Context: an optimization exercise on an open-source flow, tuned for a short achievable clock period and few clock cycles. The choices shown serve that exercise and are no tape-out recipe. In this exercise RTL edits were held to simulation tests only and were not proved equivalent to the original. The series may have gaps, and a smaller design here may also do less where the tests do not look. Power figures rest on the tool's default switching activity, not on a simulated workload.

[run.sh]
#!/bin/bash
# synth_recipe.tcl (not shown) runs the flow's synth.tcl, then flattens the netlist and writes it again
# the make line also repeats each setting of config.mk as NAME=value (left out here)
make -C /OpenROAD-flow-scripts/flow DESIGN_CONFIG=/design/flow/config.mk WORK_HOME=/design/flow/orfs CLKGATE_MAP_FILE= SYNTH_SCRIPT=/design/flow/synth_recipe.tcl finish
[config.mk]
export PLATFORM = sky130hd
export DESIGN_NAME = rvMagic
export DESIGN_NICKNAME = rvMagic
export VERILOG_FILES = /design/flow/design.v
export SDC_FILE = /design/flow/constraint.sdc
export NUM_CORES = 4
export LEC_CHECK = 0
export ABC_CLOCK_PERIOD_IN_PS = 3500
export CAP_MARGIN = 20
export CORE_MARGIN = 2
export CORE_UTILIZATION = 40
export SETUP_SLACK_MARGIN = 5
export SLEW_MARGIN = 20
[constraint.sdc]
create_clock -name core_clock -period 10.0 [get_ports {clk}]
set_input_delay 2.0000 -clock core_clock [delete_from_list [all_inputs] [get_ports {clk}]]
set_output_delay 2.0000 -clock core_clock [all_outputs]
set_load 0.01 [all_outputs]
[design.v]
module register(clk, rst_n, clr, en, d, q);
	parameter NB = 32;
	input clk, rst_n, clr, en;
	input [NB-1:0] d;
	output logic [NB-1:0] q;
	always_ff @(posedge clk, negedge rst_n) begin
		if (rst_n == 0)
			q <= 0;
		else 
			if (clr == 1)
				q <= 0;
			else 
				if (en == 1)
					q <= d;
		end
endmodule
module mux2(in0, in1, sel, out);
   parameter NB = 32;  
   input [NB-1:0] in0, in1;
   input sel;
   output logic [NB-1:0] out;
   assign out = sel ? in1 : in0;
endmodule
module mux3(in0, in1, in2, sel, out);
   parameter NB = 32;  
   input [NB-1:0] in0, in1, in2;
   input [1:0] sel;
   output logic [NB-1:0] out;
   always_comb begin
      case(sel)
         2'b00: out = in0;
         2'b01: out = in1;
         2'b10: out = in2;
         default: out = in0;  
      endcase
   end
endmodule
module rf
(
    input clk, regWrite, rst_n,
    input [5-1:0] readAddr0, readAddr1, writeAddr,
    input [32-1:0] dataIn,
    output logic [32-1:0] dataOut0, dataOut1
);
    localparam REGS = 1 << 5;  
    logic [32-1:0] regs [0:REGS-1];
    always_comb begin
        if (!readAddr0) dataOut0 = 0;
        else if ((readAddr0 == writeAddr) && regWrite) dataOut0 = dataIn;
        else dataOut0 = regs[readAddr0];
        if (!readAddr1) dataOut1 = 0;
        else if ((readAddr1 == writeAddr) && regWrite) dataOut1 = dataIn;
        else dataOut1 = regs[readAddr1];
    end
    always @ (posedge clk or negedge rst_n) begin
    	if (rst_n == 0) begin
    		for (integer i = 0; i < REGS; i++) begin
    			regs[i] <= 32'b0;
    		end
    	end
    	else if (regWrite && (writeAddr != 0)) regs[writeAddr] <= dataIn;
    end
endmodule
module hdu (
    input [5-1:0] ifidRs1, ifidRs2, idexRd,
    input ifidMemWrite, idexMemRead, branchOrJump,
    output logic stall_n, flushIdEx, flushIfIdExMem
);
    always_comb begin
        if (branchOrJump) 
            {stall_n, flushIdEx, flushIfIdExMem} = 3'b111;
        else if (idexMemRead && (idexRd != 0) && !ifidMemWrite && ((idexRd == ifidRs1) || (idexRd == ifidRs2)))
            {stall_n, flushIdEx, flushIfIdExMem} = 3'b010;
        else 
            {stall_n, flushIdEx, flushIfIdExMem} = 3'b100;
    end
endmodule
module fwu (
    input [5-1:0] idexRs1, idexRs2, exmemRs1, exmemRs2, exmemRd, memwbRd,
    input exmemRegWrite, exmemMemWrite, memwbRegWrite, memwbMemToReg,
    output logic [1:0] fwdA, fwdB,
    output logic fwdWriteData, fwdWriteAddr
);
    always_comb begin
        if (exmemRegWrite && (exmemRd != 0) && (exmemRd == idexRs1)) 
            fwdA = 2'b10;  
        else if (memwbRegWrite && (memwbRd != 0) && (memwbRd == idexRs1)) 
            fwdA = 2'b01;  
        else
            fwdA = 2'b00;  
        if (exmemRegWrite && (exmemRd != 0) && (exmemRd == idexRs2)) 
            fwdB = 2'b10;  
        else if (memwbRegWrite && (memwbRd != 0) && (memwbRd == idexRs2)) 
            fwdB = 2'b01;  
        else
            fwdB = 2'b00;  
        if (memwbMemToReg && exmemMemWrite && (memwbRd != 0) && (memwbRd == exmemRs2))
            fwdWriteData = 1;  
        else 
            fwdWriteData = 0;  
        if (memwbMemToReg && exmemMemWrite && (memwbRd != 0) && (memwbRd == exmemRs1))
            fwdWriteAddr = 1;  
        else 
            fwdWriteAddr = 0;  
    end
endmodule
module next_addr_sel_cu (
	input branchIn, compResult, 
	input jumpIn, jalrIn,
	output jalrOut, jumpOrBranch
);
	logic branchTaken;
	assign jalrOut = jalrIn;
	assign branchTaken = branchIn & compResult;
	assign jumpOrBranch = jumpIn | branchTaken;
endmodule
module immgen
(
    input [32-1:0] instruction,
    input [3-1:0] imm_type,  
    output logic [32-1:0] immediate
);
    always_comb begin
        case(imm_type)
            3'b110 :
            begin
                immediate[0] = instruction[20];
                immediate[1+:4] = instruction[21+:4];
                immediate[5+:6] = instruction[25+:6];
                for (int i = 0; i < 21; i++)
                    immediate[11+i] = instruction[31];
            end
            3'b001 :
            begin
                immediate[0] = instruction[7];
                immediate[1+:4] = instruction[8+:4];
                immediate[5+:6] = instruction[25+:6];
                for (int i = 0; i < 21; i++)
                    immediate[11+i] = instruction[31];
            end
            3'b010 :
            begin
                immediate[0+:4] = instruction[8+:4];
                immediate[4+:6] = instruction[25+:6];
                immediate[10] = instruction[7];
                for (int i = 0; i < 21; i++)
                    immediate[11+i] = instruction[31];
            end
            3'b011 :
            begin
                for (int i = 0; i < 12; i++)
                immediate[i] = 0;
                immediate[12+:8] = instruction[12+:8];
                immediate[20+:11] = instruction[20+:11];
                immediate[31] = instruction[31];
            end
            3'b100 :
            begin
                immediate[0+:4] = instruction[21+:4];
                immediate[4+:6] = instruction[25+:6];
                immediate[10] = instruction[20];
                immediate[11+:8] = instruction[12+:8];
                for (int i = 0; i < 13; i++)
                    immediate[19+i] = instruction[31];
            end
            default: immediate = 0;
        endcase
    end
endmodule
module alu (
    input [32-1:0] a, b,
    input [4-1:0] ctl,
    output logic [32-1:0] out
);
    always_comb begin
        case (ctl)
            4'h0:    out = a + b;
            4'h1:    out = a - b;
            4'h2:    out = a & b;
            4'h3:     out = a | b;
            4'h4:    out = a ^ b;
            4'h5:    out = a << b[5 - 1:0];
            4'h6:    out = a >> b[5 - 1:0];
            4'h7:    out = $signed(a) >>> b[5 - 1:0];
            4'h8:    out = a == b ? 1 : 0;
            4'h9:    out = a != b ? 1 : 0;
            4'hA:    out = $signed(a) < $signed(b) ? 1 : 0;
            4'hB:    out = $signed(a) >= $signed(b) ? 1 : 0;
            4'hC:   out = a < b ? 1 : 0;
            4'hD:   out = a >= b ? 1 : 0;
            4'hE:    out = b;
            default: out = 0;  
        endcase
    end
endmodule
module alu_decoder (
    input [6:0] opcode,
    input [2:0] funct3,
    input [6:0] funct7,
    output logic [4-1:0] ctl
);
    always_comb begin
        case (opcode)
            7'b0000011, 7'b0100011, 7'b0010111: ctl = 4'h0;
            7'b0110111: ctl = 4'hE;
            7'b1100011: 
                case (funct3)
                    0:    ctl = 4'h8;
                    1:    ctl = 4'h9;
                    4:    ctl = 4'hA;
                    5:    ctl = 4'hB;
                    6:   ctl = 4'hC;
                    7:   ctl = 4'hD;
                    default: ctl = 4'h0;  
                endcase
            7'b0110011, 7'b0010011:
                case (funct3)
                    0:    
                        ctl = (opcode == 7'b0110011 && funct7[5]) ? 
                        4'h1 : 4'h0;
                    1:        ctl = 4'h5;
                    2:        ctl = 4'hA;
                    3:       ctl = 4'hC;
                    4:        ctl = 4'h4;
                    5:    ctl = funct7[5] ? 4'h7 : 4'h6;
                    6:         ctl = 4'h3;
                    7:        ctl = 4'h2;
                    default: ctl = 4'h0;                
                    endcase
            default: ctl = 0;
        endcase
    end
endmodule
module cu
(
    input [32-1:0] instruction,   
    output logic [3-1:0] imm_type,  
    output logic D_MEM_write, D_MEM_read,  
    output logic [2-1:0] D_MEM_mode,
    output logic RF_write,  
    output logic RS1_PC_ALU_SRC_MUX_sel,  
    output logic RS2_IMM_ALU_SRC_MUX_sel,  
    output logic DMEM_ALU_WB_MUX_sel,  
    output logic branch, jump, jalr  
);
    always_comb begin
        imm_type = 3'b000;
        D_MEM_write = 0;
        D_MEM_read = 0;
        D_MEM_mode = 2'b00;
        RF_write = 0;
        RS1_PC_ALU_SRC_MUX_sel = 0;
        RS2_IMM_ALU_SRC_MUX_sel = 0;
        DMEM_ALU_WB_MUX_sel = 0;
        branch = 0;
        jump = 0;
        jalr = 0;
        if (instruction[0+:7] == 7'b0110111)
        begin
            imm_type = 3'b011;
            DMEM_ALU_WB_MUX_sel = 0;  
            RF_write = 1;
            RS2_IMM_ALU_SRC_MUX_sel = 1;  
        end
        else if (instruction[0+:7] == 7'b0010111)
        begin
            imm_type = 3'b011;
            RF_write = 1;
            RS1_PC_ALU_SRC_MUX_sel = 1;  
            RS2_IMM_ALU_SRC_MUX_sel = 1;  
        end
        else if (instruction[0+:7] == 7'b1101111)
        begin
            imm_type = 3'b100;
            RF_write = 1;
            jump = 1;
        end
        else if (instruction[0+:7] == 7'b1100111 && instruction[12+:3] == 3'b000)
        begin
            imm_type = 3'b110;
            RS2_IMM_ALU_SRC_MUX_sel = 1;
            RF_write = 1;
            jump = 1;
            jalr = 1;
        end
        else if (instruction[0+:7] == 7'b1100011 && instruction[12+:3] == 3'b000)
        begin
            imm_type = 3'b010;
            branch = 1;
        end
        else if (instruction[0+:7] == 7'b1100011 && instruction[12+:3] == 3'b001)
        begin
            imm_type = 3'b010;
            branch = 1;
        end
        else if (instruction[0+:7] == 7'b1100011 && instruction[12+:3] == 3'b100)
        begin
            imm_type = 3'b010;
            branch = 1;
        end
        else if (instruction[0+:7] == 7'b1100011 && instruction[12+:3] == 3'b101)
        begin
            imm_type = 3'b010;
            branch = 1;
        end
        else if (instruction[0+:7] == 7'b1100011 && instruction[12+:3] == 3'b110)
        begin
            imm_type = 3'b010;
            branch = 1;
        end
        else if (instruction[0+:7] == 7'b1100011 && instruction[12+:3] == 3'b111)
        begin
            imm_type = 3'b010;
            branch = 1;
        end
        else if (instruction[0+:7] == 7'b0000011 && instruction[12+:3] == 3'b000)
        begin
            imm_type = 3'b110;
            RS2_IMM_ALU_SRC_MUX_sel = 1;  
            DMEM_ALU_WB_MUX_sel = 1;  
            D_MEM_read = 1;
            D_MEM_mode = 2'b00;
            RF_write = 1;
        end
        else if (instruction[0+:7] == 7'b0000011 && instruction[12+:3] == 3'b001)
        begin
            imm_type = 3'b110;
            RS2_IMM_ALU_SRC_MUX_sel = 1;  
            DMEM_ALU_WB_MUX_sel = 1;  
            D_MEM_read = 1;
            D_MEM_mode = 2'b01;
            RF_write = 1;
        end
        else if (instruction[0+:7] == 7'b0000011 && instruction[12+:3] == 3'b010)
        begin
            imm_type = 3'b110;
            RS2_IMM_ALU_SRC_MUX_sel = 1;  
            DMEM_ALU_WB_MUX_sel = 1;  
            D_MEM_read = 1;
            D_MEM_mode = 2'b10;
            RF_write = 1;
        end
        else if (instruction[0+:7] == 7'b0000011 && instruction[12+:3] == 3'b100)
        begin
            imm_type = 3'b110;
            RS2_IMM_ALU_SRC_MUX_sel = 1;  
            DMEM_ALU_WB_MUX_sel = 1;  
            D_MEM_read = 1;
            D_MEM_mode = 2'b00;
            RF_write = 1;
        end
        else if (instruction[0+:7] == 7'b0000011 && instruction[12+:3] == 3'b101)
        begin
            imm_type = 3'b110;
            RS2_IMM_ALU_SRC_MUX_sel = 1;  
            DMEM_ALU_WB_MUX_sel = 1;  
            D_MEM_read = 1;
            D_MEM_mode = 2'b01;
            RF_write = 1;
        end
        else if (instruction[0+:7] == 7'b0100011 && instruction[12+:3] == 3'b000)
        begin
            imm_type = 3'b001;
            RS2_IMM_ALU_SRC_MUX_sel = 1;  
            D_MEM_write = 1;
            D_MEM_mode = 2'b00;
        end
        else if (instruction[0+:7] == 7'b0100011 && instruction[12+:3] == 3'b001)
        begin
            imm_type = 3'b001;
            RS2_IMM_ALU_SRC_MUX_sel = 1;  
            D_MEM_write = 1;
            D_MEM_mode = 2'b01;
        end
        else if (instruction[0+:7] == 7'b0100011 && instruction[12+:3] == 3'b010)
        begin
            imm_type = 3'b001;
            RS2_IMM_ALU_SRC_MUX_sel = 1;  
            D_MEM_write = 1;
            D_MEM_mode = 2'b10;
        end
        else if (instruction[0+:7] == 7'b0010011 && instruction[12+:3] == 3'b000)
        begin
            imm_type = 3'b110;
            RF_write = 1;
            RS2_IMM_ALU_SRC_MUX_sel = 1;  
            DMEM_ALU_WB_MUX_sel = 0;  
        end
        else if (instruction[0+:7] == 7'b0010011 && instruction[12+:3] == 3'b010)
        begin
            imm_type = 3'b110;
            RF_write = 1;
            RS2_IMM_ALU_SRC_MUX_sel = 1;  
            DMEM_ALU_WB_MUX_sel = 0;  
        end
        else if (instruction[0+:7] == 7'b0010011 && instruction[12+:3] == 3'b011)
        begin
            imm_type = 3'b110;
            RF_write = 1;
            RS2_IMM_ALU_SRC_MUX_sel = 1;  
            DMEM_ALU_WB_MUX_sel = 0;  
        end
        else if (instruction[0+:7] == 7'b0010011 && instruction[12+:3] == 3'b100)
        begin
            imm_type = 3'b110;
            RF_write = 1;
            RS2_IMM_ALU_SRC_MUX_sel = 1;  
            DMEM_ALU_WB_MUX_sel = 0;  
        end
        else if (instruction[0+:7] == 7'b0010011 && instruction[12+:3] == 3'b110)
        begin
            imm_type = 3'b110;
            RF_write = 1;
            RS2_IMM_ALU_SRC_MUX_sel = 1;  
            DMEM_ALU_WB_MUX_sel = 0;  
        end
        else if (instruction[0+:7] == 7'b0010011 && instruction[12+:3] == 3'b111)
        begin
            imm_type = 3'b110;
            RF_write = 1;
            RS2_IMM_ALU_SRC_MUX_sel = 1;  
            DMEM_ALU_WB_MUX_sel = 0;  
        end
        else if (instruction[0+:7] == 7'b0010011 && instruction[12+:3] == 3'b001 && instruction[25+:7] == 7'b0000000)
        begin
            imm_type = 3'b110;
            RF_write = 1;
            RS2_IMM_ALU_SRC_MUX_sel = 1;  
            DMEM_ALU_WB_MUX_sel = 0;  
        end
        else if (instruction[0+:7] == 7'b0010011 && instruction[12+:3] == 3'b101 && instruction[25+:7] == 7'b0000000)
        begin
            imm_type = 3'b110;
            RF_write = 1;
            RS2_IMM_ALU_SRC_MUX_sel = 1;  
            DMEM_ALU_WB_MUX_sel = 0;  
        end
        else if (instruction[0+:7] == 7'b0010011 && instruction[12+:3] == 3'b101 && instruction[25+:7] == 7'b0100000)
        begin
            imm_type = 3'b110;
            RF_write = 1;
            RS2_IMM_ALU_SRC_MUX_sel = 1;  
            DMEM_ALU_WB_MUX_sel = 0;  
        end
        else if (instruction[0+:7] == 7'b0110011 && instruction[12+:3] == 3'b000 && instruction[25+:7] == 7'b0000000)
        begin
            imm_type = 3'b101;
            RF_write = 1;
            RS2_IMM_ALU_SRC_MUX_sel = 0;  
            DMEM_ALU_WB_MUX_sel = 0;  
        end
        else if (instruction[0+:7] == 7'b0110011 && instruction[12+:3] == 3'b000 && instruction[25+:7] == 7'b0100000)
        begin
            imm_type = 3'b101;
            RF_write = 1;
            RS2_IMM_ALU_SRC_MUX_sel = 0;  
            DMEM_ALU_WB_MUX_sel = 0;  
        end
        else if (instruction[0+:7] == 7'b0110011 && instruction[12+:3] == 3'b001 && instruction[25+:7] == 7'b0000000)
        begin
            imm_type = 3'b101;
            RF_write = 1;
            RS2_IMM_ALU_SRC_MUX_sel = 0;  
            DMEM_ALU_WB_MUX_sel = 0;  
        end
        else if (instruction[0+:7] == 7'b0110011 && instruction[12+:3] == 3'b010 && instruction[25+:7] == 7'b0000000)
        begin
            imm_type = 3'b101;
            RF_write = 1;
            RS2_IMM_ALU_SRC_MUX_sel = 0;  
            DMEM_ALU_WB_MUX_sel = 0;  
        end
        else if (instruction[0+:7] == 7'b0110011 && instruction[12+:3] == 3'b011 && instruction[25+:7] == 7'b0000000)
        begin
            imm_type = 3'b101;
            RF_write = 1;
            RS2_IMM_ALU_SRC_MUX_sel = 0;  
            DMEM_ALU_WB_MUX_sel = 0;  
        end
        else if (instruction[0+:7] == 7'b0110011 && instruction[12+:3] == 3'b100 && instruction[25+:7] == 7'b0000000)
        begin
            imm_type = 3'b101;
            RF_write = 1;
            RS2_IMM_ALU_SRC_MUX_sel = 0;  
            DMEM_ALU_WB_MUX_sel = 0;  
        end
        else if (instruction[0+:7] == 7'b0110011 && instruction[12+:3] == 3'b101 && instruction[25+:7] == 7'b0000000)
        begin
            imm_type = 3'b101;
            RF_write = 1;
            RS2_IMM_ALU_SRC_MUX_sel = 0;  
            DMEM_ALU_WB_MUX_sel = 0;  
        end
        else if (instruction[0+:7] == 7'b0110011 && instruction[12+:3] == 3'b101 && instruction[25+:7] == 7'b0100000)
        begin
            imm_type = 3'b101;
            RF_write = 1;
            RS2_IMM_ALU_SRC_MUX_sel = 0;  
            DMEM_ALU_WB_MUX_sel = 0;  
        end
        else if (instruction[0+:7] == 7'b0110011 && instruction[12+:3] == 3'b110 && instruction[25+:7] == 7'b0000000)
        begin
            imm_type = 3'b101;
            RF_write = 1;
            RS2_IMM_ALU_SRC_MUX_sel = 0;  
            DMEM_ALU_WB_MUX_sel = 0;  
        end
        else if (instruction[0+:7] == 7'b0110011 && instruction[12+:3] == 3'b111 && instruction[25+:7] == 7'b0000000)
        begin
            imm_type = 3'b101;
            RF_write = 1;
            RS2_IMM_ALU_SRC_MUX_sel = 0;  
            DMEM_ALU_WB_MUX_sel = 0;  
        end
    end
endmodule
module rvMagic (
    input clk, rst_n,
    output [31:0] I_MEM_addr,
    output I_MEM_memRead,
    input [31:0] I_MEM_dataOut,
    output [31:0] D_MEM_addr,
    output [31:0] D_MEM_dataIn,
    output D_MEM_memRead, D_MEM_memWrite,
    output [1:0] D_MEM_memMode,
    input [31:0] D_MEM_dataOut
);
    localparam [6:0] OP_LUI    = 7'b0110111,
                     OP_AUIPC  = 7'b0010111,
                     OP_JAL    = 7'b1101111,
                     OP_JALR   = 7'b1100111,
                     OP_BRANCH = 7'b1100011,
                     OP_LOAD   = 7'b0000011,
                     OP_STORE  = 7'b0100011,
                     OP_IMM    = 7'b0010011,
                     OP_OP     = 7'b0110011;
    localparam [3:0] R_ADD  = 4'd0,
                     R_SUB  = 4'd1,
                     R_AND  = 4'd2,
                     R_OR   = 4'd3,
                     R_XOR  = 4'd4,
                     R_SLL  = 4'd5,
                     R_SRL  = 4'd6,
                     R_SRA  = 4'd7,
                     R_SLT  = 4'd8,
                     R_SLTU = 4'd9,
                     R_B    = 4'd10,
                     R_LINK = 4'd11;
    logic [31:0] pc_f;           
    logic [31:0] pc_d;           
    logic        d_valid;        
    logic        use_hold;       
    logic [31:0] hold_instr;
    logic        e_valid;
    logic [31:0] e_pc, e_link, e_btarget, e_imm;
    logic [31:0] e_rs1v, e_rs2v;
    logic [4:0]  e_rd;
    logic        e_regwrite, e_load, e_store, e_branch, e_jalr, e_jal;
    logic        e_pred_taken;
    logic        e_imm4, e_imm8;
    logic [2:0]  e_f3;
    logic [3:0]  e_rsel;
    logic        e_a_pc, e_b_imm;
    logic [1:0]  e_fa, e_fb;     
    logic [1:0]  e_fs;           
    logic [1:0]  e_mode;
    logic        m_regwrite, m_load;
    logic [4:0]  m_rd;
    logic [31:0] m_res;
    logic        m_rd_o, m_wr_o;
    logic [1:0]  m_mode_o;
    logic [31:0] m_addr_o, m_data_o;
    logic        w_regwrite, w_load;
    logic [4:0]  w_rd;
    logic [31:0] w_res;
    logic [31:0] regs [1:31];
    wire [31:0] instr = use_hold ? hold_instr : I_MEM_dataOut;
    wire [6:0]  opc   = instr[6:0];
    wire [4:0]  d_rd  = instr[11:7];
    wire [2:0]  d_f3  = instr[14:12];
    wire [4:0]  d_rs1 = instr[19:15];
    wire [4:0]  d_rs2 = instr[24:20];
    wire d_is_lui    = opc == OP_LUI;
    wire d_is_auipc  = opc == OP_AUIPC;
    wire d_is_jal    = opc == OP_JAL;
    wire d_is_jalr   = opc == OP_JALR;
    wire d_is_branch = opc == OP_BRANCH;
    wire d_is_load   = opc == OP_LOAD;
    wire d_is_store  = opc == OP_STORE;
    wire d_is_imm    = opc == OP_IMM;
    wire d_is_op     = opc == OP_OP;
    wire d_use1 = d_is_jalr | d_is_branch | d_is_load | d_is_store | d_is_imm | d_is_op;
    wire d_use2 = d_is_branch | d_is_store | d_is_op;
    wire d_use2_alu = d_is_branch | d_is_op;         
    wire d_writes = d_is_lui | d_is_auipc | d_is_jal | d_is_jalr | d_is_load | d_is_imm | d_is_op;
    wire [31:0] imm_i = {{21{instr[31]}}, instr[30:20]};
    wire [31:0] imm_s = {{21{instr[31]}}, instr[30:25], instr[11:7]};
    wire [31:0] imm_b = {{20{instr[31]}}, instr[7], instr[30:25], instr[11:8], 1'b0};
    wire [31:0] imm_u = {instr[31:12], 12'b0};
    wire [31:0] imm_j = {{12{instr[31]}}, instr[19:12], instr[20], instr[30:21], 1'b0};
    logic [31:0] d_imm;
    always_comb begin
        if (d_is_store)                 d_imm = imm_s;
        else if (d_is_lui | d_is_auipc) d_imm = imm_u;
        else                            d_imm = imm_i;
    end
    wire [31:0] d_timm = instr[2] ? imm_j : imm_b;
    wire [31:0] d_target = pc_d + d_timm;
    wire        d_pred_taken = d_is_jal | (d_is_branch & instr[31]);
    logic [3:0] d_rsel;
    always_comb begin
        d_rsel = R_ADD;
        if (d_is_op | d_is_imm) begin
            case (d_f3)
                3'b000: d_rsel = (d_is_op & instr[30]) ? R_SUB : R_ADD;
                3'b001: d_rsel = R_SLL;
                3'b010: d_rsel = R_SLT;
                3'b011: d_rsel = R_SLTU;
                3'b100: d_rsel = R_XOR;
                3'b101: d_rsel = instr[30] ? R_SRA : R_SRL;
                3'b110: d_rsel = R_OR;
                3'b111: d_rsel = R_AND;
            endcase
        end else if (d_is_lui)
            d_rsel = R_B;
        else if (d_is_jal | d_is_jalr)
            d_rsel = R_LINK;
    end
    wire [31:0] w_data = w_load ? D_MEM_dataOut : w_res;
    wire        w_we   = w_regwrite & (w_rd != 5'd0);
    logic [31:0] d_rs1v, d_rs2v;
    always_comb begin
        if (d_rs1 == 5'd0)                 d_rs1v = 32'd0;
        else if (w_we && (w_rd == d_rs1))  d_rs1v = w_data;
        else                               d_rs1v = regs[d_rs1];
        if (d_rs2 == 5'd0)                 d_rs2v = 32'd0;
        else if (w_we && (w_rd == d_rs2))  d_rs2v = w_data;
        else                               d_rs2v = regs[d_rs2];
    end
    wire e_wr_nz = e_valid & e_regwrite & (e_rd != 5'd0);
    wire m_wr_nz = m_regwrite & (m_rd != 5'd0);
    wire hit_e1 = e_wr_nz & (e_rd == d_rs1);
    wire hit_e2 = e_wr_nz & (e_rd == d_rs2);
    wire hit_m1 = m_wr_nz & (m_rd == d_rs1);
    wire hit_m2 = m_wr_nz & (m_rd == d_rs2);
    wire d_hazard = (e_load & ((hit_e1 & d_use1) | (hit_e2 & d_use2))) |
                    (m_load & ((hit_m1 & d_use1) | (hit_m2 & d_use2_alu)));
    logic e_redirect, e_kill_d;
    logic [31:0] e_target;
    wire d_stall    = d_valid & d_hazard;
    wire d_go       = d_valid & ~d_hazard & ~e_kill_d;
    wire d_redirect = d_go & d_pred_taken;
    logic [31:0] fa, fb, e_a, e_b, e_sd;
    always_comb begin
        case (e_fa)
            2'd1:    fa = m_res;
            2'd2:    fa = w_res;
            default: fa = e_rs1v;
        endcase
        case (e_fb)
            2'd1:    fb = m_res;
            2'd2:    fb = w_res;
            default: fb = e_rs2v;
        endcase
        case (e_fs)
            2'd1:    e_sd = m_res;
            2'd2:    e_sd = w_res;
            2'd3:    e_sd = D_MEM_dataOut;
            default: e_sd = e_rs2v;
        endcase
    end
    assign e_a = e_a_pc ? e_pc : fa;
    assign e_b = e_b_imm ? e_imm : fb;
    wire [31:0] sum  = e_a + e_b;
    wire [32:0] diff = {1'b0, e_a} - {1'b0, e_b};
    wire ltu = diff[32];
    wire lt  = (e_a[31] ^ e_b[31]) ? e_a[31] : diff[32];
    wire [4:0] shamt = e_b[4:0];
    logic [31:0] e_res;
    always_comb begin
        case (e_rsel)
            R_ADD:  e_res = sum;
            R_SUB:  e_res = diff[31:0];
            R_AND:  e_res = e_a & e_b;
            R_OR:   e_res = e_a | e_b;
            R_XOR:  e_res = e_a ^ e_b;
            R_SLL:  e_res = e_a << shamt;
            R_SRL:  e_res = e_a >> shamt;
            R_SRA:  e_res = $signed(e_a) >>> shamt;
            R_SLT:  e_res = {31'd0, lt};
            R_SLTU: e_res = {31'd0, ltu};
            R_B:    e_res = e_b;
            R_LINK: e_res = e_link;
            default: e_res = sum;
        endcase
    end
    wire [32:0] cdiff = {1'b0, fa} - {1'b0, fb};
    wire c_eq  = fa == fb;
    wire c_ltu = cdiff[32];
    wire c_lt  = (fa[31] ^ fb[31]) ? fa[31] : cdiff[32];
    logic c_taken;
    always_comb begin
        case (e_f3)
            3'b000:  c_taken = c_eq;
            3'b001:  c_taken = ~c_eq;
            3'b100:  c_taken = c_lt;
            3'b101:  c_taken = ~c_lt;
            3'b110:  c_taken = c_ltu;
            3'b111:  c_taken = ~c_ltu;
            default: c_taken = 1'b0;
        endcase
    end
    always_comb begin
        e_redirect = 1'b0;
        e_kill_d   = 1'b0;
        e_target   = e_btarget;
        if (e_valid & e_jalr) begin
            e_redirect = 1'b1;
            e_kill_d   = 1'b1;
            e_target   = {sum[31:1], 1'b0};
        end else if (e_valid & e_branch) begin
            if (e_pred_taken & ~c_taken) begin
                e_redirect = 1'b1;
                e_kill_d   = 1'b1;
                e_target   = e_link;
            end else if (~e_pred_taken & c_taken & ~e_imm4) begin
                e_kill_d   = 1'b1;
                e_redirect = ~e_imm8 | d_stall;
                e_target   = e_btarget;
            end
        end
    end
    always_ff @(posedge clk or negedge rst_n) begin
        if (!rst_n) begin
            pc_f     <= 32'd0;
            d_valid  <= 1'b0;
            use_hold <= 1'b0;
        end else begin
            if (e_redirect) begin
                pc_f     <= e_target;
                d_valid  <= 1'b0;
                use_hold <= 1'b0;
            end else if (d_stall) begin
                d_valid  <= 1'b1;
                use_hold <= 1'b1;
            end else if (d_redirect) begin
                pc_f     <= d_target;
                d_valid  <= 1'b0;
                use_hold <= 1'b0;
            end else begin
                pc_f     <= pc_f + 32'd4;
                d_valid  <= 1'b1;
                use_hold <= 1'b0;
            end
        end
    end
    always_ff @(posedge clk) begin
        if (!d_stall) pc_d <= pc_f;
        if (~use_hold) hold_instr <= I_MEM_dataOut;
    end
    always_ff @(posedge clk or negedge rst_n) begin
        if (!rst_n) begin
            e_valid    <= 1'b0;
            e_regwrite <= 1'b0;
            e_load     <= 1'b0;
            e_store    <= 1'b0;
            e_branch   <= 1'b0;
            e_jalr     <= 1'b0;
            e_jal      <= 1'b0;
        end else begin
            e_valid    <= d_go;
            e_regwrite <= d_go & d_writes;
            e_load     <= d_go & d_is_load;
            e_store    <= d_go & d_is_store;
            e_branch   <= d_go & d_is_branch;
            e_jalr     <= d_go & d_is_jalr;
            e_jal      <= d_go & d_is_jal;
        end
    end
    always_ff @(posedge clk) begin
        e_pc         <= pc_d;
        e_link       <= pc_d + 32'd4;
        e_btarget    <= d_target;
        e_imm        <= d_imm;
        e_imm4       <= d_timm == 32'd4;
        e_imm8       <= d_timm == 32'd8;
        e_rs1v       <= d_rs1v;
        e_rs2v       <= d_rs2v;
        e_rd         <= d_rd;
        e_f3         <= d_f3;
        e_mode       <= d_f3[1:0];
        e_rsel       <= d_rsel;
        e_pred_taken <= d_pred_taken;
        e_a_pc       <= d_is_auipc;
        e_b_imm      <= ~(d_is_op | d_is_branch);
        e_fa         <= hit_e1 ? 2'd1 : hit_m1 ? 2'd2 : 2'd0;
        e_fb         <= hit_e2 ? 2'd1 : hit_m2 ? 2'd2 : 2'd0;
        e_fs         <= hit_e2 ? 2'd1 : (hit_m2 & m_load) ? 2'd3 : hit_m2 ? 2'd2 : 2'd0;
    end
    always_ff @(posedge clk or negedge rst_n) begin
        if (!rst_n) begin
            m_regwrite <= 1'b0;
            m_load     <= 1'b0;
            m_rd_o     <= 1'b0;
            m_wr_o     <= 1'b0;
        end else begin
            m_regwrite <= e_regwrite;
            m_load     <= e_load;
            m_rd_o     <= e_load;
            m_wr_o     <= e_store;
        end
    end
    always_ff @(posedge clk) begin
        m_rd  <= e_rd;
        m_res <= e_res;
        if (e_load | e_store) begin
            m_addr_o <= sum;
            m_mode_o <= e_mode;
        end
        if (e_store) m_data_o <= e_sd;
    end
    always_ff @(posedge clk or negedge rst_n) begin
        if (!rst_n) begin
            w_regwrite <= 1'b0;
            w_load     <= 1'b0;
        end else begin
            w_regwrite <= m_regwrite;
            w_load     <= m_load;
        end
    end
    always_ff @(posedge clk) begin
        w_rd  <= m_rd;
        w_res <= m_res;
    end
    always_ff @(posedge clk or negedge rst_n) begin
        if (!rst_n) begin
            for (int i = 1; i < 32; i++) regs[i] <= 32'd0;
        end else if (w_we) begin
            regs[w_rd] <= w_data;
        end
    end
    assign I_MEM_addr     = pc_f;
    assign I_MEM_memRead  = 1'b1;
    assign D_MEM_addr     = m_addr_o;
    assign D_MEM_dataIn   = m_data_o;
    assign D_MEM_memRead  = m_rd_o;
    assign D_MEM_memWrite = m_wr_o;
    assign D_MEM_memMode  = m_mode_o;
endmodule
**Run 1: clock distribution**

Scale: 1 px per um.
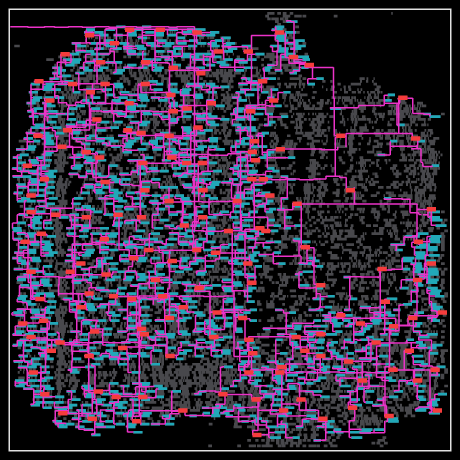
- cyan: flip-flops (count 1444)
- magenta: clock wires (length 19800 um)
- red: clock-net drivers (count 158)
- flops lie: widely spread
- routed clock nets: 159

**Run 1: signal metal coverage by tile**

The die is cut into 22 by 22 equal tiles; dark purple is low, yellow is high, scaled to the fullest tile. Values are wire area over tile area, all layers added.
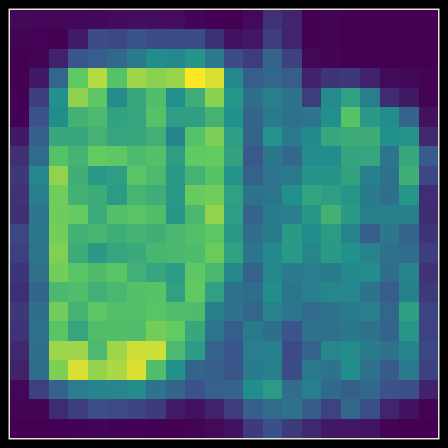
- tiles over half the peak: 36%
- emptiest ninth of the die: upper right
- nearly empty tiles: 11%
final wirelength: 409000 um
vias: 77166

**Run 1: the metal 1 layer**

Scale: 1 px per um.
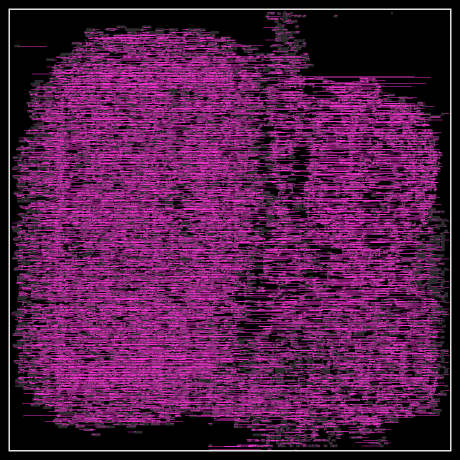
- main direction: horizontal
- wire length on this layer: 143 mm
- nets with wire on the layer: 8133
- share of all routed wire: 35%
GR Util met1: 49.0%

**Run 1: clock tree branches**

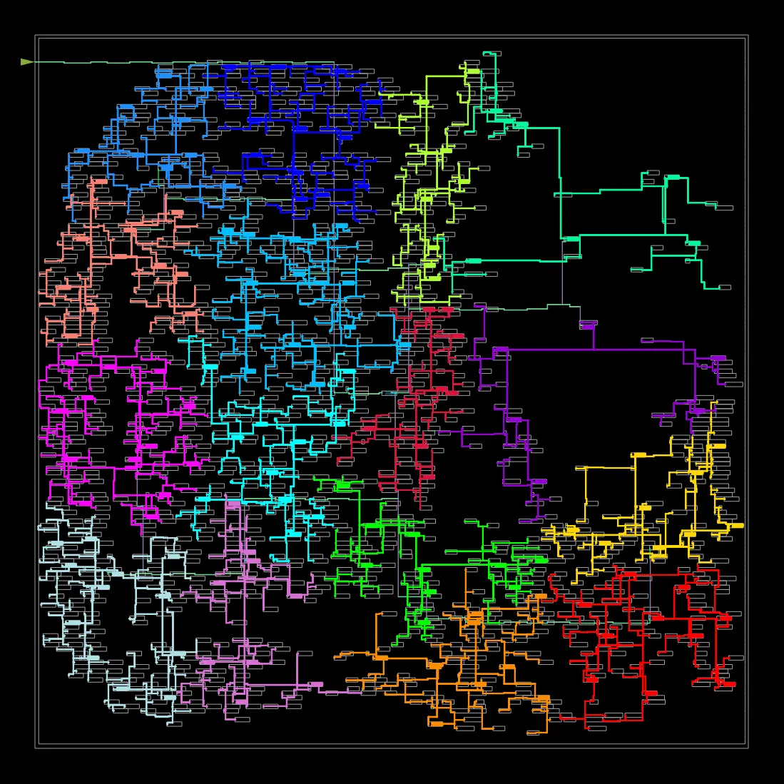
CTS buffer count: 158
clk sinks: 1444
CTS Root Cell: clkbuf_16
H-tree Lvls: 4
Seq cells: 1444

==> metrics.yaml, run 1 <==
status: "timing/DRC/antenna clean"
vdd_drop_max_v: 0.000139
detail_route.drc_violations: 0
cts_max_path_buffers: 3
crit_path_max_fanout: 22
cp-start-kind: "input pin"
yosysUniqueCellTypes: 108
vias_per_cell: 6.99
hpwl_um: 257000
grt_max_degree: 161
ctsHoldBuffers: 0
fin_cells: 11043
cpLargestDelayFamily: "simple AND/OR/NAND/NOR gates"
p_leak_nw: 34.7
slowest_stage: "nor2_4"
hp-class: "reg -> reg"
core_area_mm2: 0.190
cp-end-kind: "flip-flop"
dr.pass1.iters: 20
cp_data_required_time_ps: 10650
cts_tree: "built"
synth_edf_count: 98
design.die.area_mm2: 0.194
dieHeight_um: 440
async_reset_ff_share_pct: 71.8
period_needed_ps: 5090
rsz0062_at_grt: "true"
finalSetupViolCount: 0
syn_area_per_cell_um2: 9.02
drv_cap: 0
rows: 160
critPathBufInv: 3
p_per_area_mw_per_mm2: 219
grt.overflow.total: 0
die_w_um: 440
final_layout_size_suffix_gt1_share_pct: 11.9
dpl.cell_count: 10627
slew_headroom_pct: 15.4
syn_inst: 8430
final-hold-violation-count: 0
finalClockSkew_ps: 61.2
min_period_over_period_pct: 50.9
tightestPinTransition_ps: 1270
worstSkewPairLatency_ps: 880
ys_dominant_reg_cell: "dfrtp_1"
start_util_pct: 40.1
fin_nets: 8622
grt.total_usage_pct: 41.0
drtIter0Drc: 14919
ys_seq_area_share_pct: 46.1
grt_pass1_vias: 71652
place.gp.congestion: 1.03
wl_per_cell_um: 37.0
netlist_area_mm2: 0.0760
ys_warn_count: 2
max_stage_delay_ps: 620
syn-num-nets: 8667
io_buffers: 165
synth-seq-cells: 1444
fmax_mhz: 196
drtAntennaViolNets: 0
cp.arrival_ps: 5750
clk_pin_slew_worst_paths_ps: 60
io_pins: 167
fin_setup_tns_ps: 0
cp_cell_sequence: "clkdlybuf4s50_1, inv_1, o32ai_1, nand2_1, nor2_4, buf_6, a22oi_1, nand4_1, nand4b_1, nor3_1, a221oi_1"
antenna_found_initial: 18
crit_type: "in -> reg"
grt_pass1_wl_um: 563000
syn2layout_area_growth_pct: 16.9
slew_viol_final: 0
Testbench counts for the RTL of run 1, summed over its fixed seeds: cycles 69,207.
run 1: placed cells by master, fill, tap and decap left out, drive strengths merged, types with 26 or more instances in the layout:
cell type,netlist,layout
nor2,1096,1096
dfrtp,1037,1037
a21oi,968,968
nand2,660,660
o21ai,617,617
a22oi,555,555
buf,193,348
dfxtp,309,309
inv,231,238
a221oi,237,237
mux2i,225,225
clkbuf,531,224
nand4,175,175
a22o,173,173
ha,168,168
clkdlybuf4s50,0,163
nand3,162,162
nor3,102,102
xnor2,99,99
edfxtp,98,98
a222oi,94,94
o211ai,59,59
clkinv,3,42
nor4,37,37
a221o,35,35
mux4,34,34
a211oi,34,34
mux2,34,34
o22ai,27,27
a21o,26,26
or2,26,26
run 1: area by class of cell:
type                            count  area (um^2)
Antenna cell                       18         45.0
Multi-Input combinational cell   6028        39000
Timing Repair Buffer              518         5190
Clock buffer                      220         4500
Clock inverter                     69         1010
Inverter                          234          911
Fill cell                       17970       101000
Tap cell                         2511         3140
Timing Repair inverter              1         7.51
Sequential cell                  1444        35100
run 1: flip-flops by register name (all words and copies together), names as in the netlist, 2 cells and up:
register    cells
pc_f           32
m_res          32
e_pc           30
e_imm          32
e_rs1v         32
e_fb            2
e_rsel          4
e_btarget      32
w_rd            5
m_mode_o        2
e_fs            2
e_link         31
e_fa            2
hold_instr     31
w_res          32
e_rs2v         32
m_data_o       32
m_addr_o       32
regs          992
pc_d           32
m_rd            5
run 1: worst reg2reg max path, cell delays in order, from the launching register on:
cell and delay, ps:
dfxtp_1 380, inv_1 60, ha_1 180, buf_6 210
a22oi_1 320, o21ai_0 230, ha_1 350, nand4_1 210
nor4_1 430, nand2_1 170, mux2i_1 150, a311o_1 360
or3_4 400, buf_12 190, o211a_1 140, buf_4 230
nand2_4 210, inv_2 80, a221o_1 300, a31o_1 180
run 1: metrics by stage:
step                total power, W  instance area [um^2]  hold WS [ps]  setup WS (ps)  utilization [%]
global route                0.0200                 88800           393           4820             46.9
finish                      0.0194                 88900           382           4910             46.9
detailed placement          0.0127                 81000           358           3070             42.7
floorplan                   0.0102                 76100           347           5010                -
global placement            0.0126                 80800           368           2870             42.6
CTS                         0.0189                 87200           382           4880             46.0
run 1: routing by layer:
layer	vias up	GRT usage [%]	routed length [um]
met5	-	0.496	172
met4	14	31.2	40700
met3	2281	14.6	53500
met2	6807	60.2	171000
met1	36996	49.0	143000
li1	31068	-	-
run 1: repair_timing:
action                     in CTS  in global routing
gates cloned                    3                  4
setup buffers                  27                 63
pin swaps                      10                 32
setup endpoints to repair     172                104
gates resized for setup        92                156
run 1: cell usage after synthesis, drive strengths merged, types with 98 or more instances:
master | instances | share of area [%]
dfrtp | 1037 | 34
a221oi | 237 | 2.7
clkbuf | 531 | 2.6
nand3 | 162 | 1.1
a22oi | 555 | 5.5
a22o | 173 | 2.0
xnor2 | 99 | 1.1
nand4 | 175 | 1.4
edfxtp | 98 | 3.9
nor3 | 102 | 0.68
buf | 193 | 1.3
ha | 168 | 2.8
a21oi | 968 | 6.4
nand2 | 660 | 3.3
inv | 231 | 1.1
o21ai | 617 | 4.1
dfxtp | 309 | 8.1
nor2 | 1096 | 5.4
mux2i | 225 | 3.1
run 1: path summary, 6_finish.rpt:
kind                                   startpoint            to  slack [ps]  cells after the start
worst min-delay path                      pc_d[0]  e_btarget[0]         380                      0
min in group asynchronous                   rst_n  regs[23][22]        1130                      1
max in group asynchronous                   rst_n    regs[7][2]        6560                      3
worst max register to register            e_fa[1]      pc_f[31]        5100                     19
worst max-delay path            I_MEM_dataOut[17]     e_rs1v[5]        4910                     11
worst min register to register            pc_d[0]  e_btarget[0]         380                      0
run 1: power breakdown:
| group | internal [W] | switching [W] | total (W) |
|---|---|---|---|
| combinational | 0.00180 | 0.00338 | 0.00518 |
| clock | 0.00357 | 0.00272 | 0.00629 |
| sequential | 0.00674 | 0.00123 | 0.00797 |
| total | 0.0121 | 0.00733 | 0.0194 |
run 1: kinds of logic after synthesis:
group	share of synthesized area (%)
other cells	0.00493
mux	4.58
simple gates	13.9
buf+inv	5.07
fa+ha+maj	2.84
compound gates	26.1
xor+xnor	1.41
flops	46.1
**Run 1: clock routing**

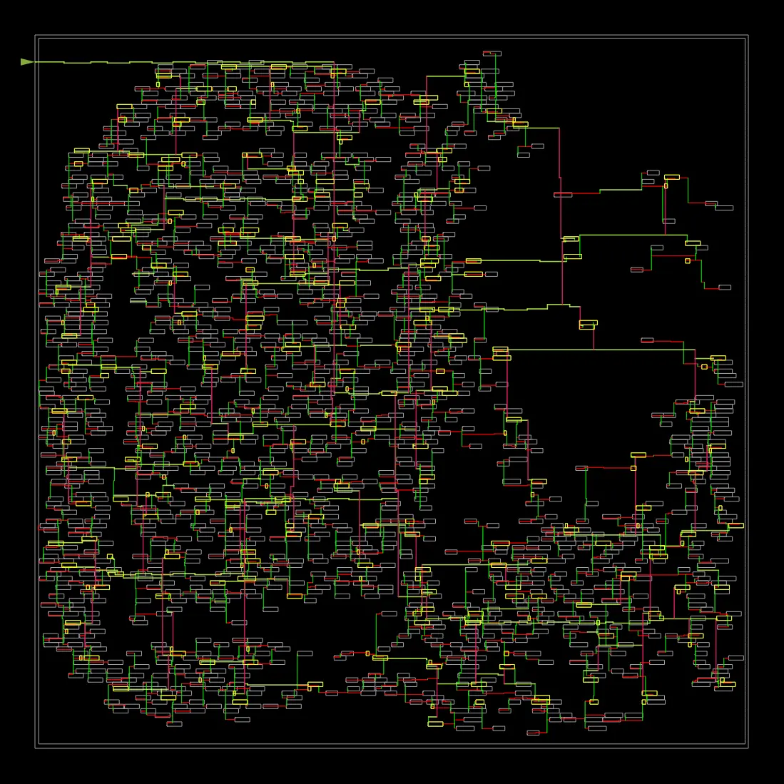

==> run 2, diff against run 1 <==
--- a/design.v
+++ b/design.v
@@ -527,2 +527,4 @@
 );
+    localparam BTBW   = 3;
+    localparam NBTB   = 1 << BTBW;
     localparam [6:0] OP_LUI    = 7'b0110111,
@@ -536,14 +538,4 @@
                      OP_OP     = 7'b0110011;
-    localparam [3:0] R_ADD  = 4'd0,
-                     R_SUB  = 4'd1,
-                     R_AND  = 4'd2,
-                     R_OR   = 4'd3,
-                     R_XOR  = 4'd4,
-                     R_SLL  = 4'd5,
-                     R_SRL  = 4'd6,
-                     R_SRA  = 4'd7,
-                     R_SLT  = 4'd8,
-                     R_SLTU = 4'd9,
-                     R_B    = 4'd10,
-                     R_LINK = 4'd11;
+    localparam S_ADD = 0, S_AND = 1, S_OR = 2, S_XOR = 3, S_SLL = 4, S_SR = 5,
+               S_SLT = 6, S_SLTU = 7, S_B = 8, S_LINK = 9, NSEL = 10;
     logic [31:0] pc_f;           
@@ -553,2 +545,9 @@
     logic [31:0] hold_instr;
+    logic        d_btb;          
+    logic [29:0] d_btb_tgt;
+    logic [BTBW-1:0] d_btb_idx, e_btb_idx, x_idx;
+    logic x_inval, x_alloc, e_back;
+    logic a_req, a_ret;
+    logic [29:0] a_pc, a_tgt;
+    logic [29:0] x_pc, x_tgt;
     logic        e_valid;
@@ -557,12 +556,14 @@
     logic [4:0]  e_rd;
-    logic        e_regwrite, e_load, e_store, e_branch, e_jalr, e_jal;
-    logic        e_pred_taken;
-    logic        e_imm4, e_imm8;
-    logic [2:0]  e_f3;
-    logic [3:0]  e_rsel;
-    logic        e_a_pc, e_b_imm;
-    logic [1:0]  e_fa, e_fb;     
-    logic [1:0]  e_fs;           
+    logic        e_regwrite, e_load, e_store, e_branch, e_jalr, e_jal, e_auipc;
+    logic        e_pred_taken, e_imm4, e_late, e_fused, e_btb;
+    logic [29:0] e_btb_tgt;
+    logic        e_beq, e_bne, e_blt, e_bge, e_bltu, e_bgeu;
+    logic [NSEL-1:0] e_sel;
+    logic        e_sub, e_sra, e_a_pc, e_b_imm;
+    logic        e_fa_m, e_fa_w, e_fa_l, e_fa_r;    
+    logic        e_fb_m, e_fb_w, e_fb_l, e_fb_r;    
+    logic        e_fs_m, e_fs_w, e_fs_l, e_fs_r;    
     logic [1:0]  e_mode;
-    logic        m_regwrite, m_load;
+    logic [31:0] au_val;         
+    logic        m_regwrite, m_load, m_late;
     logic [4:0]  m_rd;
@@ -576,2 +577,26 @@
     logic [31:0] regs [1:31];
+    logic [31:0] ras [0:3];
+    logic [3:0]  ras_v;
+    logic [1:0]  ras_p;
+    wire  [31:0] ras_top = ras[ras_p];
+    logic [NBTB-1:0] btb_v;
+    logic [29:0]     btb_tag [0:NBTB-1];
+    logic [29:0]     btb_dst [0:NBTB-1];
+    logic [NBTB-1:0] btb_ret;    
+    logic [BTBW-1:0] btb_rr;
+    logic            btb_hit;
+    logic [29:0]     btb_tgt;
+    logic [BTBW-1:0] btb_idx;
+    always_comb begin
+        btb_hit = 1'b0;
+        btb_tgt = 30'd0;
+        btb_idx = '0;
+        for (int i = 0; i < NBTB; i++) begin
+            if (btb_v[i] && btb_tag[i] == pc_f[31:2] && (!btb_ret[i] || ras_v[ras_p])) begin
+                btb_hit = 1'b1;
+                btb_idx = btb_idx | i[BTBW-1:0];
+                btb_tgt = btb_tgt | (btb_ret[i] ? ras_top[31:2] : btb_dst[i]);
+            end
+        end
+    end
     wire [31:0] instr = use_hold ? hold_instr : I_MEM_dataOut;
@@ -606,23 +631,55 @@
     end
-    wire [31:0] d_timm = instr[2] ? imm_j : imm_b;
-    wire [31:0] d_target = pc_d + d_timm;
-    wire        d_pred_taken = d_is_jal | (d_is_branch & instr[31]);
-    logic [3:0] d_rsel;
+    wire [31:0] d_link = pc_d + 32'd4;
+    wire [18:0] pc_h13   = pc_d[31:13];
+    wire [18:0] pc_h13p  = pc_d[31:13] + 19'd1;
+    wire [18:0] pc_h13m  = pc_d[31:13] - 19'd1;
+    wire [13:0] br_lo    = {1'b0, pc_d[12:0]} + {1'b0, imm_b[12:0]};
+    wire [18:0] br_hi    = instr[31] ? (br_lo[13] ? pc_h13 : pc_h13m)
+                                     : (br_lo[13] ? pc_h13p : pc_h13);
+    wire [31:0] t_br     = {br_hi, br_lo[12:0]};
+    wire [10:0] pc_h21   = pc_d[31:21];
+    wire [10:0] pc_h21p  = pc_d[31:21] + 11'd1;
+    wire [10:0] pc_h21m  = pc_d[31:21] - 11'd1;
+    wire [21:0] jl_lo    = {1'b0, pc_d[20:0]} + {1'b0, imm_j[20:0]};
+    wire [10:0] jl_hi    = instr[31] ? (jl_lo[21] ? pc_h21 : pc_h21m)
+                                     : (jl_lo[21] ? pc_h21p : pc_h21);
+    wire [31:0] t_jal    = {jl_hi, jl_lo[20:0]};
+    wire [19:0] au_h12   = au_val[31:12];
+    wire [19:0] au_h12p  = au_val[31:12] + 20'd1;
+    wire [19:0] au_h12m  = au_val[31:12] - 20'd1;
+    wire [12:0] fu_lo    = {1'b0, au_val[11:0]} + {1'b0, imm_i[11:0]};
+    wire [19:0] fu_hi    = instr[31] ? (fu_lo[12] ? au_h12 : au_h12m)
+                                     : (fu_lo[12] ? au_h12p : au_h12);
+    wire [31:0] t_fu     = {fu_hi, fu_lo[11:1], 1'b0};
+    wire d_rd_link  = (d_rd == 5'd1) | (d_rd == 5'd5);
+    wire d_rs1_link = (d_rs1 == 5'd1) | (d_rs1 == 5'd5);
+    wire d_is_call  = (d_is_jal | d_is_jalr) & d_rd_link;
+    wire d_is_ret   = d_is_jalr & d_rs1_link & (d_rd == 5'd0) & (instr[31:20] == 12'd0);
+    wire d_ret_pred = d_is_ret & ras_v[ras_p];
+    wire d_fused    = d_is_jalr & e_valid & e_auipc & (e_rd == d_rs1) & (d_rs1 != 5'd0);
+    wire [31:0] d_target = instr[2] ? (instr[3] ? t_jal : d_fused ? t_fu : ras_top) : t_br;
+    wire        d_pred_taken = d_is_jal | (d_is_branch & instr[31]) | d_ret_pred | d_fused;
+    logic [NSEL-1:0] d_sel;
+    logic d_sub, d_sra;
     always_comb begin
-        d_rsel = R_ADD;
+        d_sel = '0;
+        d_sub = 1'b0;
+        d_sra = instr[30];
         if (d_is_op | d_is_imm) begin
             case (d_f3)
-                3'b000: d_rsel = (d_is_op & instr[30]) ? R_SUB : R_ADD;
-                3'b001: d_rsel = R_SLL;
-                3'b010: d_rsel = R_SLT;
-                3'b011: d_rsel = R_SLTU;
-                3'b100: d_rsel = R_XOR;
-                3'b101: d_rsel = instr[30] ? R_SRA : R_SRL;
-                3'b110: d_rsel = R_OR;
-                3'b111: d_rsel = R_AND;
+                3'b000: begin d_sel[S_ADD] = 1'b1; d_sub = d_is_op & instr[30]; end
+                3'b001: d_sel[S_SLL] = 1'b1;
+                3'b010: begin d_sel[S_SLT] = 1'b1; d_sub = 1'b1; end
+                3'b011: begin d_sel[S_SLTU] = 1'b1; d_sub = 1'b1; end
+                3'b100: d_sel[S_XOR] = 1'b1;
+                3'b101: d_sel[S_SR] = 1'b1;
+                3'b110: d_sel[S_OR] = 1'b1;
+                3'b111: d_sel[S_AND] = 1'b1;
             endcase
         end else if (d_is_lui)
-            d_rsel = R_B;
+            d_sel[S_B] = 1'b1;
         else if (d_is_jal | d_is_jalr)
-            d_rsel = R_LINK;
+            d_sel[S_LINK] = 1'b1;
+        else
+            d_sel[S_ADD] = 1'b1;
     end
@@ -645,89 +702,55 @@
     wire hit_m2 = m_wr_nz & (m_rd == d_rs2);
-    wire d_hazard = (e_load & ((hit_e1 & d_use1) | (hit_e2 & d_use2))) |
-                    (m_load & ((hit_m1 & d_use1) | (hit_m2 & d_use2_alu)));
-    logic e_redirect, e_kill_d;
-    logic [31:0] e_target;
+    wire d_late = d_is_store & e_load & hit_e2 & ~hit_e1;
+    wire d_hazard = (e_load & ((hit_e1 & d_use1) | (hit_e2 & d_use2 & ~d_late))) |
+                    (e_late & (d_is_load | d_is_store)) |
+                    (m_load & ((hit_m1 & (d_is_branch | d_is_jalr)) | (hit_m2 & d_is_branch)));
+    wire d_btb_kind = d_is_jal | d_is_branch | d_is_ret;
     wire d_stall    = d_valid & d_hazard;
-    wire d_go       = d_valid & ~d_hazard & ~e_kill_d;
-    wire d_redirect = d_go & d_pred_taken;
-    logic [31:0] fa, fb, e_a, e_b, e_sd;
-    always_comb begin
-        case (e_fa)
-            2'd1:    fa = m_res;
-            2'd2:    fa = w_res;
-            default: fa = e_rs1v;
-        endcase
-        case (e_fb)
-            2'd1:    fb = m_res;
-            2'd2:    fb = w_res;
-            default: fb = e_rs2v;
-        endcase
-        case (e_fs)
-            2'd1:    e_sd = m_res;
-            2'd2:    e_sd = w_res;
-            2'd3:    e_sd = D_MEM_dataOut;
-            default: e_sd = e_rs2v;
-        endcase
-    end
-    assign e_a = e_a_pc ? e_pc : fa;
-    assign e_b = e_b_imm ? e_imm : fb;
-    wire [31:0] sum  = e_a + e_b;
-    wire [32:0] diff = {1'b0, e_a} - {1'b0, e_b};
-    wire ltu = diff[32];
-    wire lt  = (e_a[31] ^ e_b[31]) ? e_a[31] : diff[32];
+    wire d_redir    = d_valid & ~d_hazard & (d_btb ? ~d_btb_kind : d_pred_taken);
+    wire [31:0] d_next = d_pred_taken ? d_target : d_link;
+    wire [31:0] fa = ({32{e_fa_m}} & m_res) | ({32{e_fa_w}} & w_res) |
+                     ({32{e_fa_l}} & D_MEM_dataOut) | ({32{e_fa_r}} & e_rs1v);
+    wire [31:0] fb = ({32{e_fb_m}} & m_res) | ({32{e_fb_w}} & w_res) |
+                     ({32{e_fb_l}} & D_MEM_dataOut) | ({32{e_fb_r}} & e_rs2v);
+    wire [31:0] e_sd = ({32{e_fs_m}} & m_res) | ({32{e_fs_w}} & w_res) |
+                       ({32{e_fs_l}} & D_MEM_dataOut) | ({32{e_fs_r}} & e_rs2v);
+    wire [31:0] ca = ({32{e_fa_m}} & m_res) | ({32{e_fa_w}} & w_res) | ({32{e_fa_r}} & e_rs1v);
+    wire [31:0] cb = ({32{e_fb_m}} & m_res) | ({32{e_fb_w}} & w_res) | ({32{e_fb_r}} & e_rs2v);
+    wire [31:0] e_a = e_a_pc ? e_pc : fa;
+    wire [31:0] e_b = e_b_imm ? e_imm : fb;
+    wire [32:0] asum = {1'b0, e_a} + {1'b0, e_b ^ {32{e_sub}}} + {32'd0, e_sub};
+    wire [31:0] sum  = asum[31:0];
+    wire ltu = ~asum[32];
+    wire lt  = (e_a[31] ^ e_b[31]) ? e_a[31] : asum[31];
     wire [4:0] shamt = e_b[4:0];
-    logic [31:0] e_res;
-    always_comb begin
-        case (e_rsel)
-            R_ADD:  e_res = sum;
-            R_SUB:  e_res = diff[31:0];
-            R_AND:  e_res = e_a & e_b;
-            R_OR:   e_res = e_a | e_b;
-            R_XOR:  e_res = e_a ^ e_b;
-            R_SLL:  e_res = e_a << shamt;
-            R_SRL:  e_res = e_a >> shamt;
-            R_SRA:  e_res = $signed(e_a) >>> shamt;
-            R_SLT:  e_res = {31'd0, lt};
-            R_SLTU: e_res = {31'd0, ltu};
-            R_B:    e_res = e_b;
-            R_LINK: e_res = e_link;
-            default: e_res = sum;
-        endcase
-    end
-    wire [32:0] cdiff = {1'b0, fa} - {1'b0, fb};
-    wire c_eq  = fa == fb;
+    wire [31:0] shl = e_a << shamt;
+    wire [31:0] shr = $signed({e_sra & e_a[31], e_a}) >>> shamt;
+    wire [31:0] e_res = ({32{e_sel[S_ADD]}}  & sum) |
+                        ({32{e_sel[S_AND]}}  & (e_a & e_b)) |
+                        ({32{e_sel[S_OR]}}   & (e_a | e_b)) |
+                        ({32{e_sel[S_XOR]}}  & (e_a ^ e_b)) |
+                        ({32{e_sel[S_SLL]}}  & shl) |
+                        ({32{e_sel[S_SR]}}   & shr) |
+                        ({32{e_sel[S_SLT]}}  & {31'd0, lt}) |
+                        ({32{e_sel[S_SLTU]}} & {31'd0, ltu}) |
+                        ({32{e_sel[S_B]}}    & e_b) |
+                        ({32{e_sel[S_LINK]}} & e_link);
+    wire [32:0] cdiff = {1'b0, ca} - {1'b0, cb};
+    wire c_eq  = ca == cb;
     wire c_ltu = cdiff[32];
-    wire c_lt  = (fa[31] ^ fb[31]) ? fa[31] : cdiff[32];
-    logic c_taken;
-    always_comb begin
-        case (e_f3)
-            3'b000:  c_taken = c_eq;
-            3'b001:  c_taken = ~c_eq;
-            3'b100:  c_taken = c_lt;
-            3'b101:  c_taken = ~c_lt;
-            3'b110:  c_taken = c_ltu;
-            3'b111:  c_taken = ~c_ltu;
-            default: c_taken = 1'b0;
-        endcase
-    end
-    always_comb begin
-        e_redirect = 1'b0;
-        e_kill_d   = 1'b0;
-        e_target   = e_btarget;
-        if (e_valid & e_jalr) begin
-            e_redirect = 1'b1;
-            e_kill_d   = 1'b1;
-            e_target   = {sum[31:1], 1'b0};
-        end else if (e_valid & e_branch) begin
-            if (e_pred_taken & ~c_taken) begin
-                e_redirect = 1'b1;
-                e_kill_d   = 1'b1;
-                e_target   = e_link;
-            end else if (~e_pred_taken & c_taken & ~e_imm4) begin
-                e_kill_d   = 1'b1;
-                e_redirect = ~e_imm8 | d_stall;
-                e_target   = e_btarget;
-            end
-        end
-    end
+    wire c_lt  = (ca[31] ^ cb[31]) ? ca[31] : cdiff[32];
+    wire c_taken = (e_beq & c_eq) | (e_bne & ~c_eq) | (e_blt & c_lt) | (e_bge & ~c_lt) |
+                   (e_bltu & c_ltu) | (e_bgeu & ~c_ltu);
+    wire [31:0] jsum = ca + e_imm;
+    wire e_btb_bad = e_btb & (e_btb_tgt != e_btarget[31:2]);
+    wire e_redirect = e_valid & (
+        (e_jalr & ~(e_pred_taken & (e_fused | (ca[31:1] == e_btarget[31:1])))) |
+        (e_branch & (c_taken ? (~e_pred_taken & ~e_imm4) | e_btb_bad : e_pred_taken)) |
+        (e_jal & e_btb_bad));
+    wire [31:0] e_target = e_jalr ? {jsum[31:1], 1'b0} :
+                           (e_jal | c_taken) ? e_btarget : e_link;
+    wire d_go = d_valid & ~d_hazard & ~e_redirect;
+    wire [31:0] pc_seq  = btb_hit ? {btb_tgt, 2'b00} : pc_f + 32'd4;
+    wire [31:0] pc_dsel = d_stall ? pc_f : d_redir ? d_next : pc_seq;
+    wire [31:0] pc_next = e_redirect ? e_target : pc_dsel;
     always_ff @(posedge clk or negedge rst_n) begin
@@ -738,18 +761,5 @@
         end else begin
-            if (e_redirect) begin
-                pc_f     <= e_target;
-                d_valid  <= 1'b0;
-                use_hold <= 1'b0;
-            end else if (d_stall) begin
-                d_valid  <= 1'b1;
-                use_hold <= 1'b1;
-            end else if (d_redirect) begin
-                pc_f     <= d_target;
-                d_valid  <= 1'b0;
-                use_hold <= 1'b0;
-            end else begin
-                pc_f     <= pc_f + 32'd4;
-                d_valid  <= 1'b1;
-                use_hold <= 1'b0;
-            end
+            pc_f     <= pc_next;
+            d_valid  <= ~e_redirect & ~d_redir;
+            use_hold <= ~e_redirect & d_stall;
         end
@@ -757,3 +767,8 @@
     always_ff @(posedge clk) begin
-        if (!d_stall) pc_d <= pc_f;
+        if (!d_stall) begin
+            pc_d      <= pc_f;
+            d_btb     <= btb_hit;
+            d_btb_tgt <= btb_tgt;
+            d_btb_idx <= btb_idx;
+        end
         if (~use_hold) hold_instr <= I_MEM_dataOut;
@@ -762,2 +777,67 @@
         if (!rst_n) begin
+            ras_v <= 4'd0;
+            ras_p <= 2'd0;
+        end else if (d_go & d_is_call) begin
+            ras_p        <= ras_p + 2'd1;
+            ras_v[ras_p + 2'd1] <= 1'b1;
+        end else if (d_go & d_is_ret) begin
+            ras_p        <= ras_p - 2'd1;
+            ras_v[ras_p] <= 1'b0;
+        end
+    end
+    always_ff @(posedge clk) begin
+        if (d_valid & d_is_call) ras[ras_p + 2'd1] <= d_link;
+    end
+    wire btb_alloc = d_valid & ~d_hazard & ~d_btb & d_btb_kind & d_pred_taken;
+    always_ff @(posedge clk or negedge rst_n) begin
+        if (!rst_n) begin
+            btb_v  <= '0;
+            btb_rr <= '0;
+        end else begin
+            if (a_req) begin
+                btb_v[btb_rr] <= 1'b1;
+                btb_rr        <= btb_rr + 1'b1;
+            end else if (x_alloc) begin
+                btb_v[btb_rr] <= 1'b1;
+                btb_rr        <= btb_rr + 1'b1;
+            end
+            if (x_inval) btb_v[x_idx] <= 1'b0;
+        end
+    end
+    always_ff @(posedge clk or negedge rst_n) begin
+        if (!rst_n) begin
+            x_inval <= 1'b0;
+            x_alloc <= 1'b0;
+        end else begin
+            x_inval <= e_valid & e_branch & e_btb & ~c_taken & ~e_back;
+            x_alloc <= e_valid & e_branch & ~e_btb & c_taken & ~e_back & ~e_imm4;
+        end
+    end
+    always_ff @(posedge clk or negedge rst_n) begin
+        if (!rst_n) a_req <= 1'b0;
+        else        a_req <= btb_alloc;
+    end
+    always_ff @(posedge clk) begin
+        a_pc  <= pc_d[31:2];
+        a_tgt <= d_target[31:2];
+        a_ret <= d_is_ret;
+    end
+    always_ff @(posedge clk) begin
+        x_idx <= e_btb_idx;
+        x_pc  <= e_pc[31:2];
+        x_tgt <= e_btarget[31:2];
+    end
+    always_ff @(posedge clk) begin
+        if (a_req) begin
+            btb_tag[btb_rr] <= a_pc;
+            btb_ret[btb_rr] <= a_ret;
+            btb_dst[btb_rr] <= a_tgt;
+        end else if (x_alloc) begin
+            btb_tag[btb_rr] <= x_pc;
+            btb_ret[btb_rr] <= 1'b0;
+            btb_dst[btb_rr] <= x_tgt;
+        end
+    end
+    always_ff @(posedge clk or negedge rst_n) begin
+        if (!rst_n) begin
             e_valid    <= 1'b0;
@@ -769,2 +849,4 @@
             e_jal      <= 1'b0;
+            e_late     <= 1'b0;
+            e_auipc    <= 1'b0;
         end else begin
@@ -777,11 +859,21 @@
             e_jal      <= d_go & d_is_jal;
+            e_late     <= d_go & d_late;
+            e_auipc    <= d_go & d_is_auipc;
         end
     end
+    wire ld_m1 = hit_m1 & m_load;
+    wire ld_m2 = hit_m2 & m_load;
     always_ff @(posedge clk) begin
         e_pc         <= pc_d;
-        e_link       <= pc_d + 32'd4;
-        e_btarget    <= d_target;
+        e_link       <= d_link;
+        au_val       <= pc_d + imm_u;
+        e_fused      <= d_fused;
+        e_btb        <= d_btb & d_btb_kind;
+        e_btb_tgt    <= d_btb_tgt;
+        e_btb_idx    <= d_btb_idx;
+        e_btarget    <= (d_btb & d_is_ret) ? {d_btb_tgt, 2'b00} : d_target;
+        e_pred_taken <= d_pred_taken | (d_btb & d_btb_kind);
         e_imm        <= d_imm;
-        e_imm4       <= d_timm == 32'd4;
-        e_imm8       <= d_timm == 32'd8;
+        e_imm4       <= imm_b == 32'd4;
+        e_back       <= instr[31];
         e_rs1v       <= d_rs1v;
@@ -789,11 +881,26 @@
         e_rd         <= d_rd;
-        e_f3         <= d_f3;
         e_mode       <= d_f3[1:0];
-        e_rsel       <= d_rsel;
-        e_pred_taken <= d_pred_taken;
+        e_beq        <= d_f3 == 3'b000;
+        e_bne        <= d_f3 == 3'b001;
+        e_blt        <= d_f3 == 3'b100;
+        e_bge        <= d_f3 == 3'b101;
+        e_bltu       <= d_f3 == 3'b110;
+        e_bgeu       <= d_f3 == 3'b111;
+        e_sel        <= d_sel;
+        e_sub        <= d_sub;
+        e_sra        <= d_sra;
         e_a_pc       <= d_is_auipc;
         e_b_imm      <= ~(d_is_op | d_is_branch);
-        e_fa         <= hit_e1 ? 2'd1 : hit_m1 ? 2'd2 : 2'd0;
-        e_fb         <= hit_e2 ? 2'd1 : hit_m2 ? 2'd2 : 2'd0;
-        e_fs         <= hit_e2 ? 2'd1 : (hit_m2 & m_load) ? 2'd3 : hit_m2 ? 2'd2 : 2'd0;
+        e_fa_m       <= hit_e1;
+        e_fa_l       <= ~hit_e1 & ld_m1;
+        e_fa_w       <= ~hit_e1 & ~ld_m1 & hit_m1;
+        e_fa_r       <= ~hit_e1 & ~hit_m1;
+        e_fb_m       <= hit_e2;
+        e_fb_l       <= ~hit_e2 & ld_m2;
+        e_fb_w       <= ~hit_e2 & ~ld_m2 & hit_m2;
+        e_fb_r       <= ~hit_e2 & ~hit_m2;
+        e_fs_m       <= hit_e2;
+        e_fs_l       <= ~hit_e2 & ld_m2;
+        e_fs_w       <= ~hit_e2 & ~ld_m2 & hit_m2;
+        e_fs_r       <= ~hit_e2 & ~hit_m2;
     end
@@ -805,2 +912,3 @@
             m_wr_o     <= 1'b0;
+            m_late     <= 1'b0;
         end else begin
@@ -809,3 +917,4 @@
             m_rd_o     <= e_load;
-            m_wr_o     <= e_store;
+            m_wr_o     <= (e_store & ~e_late) | m_late;
+            m_late     <= e_late;
         end
@@ -819,3 +928,4 @@
         end
-        if (e_store) m_data_o <= e_sd;
+        if (m_late) m_data_o <= D_MEM_dataOut;
+        else if (e_store) m_data_o <= e_sd;
     end
==> flow/run.sh (new file) <==
#!/bin/bash
set -euo pipefail
bash standard.sh SETUP_SLACK_MARGIN=6.2 finish > standard_flow.log 2>&1
==> standard.sh (new file) <==
#!/bin/bash
# synth_recipe.tcl (not shown) runs the flow's synth.tcl, then flattens the netlist and writes it again
# the make line also repeats each setting of config.mk as NAME=value (left out here)
make -C /OpenROAD-flow-scripts/flow DESIGN_CONFIG=/design/flow/config.mk WORK_HOME=/design/flow/orfs CLKGATE_MAP_FILE= SYNTH_SCRIPT=/design/flow/synth_recipe.tcl "${@:-finish}"
--- a/config.mk
+++ b/config.mk
@@ -7,6 +7,6 @@
 export LEC_CHECK = 0
-export ABC_CLOCK_PERIOD_IN_PS = 3500
+export ABC_CLOCK_PERIOD_IN_PS = 1500
 export CAP_MARGIN = 20
 export CORE_MARGIN = 2
-export CORE_UTILIZATION = 40
+export CORE_UTILIZATION = 30
 export SETUP_SLACK_MARGIN = 5
removed: run.sh
**Run 2: clock routing**

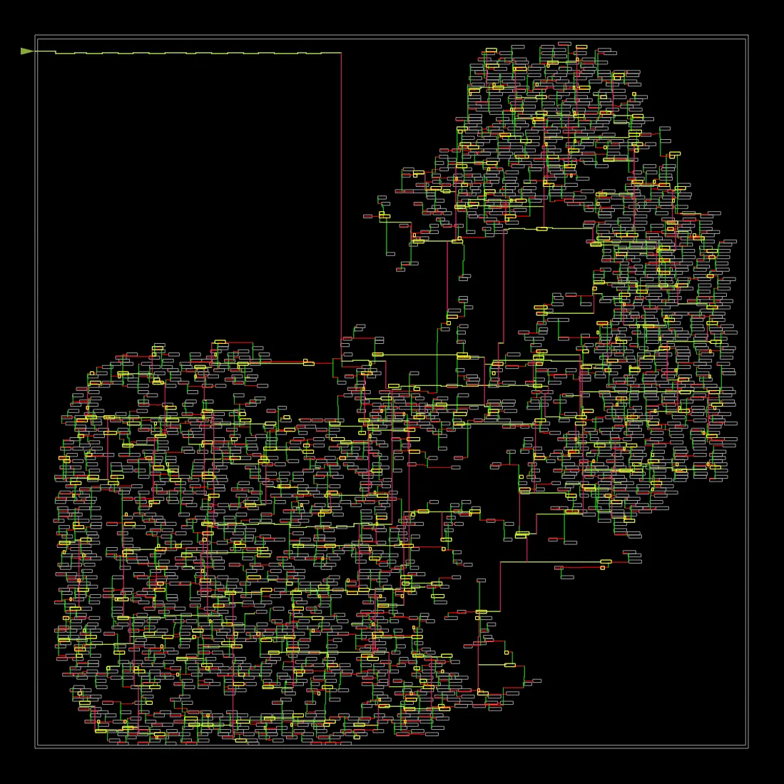
clk sinks: 2282
Clk power: 0.00957 W
clk latency of the worst-skew pair: 1060 ps
Seq cells: 2282

==> run 2 against run 1 <==
Effect of this change: clock skew is 86 ps higher; critical path type is now reg -> reg; synthesized area is 49% higher; first-iteration DRC count is 29% higher; hold slack worse by 85 ps; non-clock buffer count is 815 higher; fmax is 10% higher.
==> metrics.yaml, run 2 <==
status: "timing/DRC/antenna clean"
cp.arrival_ps: 5530
synth_area_leaders: "dfrtp_1, edfxtp_1, dfxtp_1"
dieHeight_um: 618
wl_per_cell_um: 35.8
comb_power_share_pct: 33.1
antenna_found_initial: 74
start_util_pct: 30.1
root_buffer: "clkbuf_16"
fin_setup_tns_ps: 0
p_seq_share_pct: 38.2
slew_headroom_pct: 10.5
design.die.area_mm2: 0.382
cpLargestDelayFamily: "compound AO/OA/AOI/OAI gates"
final-hold-violation-count: 0
fin_nets: 12404
vias_per_cell: 6.28
crit_type: "reg -> reg"
finalClockSkew_ps: 147
htreeDepth: 4
grt.overflow.total: 0
io_pins: 167
rsz0062_at_grt: "true"
synth_top_area_cell: "dfrtp_1"
grt_max_degree: 180
p_sw_w: 0.0128
yosysUniqueCellTypes: 100
ys_seq_area_share_pct: 51.7
internal_power_w: 0.0205
hp-class: "reg -> reg"
final_cell_mix: "nand2_1, nor2_1, dfrtp_1, a21oi_1, buf_4"
max_stage_delay_ps: 920
p_clk_share_pct: 28.7
yosys.area.top_type_share_pct: 23.5
p_per_area_mw_per_mm2: 227
yosysMostFrequentCell: "nor2_1"
synth-seq-cells: 2282
cp_cell_sequence: "buf_6, buf_16, a222oi_1, buf_4, inv_4, ha_4, nand4_1, buf_4, nor2_4, a221oi_2, buf_4, a31oi_4, buf_6, or3b_4, and4b_4, nand2_8, mux2i_1, o211ai_1, o31a_1"
vdd_drop_max_v: 0.000183
min_period_over_period_pct: 46.2
async_reset_ff_share_pct: 46.5
fillers: 36524
ys_dominant_reg_cell: "dfrtp_1"
mostFrequentLayoutCell: "nand2_1"
cts_inserted_buffers: 243
syn-num-nets: 11689
core_area_mm2: 0.376
cts_max_path_buffers: 4
reg_top3: "regs (992), btb_dst (240), btb_tag (240)"
slowest_stage: "o211ai_1"
cp-start-kind: "flip-flop"
period_needed_ps: 4620
largest_register_ffs: 992
place.gp.congestion: 1.03
finalSetupViolCount: 0
drtAntennaViolNets: 0
Testbench counts for the RTL of run 2, summed over its fixed seeds: cycles 59,952.
**Run 2: the metal 1 layer**

Scale: 1 px per um.
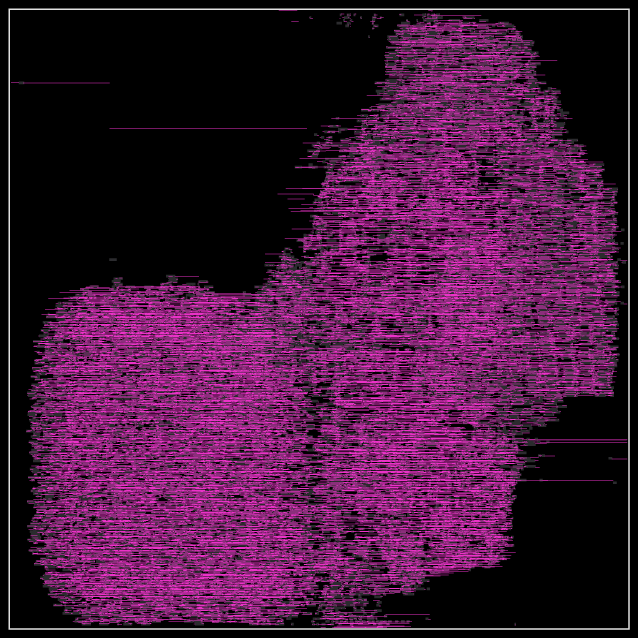
- nets with wire on the layer: 11827
- share of all routed wire: 35%
- wire length on this layer: 219 mm
final wirelength: 622000 um
vias: 109234
GR Util met1: 36.8%

[run 2: cell count changes after synthesis, sizes merged, moves of 155 or more]
cell    delta
dfxtp    +164
xnor2    +312
nand2    +453
clkbuf   +216
edfxtp   +650
nand4    +155
[run 2: what timing repair did]
action	in CTS	in global routing
endpoints found under the setup margin	591	366
hold buffers	0	0
cloned	35	16
setup buffers	514	212
pin swaps	281	277
gates resized for setup	1465	528
[run 2: cell families (layout without fill, tap and decap cells)]
family,count (synthesis),after routing,synth area share [%]
buffers and inverters,1101,2018,3.76
AO/OA/AOI/OAI,3442,3446,20.1
AND/OR/NAND/NOR,3336,3345,13.2
XOR/XNOR,526,526,4.07
other,1,70,0.00331
multiplexers,471,471,4.61
adder cells (fa/ha/maj),232,232,2.60
flip-flops,2282,2282,51.7
[run 2: final cells by class]
type | instances | area (um^2) | area share (%)
sequential | 2282 | 58500 | 39.8
multi-input combinational | 8021 | 58400 | 39.8
timing repair buffer | 1333 | 14200 | 9.70
clock buffer | 336 | 6840 | 4.66
tap | 4994 | 6250 | 4.25
clock inverter | 124 | 1430 | 0.973
inverter | 223 | 1010 | 0.686
antenna | 69 | 173 | 0.118
timing repair inverter | 2 | 25.0 | 0.0170
[run 2: per-stage QoR]
step | cells | utilization (%) | hold slack [ps]
detailed placement | 16068 | 33.0 | 319
CTS | 17077 | 37.8 | 324
global route | 17351 | 39.1 | 342
floorplan | 11391 | - | 310
global placement | 16054 | 32.9 | 315
finish | 17384 | 39.1 | 297
[run 2: power groups by stage]
stage | logic, W | registers (W) | clock network (W)
6_report | 0.0110 | 0.0127 | 0.00957
5_1_grt | 0.0113 | 0.0127 | 0.00991
4_1_cts | 0.00990 | 0.0126 | 0.00954
3_5_place_dp | 0.00828 | 0.0127 | 0
3_3_place_gp | 0.00818 | 0.0127 | 0
2_1_floorplan | 0.00481 | 0.0118 | 0
[run 2: path summary, 6_finish.rpt]
kind                         start      endpoint  slack [ps]  cells past startpoint
max in group asynchronous    rst_n  regs[21][21]        6750                      3
hold / removal             m_rd[3]       w_rd[3]         300                      0
min in group asynchronous    rst_n  regs[23][27]        1000                      1
hold reg to reg            m_rd[3]       w_rd[3]         300                      0
setup / recovery            e_fa_m      pc_f[20]        5380                     19
setup reg to reg            e_fa_m      pc_f[20]        5380                     19
[run 2: metal layers]
layer  track usage (%)  vias to the layer above  wire, um
li1                  -                    43835         -
met1              36.8                    53255    219000
met2              44.2                     9297    254000
met3              11.3                     2799     85000
met4              25.2                       48     62600
met5             0.732                        -       589
**Run 2: clock distribution**

Scale: 1 px per um.
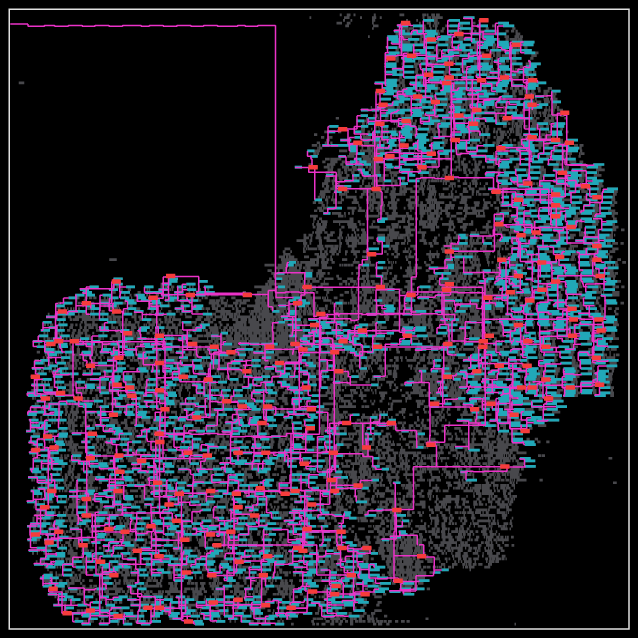

==> run 3, diff against run 2 <==
--- a/design.v
+++ b/design.v
@@ -516,2 +516,30 @@
 endmodule
+module rv_ksadd #(parameter W = 32) (
+    input  [W-1:0] a, b,
+    input          ci,
+    output [W-1:0] s,
+    output         co
+);
+    logic [W-1:0] g [0:6];
+    logic [W-1:0] p [0:6];
+    wire  [W-1:0] p0 = a ^ b;
+    always_comb begin
+        g[0] = a & b;
+        p[0] = p0;
+        g[0][0] = (a[0] & b[0]) | (p0[0] & ci);
+        for (int k = 1; k <= 6; k++) begin
+            for (int i = 0; i < W; i++) begin
+                if (i >= (1 << (k - 1))) begin
+                    g[k][i] = g[k-1][i] | (p[k-1][i] & g[k-1][i - (1 << (k - 1))]);
+                    p[k][i] = p[k-1][i] & p[k-1][i - (1 << (k - 1))];
+                end else begin
+                    g[k][i] = g[k-1][i];
+                    p[k][i] = p[k-1][i];
+                end
+            end
+        end
+    end
+    assign s  = p0 ^ {g[6][W-2:0], ci};
+    assign co = g[6][W-1];
+endmodule
 module rvMagic (
@@ -558,3 +586,3 @@
     logic        e_pred_taken, e_imm4, e_late, e_fused, e_btb;
-    logic [29:0] e_btb_tgt;
+    logic [29:0] e_btb_tgt, e_rtgt;
     logic        e_beq, e_bne, e_blt, e_bge, e_bltu, e_bgeu;
@@ -565,2 +593,4 @@
     logic        e_fs_m, e_fs_w, e_fs_l, e_fs_r;    
+    logic        ea_m, ea_w, ea_l, ea_r, eb_m, eb_w, eb_l, eb_r;    
+    logic        k_eq, k_ne, k_lt, k_ge, k_ltu, k_geu, x_flush;
     logic [1:0]  e_mode;
@@ -635,3 +665,4 @@
     wire [18:0] pc_h13m  = pc_d[31:13] - 19'd1;
-    wire [13:0] br_lo    = {1'b0, pc_d[12:0]} + {1'b0, imm_b[12:0]};
+    wire [13:0] br_lo;
+    rv_ksadd #(13) u_br (.a(pc_d[12:0]), .b(imm_b[12:0]), .ci(1'b0), .s(br_lo[12:0]), .co(br_lo[13]));
     wire [18:0] br_hi    = instr[31] ? (br_lo[13] ? pc_h13 : pc_h13m)
@@ -642,3 +673,4 @@
     wire [10:0] pc_h21m  = pc_d[31:21] - 11'd1;
-    wire [21:0] jl_lo    = {1'b0, pc_d[20:0]} + {1'b0, imm_j[20:0]};
+    wire [21:0] jl_lo;
+    rv_ksadd #(21) u_jl (.a(pc_d[20:0]), .b(imm_j[20:0]), .ci(1'b0), .s(jl_lo[20:0]), .co(jl_lo[21]));
     wire [10:0] jl_hi    = instr[31] ? (jl_lo[21] ? pc_h21 : pc_h21m)
@@ -649,3 +681,4 @@
     wire [19:0] au_h12m  = au_val[31:12] - 20'd1;
-    wire [12:0] fu_lo    = {1'b0, au_val[11:0]} + {1'b0, imm_i[11:0]};
+    wire [12:0] fu_lo;
+    rv_ksadd #(12) u_fu (.a(au_val[11:0]), .b(imm_i[11:0]), .ci(1'b0), .s(fu_lo[11:0]), .co(fu_lo[12]));
     wire [19:0] fu_hi    = instr[31] ? (fu_lo[12] ? au_h12 : au_h12m)
@@ -710,12 +743,12 @@
     wire [31:0] d_next = d_pred_taken ? d_target : d_link;
-    wire [31:0] fa = ({32{e_fa_m}} & m_res) | ({32{e_fa_w}} & w_res) |
-                     ({32{e_fa_l}} & D_MEM_dataOut) | ({32{e_fa_r}} & e_rs1v);
-    wire [31:0] fb = ({32{e_fb_m}} & m_res) | ({32{e_fb_w}} & w_res) |
-                     ({32{e_fb_l}} & D_MEM_dataOut) | ({32{e_fb_r}} & e_rs2v);
+    wire [31:0] fa = ({32{e_fa_m}} & m_res) | ({32{e_fa_w}} & w_res) | ({32{e_fa_r}} & e_rs1v);
+    wire [31:0] fb = ({32{e_fb_m}} & m_res) | ({32{e_fb_w}} & w_res) | ({32{e_fb_r}} & e_rs2v);
     wire [31:0] e_sd = ({32{e_fs_m}} & m_res) | ({32{e_fs_w}} & w_res) |
                        ({32{e_fs_l}} & D_MEM_dataOut) | ({32{e_fs_r}} & e_rs2v);
-    wire [31:0] ca = ({32{e_fa_m}} & m_res) | ({32{e_fa_w}} & w_res) | ({32{e_fa_r}} & e_rs1v);
-    wire [31:0] cb = ({32{e_fb_m}} & m_res) | ({32{e_fb_w}} & w_res) | ({32{e_fb_r}} & e_rs2v);
-    wire [31:0] e_a = e_a_pc ? e_pc : fa;
-    wire [31:0] e_b = e_b_imm ? e_imm : fb;
+    wire [31:0] ca = fa;
+    wire [31:0] cb = fb;
+    wire [31:0] e_a = ({32{e_a_pc}} & e_pc) | ({32{ea_m}} & m_res) | ({32{ea_w}} & w_res) |
+                      ({32{ea_l}} & D_MEM_dataOut) | ({32{ea_r}} & e_rs1v);
+    wire [31:0] e_b = ({32{e_b_imm}} & e_imm) | ({32{eb_m}} & m_res) | ({32{eb_w}} & w_res) |
+                      ({32{eb_l}} & D_MEM_dataOut) | ({32{eb_r}} & e_rs2v);
     wire [32:0] asum = {1'b0, e_a} + {1'b0, e_b ^ {32{e_sub}}} + {32'd0, e_sub};
@@ -737,3 +770,6 @@
                         ({32{e_sel[S_LINK]}} & e_link);
-    wire [32:0] cdiff = {1'b0, ca} - {1'b0, cb};
+    wire [32:0] cdiff;
+    wire        cdiff_co;
+    rv_ksadd #(32) u_cmp (.a(ca), .b(~cb), .ci(1'b1), .s(cdiff[31:0]), .co(cdiff_co));
+    assign cdiff[32] = ~cdiff_co;
     wire c_eq  = ca == cb;
@@ -743,13 +779,31 @@
                    (e_bltu & c_ltu) | (e_bgeu & ~c_ltu);
-    wire [31:0] jsum = ca + e_imm;
+    wire [31:0] jsum;
+    wire        jsum_co;
+    rv_ksadd #(32) u_jsum (.a(ca), .b(e_imm), .ci(1'b0), .s(jsum), .co(jsum_co));
     wire e_btb_bad = e_btb & (e_btb_tgt != e_btarget[31:2]);
     wire e_redirect = e_valid & (
-        (e_jalr & ~(e_pred_taken & (e_fused | (ca[31:1] == e_btarget[31:1])))) |
-        (e_branch & (c_taken ? (~e_pred_taken & ~e_imm4) | e_btb_bad : e_pred_taken)) |
-        (e_jal & e_btb_bad));
+        (e_jalr & ~(e_pred_taken & (e_fused | ((ca[31:2] == e_rtgt) & ~ca[1])))) |
+        (c_eq & k_eq) | (~c_eq & k_ne) | (c_lt & k_lt) | (~c_lt & k_ge) |
+        (c_ltu & k_ltu) | (~c_ltu & k_geu) |
+        e_btb_bad);
     wire [31:0] e_target = e_jalr ? {jsum[31:1], 1'b0} :
-                           (e_jal | c_taken) ? e_btarget : e_link;
+                           e_btb_bad ? e_pc :
+                           e_pred_taken ? e_link : e_btarget;
     wire d_go = d_valid & ~d_hazard & ~e_redirect;
-    wire [31:0] pc_seq  = btb_hit ? {btb_tgt, 2'b00} : pc_f + 32'd4;
-    wire [31:0] pc_dsel = d_stall ? pc_f : d_redir ? d_next : pc_seq;
+    wire d_ok   = d_valid & ~d_hazard;
+    wire s_jal  = d_ok & ~d_btb & d_is_jal;
+    wire s_br   = d_ok & ~d_btb & d_is_branch & instr[31];
+    wire s_fu   = d_ok & d_fused & ~(d_btb & d_is_ret);
+    wire s_ras  = d_ok & ~d_btb & d_ret_pred & ~d_fused;
+    wire s_link = d_ok & d_btb & ~d_btb_kind & ~d_fused;
+    wire s_seq  = ~d_stall & ~s_jal & ~s_br & ~s_fu & ~s_ras & ~s_link;
+    wire [31:0] pc_inc = pc_f + 32'd4;
+    wire [31:0] pc_dsel = ({32{d_stall}} & pc_f) |
+                          ({32{s_jal}} & t_jal) |
+                          ({32{s_br}} & t_br) |
+                          ({32{s_fu}} & t_fu) |
+                          ({32{s_ras}} & ras_top) |
+                          ({32{s_link}} & d_link) |
+                          ({32{s_seq & btb_hit}} & {btb_tgt, 2'b00}) |
+                          ({32{s_seq & ~btb_hit}} & pc_inc);
     wire [31:0] pc_next = e_redirect ? e_target : pc_dsel;
@@ -804,2 +858,3 @@
             if (x_inval) btb_v[x_idx] <= 1'b0;
+            if (x_flush) btb_v <= '0;
         end
@@ -810,4 +865,6 @@
             x_alloc <= 1'b0;
+            x_flush <= 1'b0;
         end else begin
             x_inval <= e_valid & e_branch & e_btb & ~c_taken & ~e_back;
+            x_flush <= e_valid & e_btb_bad;
             x_alloc <= e_valid & e_branch & ~e_btb & c_taken & ~e_back & ~e_imm4;
@@ -863,2 +920,5 @@
     end
+    wire d_rs2_alu = d_is_op | d_is_branch;
+    wire d_br_p  = d_pred_taken | (d_btb & d_btb_kind);
+    wire d_br_nt = ~d_br_p & (imm_b != 32'd4);
     wire ld_m1 = hit_m1 & m_load;
@@ -870,6 +930,7 @@
         e_fused      <= d_fused;
-        e_btb        <= d_btb & d_btb_kind;
+        e_btb        <= d_btb & (d_is_jal | d_is_branch);
         e_btb_tgt    <= d_btb_tgt;
         e_btb_idx    <= d_btb_idx;
-        e_btarget    <= (d_btb & d_is_ret) ? {d_btb_tgt, 2'b00} : d_target;
+        e_btarget    <= instr[2] ? (instr[3] ? t_jal : t_fu) : t_br;
+        e_rtgt       <= d_btb ? d_btb_tgt : ras_top[31:2];
         e_pred_taken <= d_pred_taken | (d_btb & d_btb_kind);
@@ -901,2 +962,16 @@
         e_fb_r       <= ~hit_e2 & ~hit_m2;
+        ea_m         <= ~d_is_auipc & hit_e1;
+        ea_l         <= ~d_is_auipc & ~hit_e1 & ld_m1;
+        ea_w         <= ~d_is_auipc & ~hit_e1 & ~ld_m1 & hit_m1;
+        ea_r         <= ~d_is_auipc & ~hit_e1 & ~hit_m1;
+        eb_m         <= d_rs2_alu & hit_e2;
+        eb_l         <= d_rs2_alu & ~hit_e2 & ld_m2;
+        eb_w         <= d_rs2_alu & ~hit_e2 & ~ld_m2 & hit_m2;
+        eb_r         <= d_rs2_alu & ~hit_e2 & ~hit_m2;
+        k_eq         <= d_is_branch & ((d_f3 == 3'b000) ? d_br_nt : (d_f3 == 3'b001) & d_br_p);
+        k_ne         <= d_is_branch & ((d_f3 == 3'b001) ? d_br_nt : (d_f3 == 3'b000) & d_br_p);
+        k_lt         <= d_is_branch & ((d_f3 == 3'b100) ? d_br_nt : (d_f3 == 3'b101) & d_br_p);
+        k_ge         <= d_is_branch & ((d_f3 == 3'b101) ? d_br_nt : (d_f3 == 3'b100) & d_br_p);
+        k_ltu        <= d_is_branch & ((d_f3 == 3'b110) ? d_br_nt : (d_f3 == 3'b111) & d_br_p);
+        k_geu        <= d_is_branch & ((d_f3 == 3'b111) ? d_br_nt : (d_f3 == 3'b110) & d_br_p);
         e_fs_m       <= hit_e2;
--- a/config.mk
+++ b/config.mk
@@ -10,3 +10,3 @@
 export CORE_MARGIN = 2
-export CORE_UTILIZATION = 30
+export CORE_UTILIZATION = 40
 export SETUP_SLACK_MARGIN = 5
**Run 3: clock distribution**

Scale: 1 px per um.
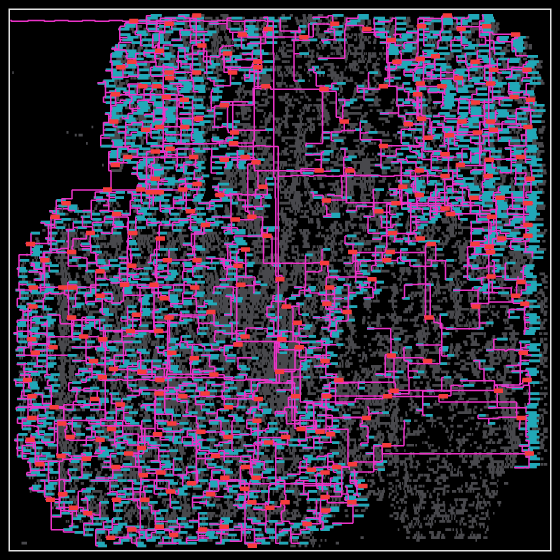
- cyan: flip-flops (count 2325)
- magenta: clock wires (length 32.0 mm)
- red: clock-net drivers (count 267)
- routed clock nets: 268
- flops lie: widely spread
final setup skew: 84.1 ps
clk latency of the worst-skew pair: 960 ps
Clk pwr share: 28.5%

**Run 3: clock routing**

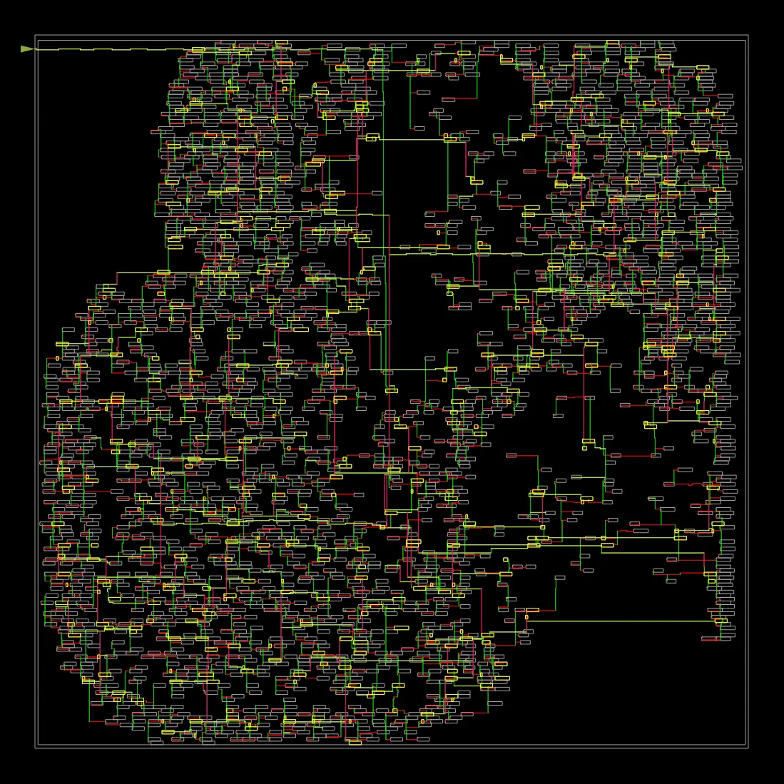
Clk power: 0.0102 W
clk sinks: 2325
Seq cells: 2325
CTS buffer count: 267

==> run 3 against run 2 <==
Effect of this change: register-to-register slack improved by 70 ps; clock-buffer cell count rose by 21; global-route usage rose by 12 points; critical path depth fell by 4; routed wire length rose by 6.0%; synthesized cell count rose by 1.8%; sequential cell count rose by 43; fmax rose by 1.6%.
==> metrics.yaml, run 3 <==
yosysUniqueCellTypes: 96
highest_layer: "met5"
yosysMostFrequentCell: "nand2_1"
r2r_slack_ps: 5450
dieHeight_um: 540
largest_register_ffs: 992
ys_warn_count: 14
hpwl_um: 404000
rows: 196
clk_pin_slew_worst_paths_ps: 60
grt_max_degree: 173
postLayoutCoreUtil_pct: 51.6
ys_seq_area_share_pct: 51.6
root_buffer: "clkbuf_16"
hp-class: "reg -> reg"
detail_route.drc_violations: 0
io_buffers: 165
cp_data_required_time_ps: 10830
max_stage_delay_ps: 660
finalSetupViolCount: 0
core_area_mm2: 0.285
grt_pass1_wl_um: 874000
dpl.cell_count: 14921
start_util_pct: 40.3
r2r-end: "pc_f[31]"
ys_dominant_reg_cell: "dfrtp_1"
wl_per_cell_um: 40.4
drv_cap: 0
r2r_cells: 15
ctsHoldBuffers: 0
wl_met1_um: 238000
min_period_over_period_pct: 45.5
fmax_mhz: 220
slowest_stage: "a222oi_1"
place.gp.congestion: 1.04
syn_inst: 11596
drtAntennaViolNets: 0
reg_top3: "regs (992), btb_dst (240), btb_tag (240)"
async_reset_ff_share_pct: 45.6
grt.overflow.total: 0
netlist_area_mm2: 0.115
crit_type: "reg -> reg"
rsz0062_at_grt: "true"
vdd_drop_max_v: 0.000156
grt.total_usage_pct: 43.1
drt-total-wl_um: 659000
antenna_found_initial: 82
final-hold-violation-count: 0
synth_top_area_cell: "dfrtp_1"
synthTopCellsByCount: "nand2_1, nor2_1, dfrtp_1, a21oi_1, clkbuf_1"
yosys.area.top_type_share_pct: 23.1
slew_viol_final: 0
whs_endpoint: "x_idx[1]"
routed-via-count: 112968
dr.pass1.iters: 19
syn2layout_area_growth_pct: 28.2
p_per_area_mw_per_mm2: 242
timing.rr.start: "e_fa_m"
mostFrequentLayoutCell: "nand2_1"
grt_pass1_vias: 103569
drtIter0Drc: 23248
period_needed_ps: 4550
crit_path_max_fanout: 7
cts_max_path_buffers: 4
final_cell_mix: "nand2_1, dfrtp_1, nor2_1, a21oi_1, buf_4"
hold_depth: 0
p_total_w: 0.0356
fin_setup_tns_ps: 0
cp_cell_sequence: "buf_12, a222oi_1, buf_4, inv_2, ha_4, inv_1, o21ai_0, o21ai_0, and3_2, a21oi_4, o2111ai_2, a31o_2, o211a_1, a211oi_4, o32a_1"
final_layout_size_suffix_gt1_share_pct: 23.4
slew_headroom_pct: 11.8
fin_cells: 16318
htreeDepth: 5
hp-start: "e_btb_idx[1]"
dr_wl_met2_um: 255000
tightestPinTransition_ps: 1310
postPlaceCellArea_mm2: 0.123
synth-seq-cells: 2325
p_leak_nw: 56.5
cp-end-kind: "flip-flop"
design.die.area_mm2: 0.292
status: "timing/DRC/antenna clean"
fin_nets: 12588
critical_path.most_common_cell: "o21ai_0"
final_area_mm2: 0.147
synth_edf_count: 748
wl_met3_um: 102000
vias_per_cell: 6.92
syn-num-nets: 11894
regMostFlops: "regs"
die_w_um: 540
io_pins: 167
cp-start-kind: "flip-flop"
syn_area_per_cell_um2: 9.91
cp.arrival_ps: 5370
synth_area_leaders: "dfrtp_1, edfxtp_1, dfxtp_1"
cts_tree: "built"
Testbench counts for the RTL of run 3, summed over its fixed seeds: cycles 59,952.
run 3: worst max-delay path by stage:
stage	from	end	slack, ps	cells past startpoint
global route	e_fs_w	pc_f[23]	5440	19
CTS	D_MEM_dataOut[1]	m_addr_o[30]	5640	17
finish	e_fa_m	pc_f[31]	5450	15
floorplan	D_MEM_dataOut[1]	m_addr_o[30]	4840	18
global placement	I_MEM_dataOut[24]	pc_f[17]	2940	13
detailed placement	I_MEM_dataOut[24]	pc_f[17]	2910	13
run 3: through the flow:
stage | setup WS (ps) | hold slack, ps
floorplan | 4840 | 310
global placement | 2940 | 317
detailed placement | 2910 | 312
CTS | 5640 | 342
global route | 5440 | 350
finish | 5450 | 341
run 3: power by group:
group | switching [W] | total, W | internal (W)
clock network | 0.00437 | 0.0102 | 0.00579
logic | 0.00767 | 0.0120 | 0.00431
registers | 0.00213 | 0.0135 | 0.0113
run 3: cells by family after synthesis:
group / after synthesis / synth area share (%)
adder cells (fa/ha/maj): 234 / 2.58
AND/OR/NAND/NOR: 3343 / 12.8
AO/OA/AOI/OAI: 3539 / 20.4
other: 1 / 0.00326
buffers and inverters: 1122 / 3.71
XOR/XNOR: 571 / 4.35
flip-flops: 2325 / 51.6
multiplexers: 461 / 4.47
run 3: worst max-delay path: cells and delay by family, from the launching register on:
kind / cells / cell delay (ps)
compound gates: 9 / 2910
buf+inv: 4 / 520
flops: 1 / 410
fa+ha+maj: 1 / 300
simple gates: 1 / 270
run 3: routing by layer:
| layer | vias up | track usage, % |
|---|---|---|
| met5 | - | 1.84 |
| met2 | 10446 | 58.4 |
| met1 | 54894 | 53.6 |
| met3 | 3138 | 19.4 |
| met4 | 57 | 31.4 |
| li1 | 44433 | - |
run 3: layout make-up:
class	count	area [um^2]
repair inverters	4	32.5
multi-input cells	8160	58800
clock inverters	122	1340
inverters	203	956
clock buffers	357	7470
flip-flops and latches	2325	59400
diodes	56	140
fillers	25298	138000
well taps	3762	4710
repair buffers	1329	14500
run 3: what timing repair did:
action | in CTS | in global routing
cloned | 55 | 15
gates resized for setup | 1519 | 344
pin swaps | 425 | 269
setup buffers | 633 | 150
endpoints found under the setup margin | 556 | 337
**Run 3: signal metal coverage by tile**

The die is cut into 27 by 27 equal tiles; dark purple is low, yellow is high, scaled to the fullest tile. Values are wire area over tile area, all layers added.
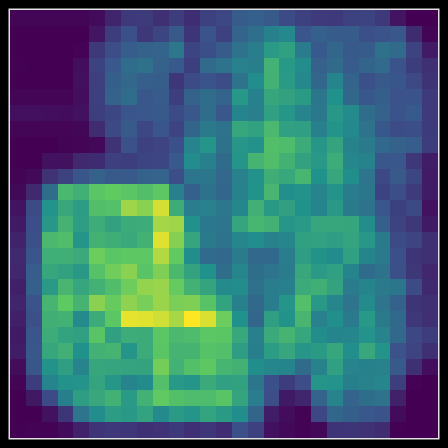

==> run 4, diff against run 3 <==
--- a/design.v
+++ b/design.v
@@ -590,4 +590,4 @@
     logic        e_sub, e_sra, e_a_pc, e_b_imm;
-    logic        e_fa_m, e_fa_w, e_fa_l, e_fa_r;    
-    logic        e_fb_m, e_fb_w, e_fb_l, e_fb_r;    
+    logic        e_fa_m, e_fa_w, e_fa_r;    
+    logic        e_fb_m, e_fb_w, e_fb_r;    
     logic        e_fs_m, e_fs_w, e_fs_l, e_fs_r;    
@@ -923,2 +923,3 @@
     wire d_br_nt = ~d_br_p & (imm_b != 32'd4);
+    wire d_cmp1 = d_is_branch | d_is_jalr;
     wire ld_m1 = hit_m1 & m_load;
@@ -954,10 +955,8 @@
         e_b_imm      <= ~(d_is_op | d_is_branch);
-        e_fa_m       <= hit_e1;
-        e_fa_l       <= ~hit_e1 & ld_m1;
-        e_fa_w       <= ~hit_e1 & ~ld_m1 & hit_m1;
-        e_fa_r       <= ~hit_e1 & ~hit_m1;
-        e_fb_m       <= hit_e2;
-        e_fb_l       <= ~hit_e2 & ld_m2;
-        e_fb_w       <= ~hit_e2 & ~ld_m2 & hit_m2;
-        e_fb_r       <= ~hit_e2 & ~hit_m2;
+        e_fa_m       <= d_cmp1 & hit_e1;
+        e_fa_w       <= d_cmp1 & ~hit_e1 & hit_m1;
+        e_fa_r       <= d_cmp1 & ~hit_e1 & ~hit_m1;
+        e_fb_m       <= d_is_branch & hit_e2;
+        e_fb_w       <= d_is_branch & ~hit_e2 & hit_m2;
+        e_fb_r       <= d_is_branch & ~hit_e2 & ~hit_m2;
         ea_m         <= ~d_is_auipc & hit_e1;
@@ -976,6 +975,6 @@
         k_geu        <= d_is_branch & ((d_f3 == 3'b111) ? d_br_nt : (d_f3 == 3'b110) & d_br_p);
-        e_fs_m       <= hit_e2;
-        e_fs_l       <= ~hit_e2 & ld_m2;
-        e_fs_w       <= ~hit_e2 & ~ld_m2 & hit_m2;
-        e_fs_r       <= ~hit_e2 & ~hit_m2;
+        e_fs_m       <= d_is_store & hit_e2;
+        e_fs_l       <= d_is_store & ~hit_e2 & ld_m2;
+        e_fs_w       <= d_is_store & ~hit_e2 & ~ld_m2 & hit_m2;
+        e_fs_r       <= d_is_store & ~hit_e2 & ~hit_m2;
     end
**Run 4: signal metal coverage by tile**

The die is cut into 27 by 27 equal tiles; dark purple is low, yellow is high, scaled to the fullest tile. Values are wire area over tile area, all layers added.
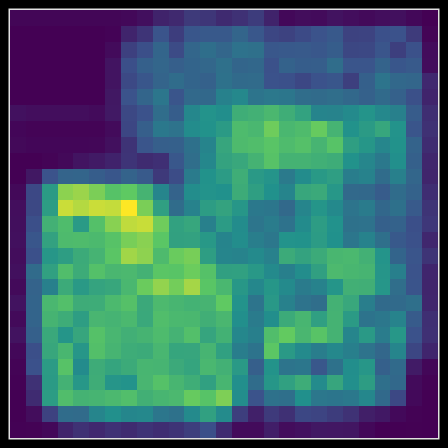
- tiles over half the peak: 36%
- nearly empty tiles: 9.6%
- mean over tiles: 0.41
- emptiest ninth of the die: upper left
- fullest tile: 1.1
vias: 113099
routed wire length per instance: 39.5 um

==> run 4 against run 3 <==
Effect of this change: fmax hardly changed; clock power hardly changed; critical endpoint is now ras_v[2]; via count is 0.12% higher; still clean; largest power group unchanged; routed wire length is 2.2% lower; die area is 0.17% higher; clock-buffer cell count is 8 higher; final cell count hardly changed; critical path type unchanged.
==> metrics.yaml, run 4 <==
place.gp.congestion: 1.03
drt-total-wl_um: 644000
synthTopCellsByCount: "nand2_1, nor2_1, dfrtp_1, a21oi_1, clkbuf_1"
hold_depth: 0
whs_endpoint: "x_idx[2]"
core_area_mm2: 0.286
crit_start: "e_fb_m"
r2r-end: "ras_v[2]"
min_period_over_period_pct: 45.5
root_buffer: "clkbuf_16"
start_util_pct: 40.3
fillers: 25095
drv_cap: 0
syn_area_per_cell_um2: 9.89
dr.pass1.iters: 15
fmax_mhz: 220
clock_sinks: 2328
final_cell_mix: "nand2_1, nor2_1, dfrtp_1, a21oi_1, edfxtp_1"
ys_dominant_reg_cell: "dfrtp_1"
cts_max_path_buffers: 4
ys_seq_area_share_pct: 51.6
htreeDepth: 5
ctsHoldBuffers: 0
vdd_drop_max_v: 0.000164
slew_headroom_pct: 12.6
hp-class: "reg -> reg"
mostFrequentLayoutCell: "nand2_1"
holdWs_ps: 330
drtIter0Drc: 23370
tightestPinTransition_ps: 1310
cts_inserted_buffers: 264
cp_data_required_time_ps: 10790
timing.rr.start: "e_fb_m"
worstSkewPairLatency_ps: 960
synth-seq-cells: 2328
async_reset_ff_share_pct: 45.6
rows: 196
crit_path_max_fanout: 12
cp-end-kind: "flip-flop"
r2r_cells: 15
synth_area_leaders: "dfrtp_1, edfxtp_1, dfxtp_1"
synth_edf_count: 748
die_w_um: 540
final-hold-violation-count: 0
dieHeight_um: 540
netlist_area_mm2: 0.115
slew_viol_final: 0
fin_setup_tns_ps: 0
cp_cell_sequence: "buf_12, a222oi_1, ha_4, a211o_1, o211ai_1, a31oi_1, or4_4, a221oi_4, a21boi_2, o41a_4, buf_12, or2_4, nor2_8, a21boi_2, a211o_1"
status: "timing/DRC/antenna clean"
syn_inst: 11641
drtAntennaViolNets: 0
io_pins: 167
clk_pin_slew_worst_paths_ps: 60
syn2layout_area_growth_pct: 28.4
antenna_found_initial: 70
regMostFlops: "regs"
period_needed_ps: 4550
yosysUniqueCellTypes: 104
r2r_slack_ps: 5450
Testbench counts for the RTL of run 4, summed over its fixed seeds: cycles 59,952.
**Run 4: the metal 1 layer**

Scale: 1 px per um.
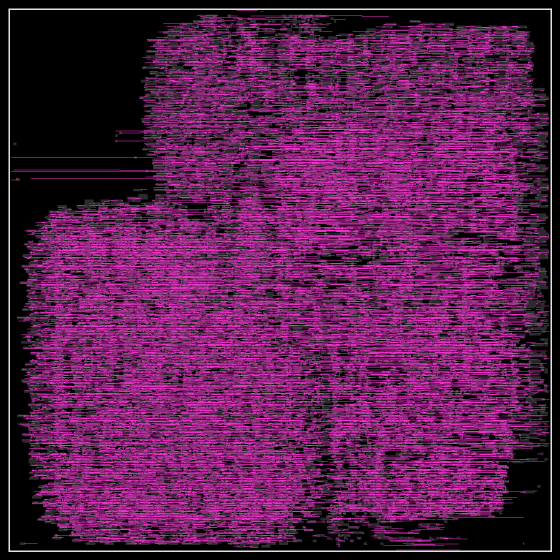
- nets with wire on the layer: 11917
- main direction: horizontal
- wire length on this layer: 227 mm
- longest straight run: 176 um
- share of all routed wire: 35%

==> run 4: what timing repair did <==
item	in CTS	in global routing
gates resized for setup	1334	536
setup endpoints to repair	572	385
gates cloned	41	23
pin swaps	332	303
setup buffers	549	249
==> run 4: kinds of logic after synthesis <==
| kind of cell | after synthesis | share of synthesized area [%] |
|---|---|---|
| AOI/OAI and AO/OA | 3489 | 20.4 |
| xor gates and xnor gates | 565 | 4.30 |
| adders and majority gates | 232 | 2.56 |
| buffers and inverters | 1141 | 3.84 |
| DFF | 2328 | 51.6 |
| muxes | 436 | 4.23 |
| other | 1 | 0.00326 |
| and+or+nand+nor | 3449 | 13.1 |
==> run 4: worst max path at each step <==
stage / to / slack [ps] / cells past startpoint
2_1_floorplan: m_addr_o[30] / 4770 / 18
3_3_place_gp: m_addr_o[30] / 2570 / 20
3_5_place_dp: m_addr_o[30] / 2650 / 20
4_1_cts: pc_f[21] / 5520 / 12
5_1_grt: ras_v[3] / 5430 / 15
6_report: ras_v[2] / 5450 / 15
==> run 4: worst max-delay path, delay by kind of cell (launching register included) <==
kind | cells | cell delay, ps
DFF | 1 | 350
buffers and inverters | 2 | 310
AOI/OAI and AO/OA | 9 | 2470
and+or+nand+nor | 3 | 950
adders and majority gates | 1 | 310
==> run 4: cell type report <==
class	count	area, um^2	share of cell area [%]
Clock buffer	365	7610	5.15
Multi-Input combinational cell	8183	58900	39.9
Inverter	201	925	0.626
Clock inverter	114	1350	0.914
Timing Repair inverter	7	75.1	0.0508
Tap cell	3762	4710	3.19
Sequential cell	2328	59400	40.2
Timing Repair Buffer	1320	14600	9.89
Antenna cell	44	110	0.0745
==> run 4: routing by layer <==
metal | global-route usage, % | share of wire [%] | vias to the layer above
li1 | - | - | 44489
met1 | 51.2 | 35 | 54804
met2 | 57.6 | 39 | 10504
met3 | 16.6 | 15 | 3239
met4 | 32.4 | 10 | 63
met5 | 0.279 | 0.13 | -
==> run 4: where the power goes <==
part	total (W)	internal (W)	switching (W)
clock network	0.0103	0.00592	0.00440
registers	0.0133	0.0113	0.00201
logic	0.0103	0.00368	0.00660
total	0.0339	0.0209	0.0130
==> run 4: per-stage QoR <==
| stage | instances | instance area [um^2] | setup slack, ps | power [W] | utilization (%) |
|---|---|---|---|---|---|
| after floorplan | 11641 | 118000 | 4770 | 0.0168 | - |
| after global placement | 14927 | 123000 | 2570 | 0.0210 | 43.1 |
| after detailed placement | 14928 | 123000 | 2650 | 0.0211 | 43.1 |
| after CTS | 15997 | 142000 | 5520 | 0.0326 | 49.8 |
| after global routing | 16291 | 148000 | 5430 | 0.0344 | 51.7 |
| final | 16324 | 148000 | 5450 | 0.0339 | 51.7 |

==> notes/layouts.md <==
Pictures saved along the way, in no particular order.

Clock tree branches.
panel A
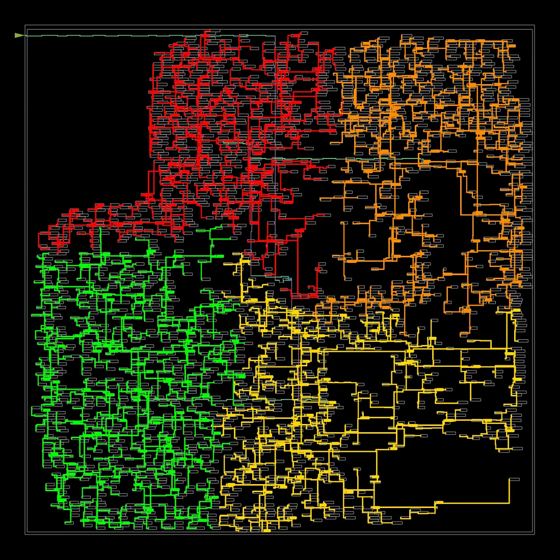
panel B
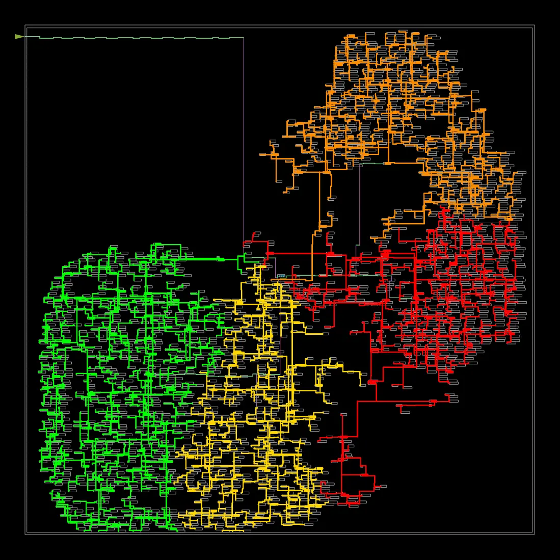
For run 4, see panel A.
For run 2, see panel B.

## separate check: timing with driven ports
No port has a modelled driver above. Below, the same layouts with a new extraction and two added sets of constraints. Step 1: set_driving_cell puts a clkbuf_16 on clk and a buf_2 on each other input, an assumption about the parent block. Step 2 moves the port delays by t, midway between the first and last clock arrival at a register: inputs arrive t later, outputs are due t later. That takes back most of the time a late clock gives input paths. Slacks: no drivers / after step 1 / after step 2; pairs: no drivers / after step 1.
run	t (ns)	setup WS [ns]	worst data-port slew with drivers (ns)
run 1	0.936	4.907 / 4.971 / 4.035	0.07
run 2	1.090	5.384 / 5.384 / 4.355	0.29
run 3	1.010	5.454 / 5.454 / 4.569	0.33
run 4	1.031	5.453 / 5.453 / 4.472	0.29
After both steps every run listed still meets setup and hold. For run 2, which loses most, drivers alone change the setup slack by 0.000 ns; drivers and shift together by -1.029 ns.
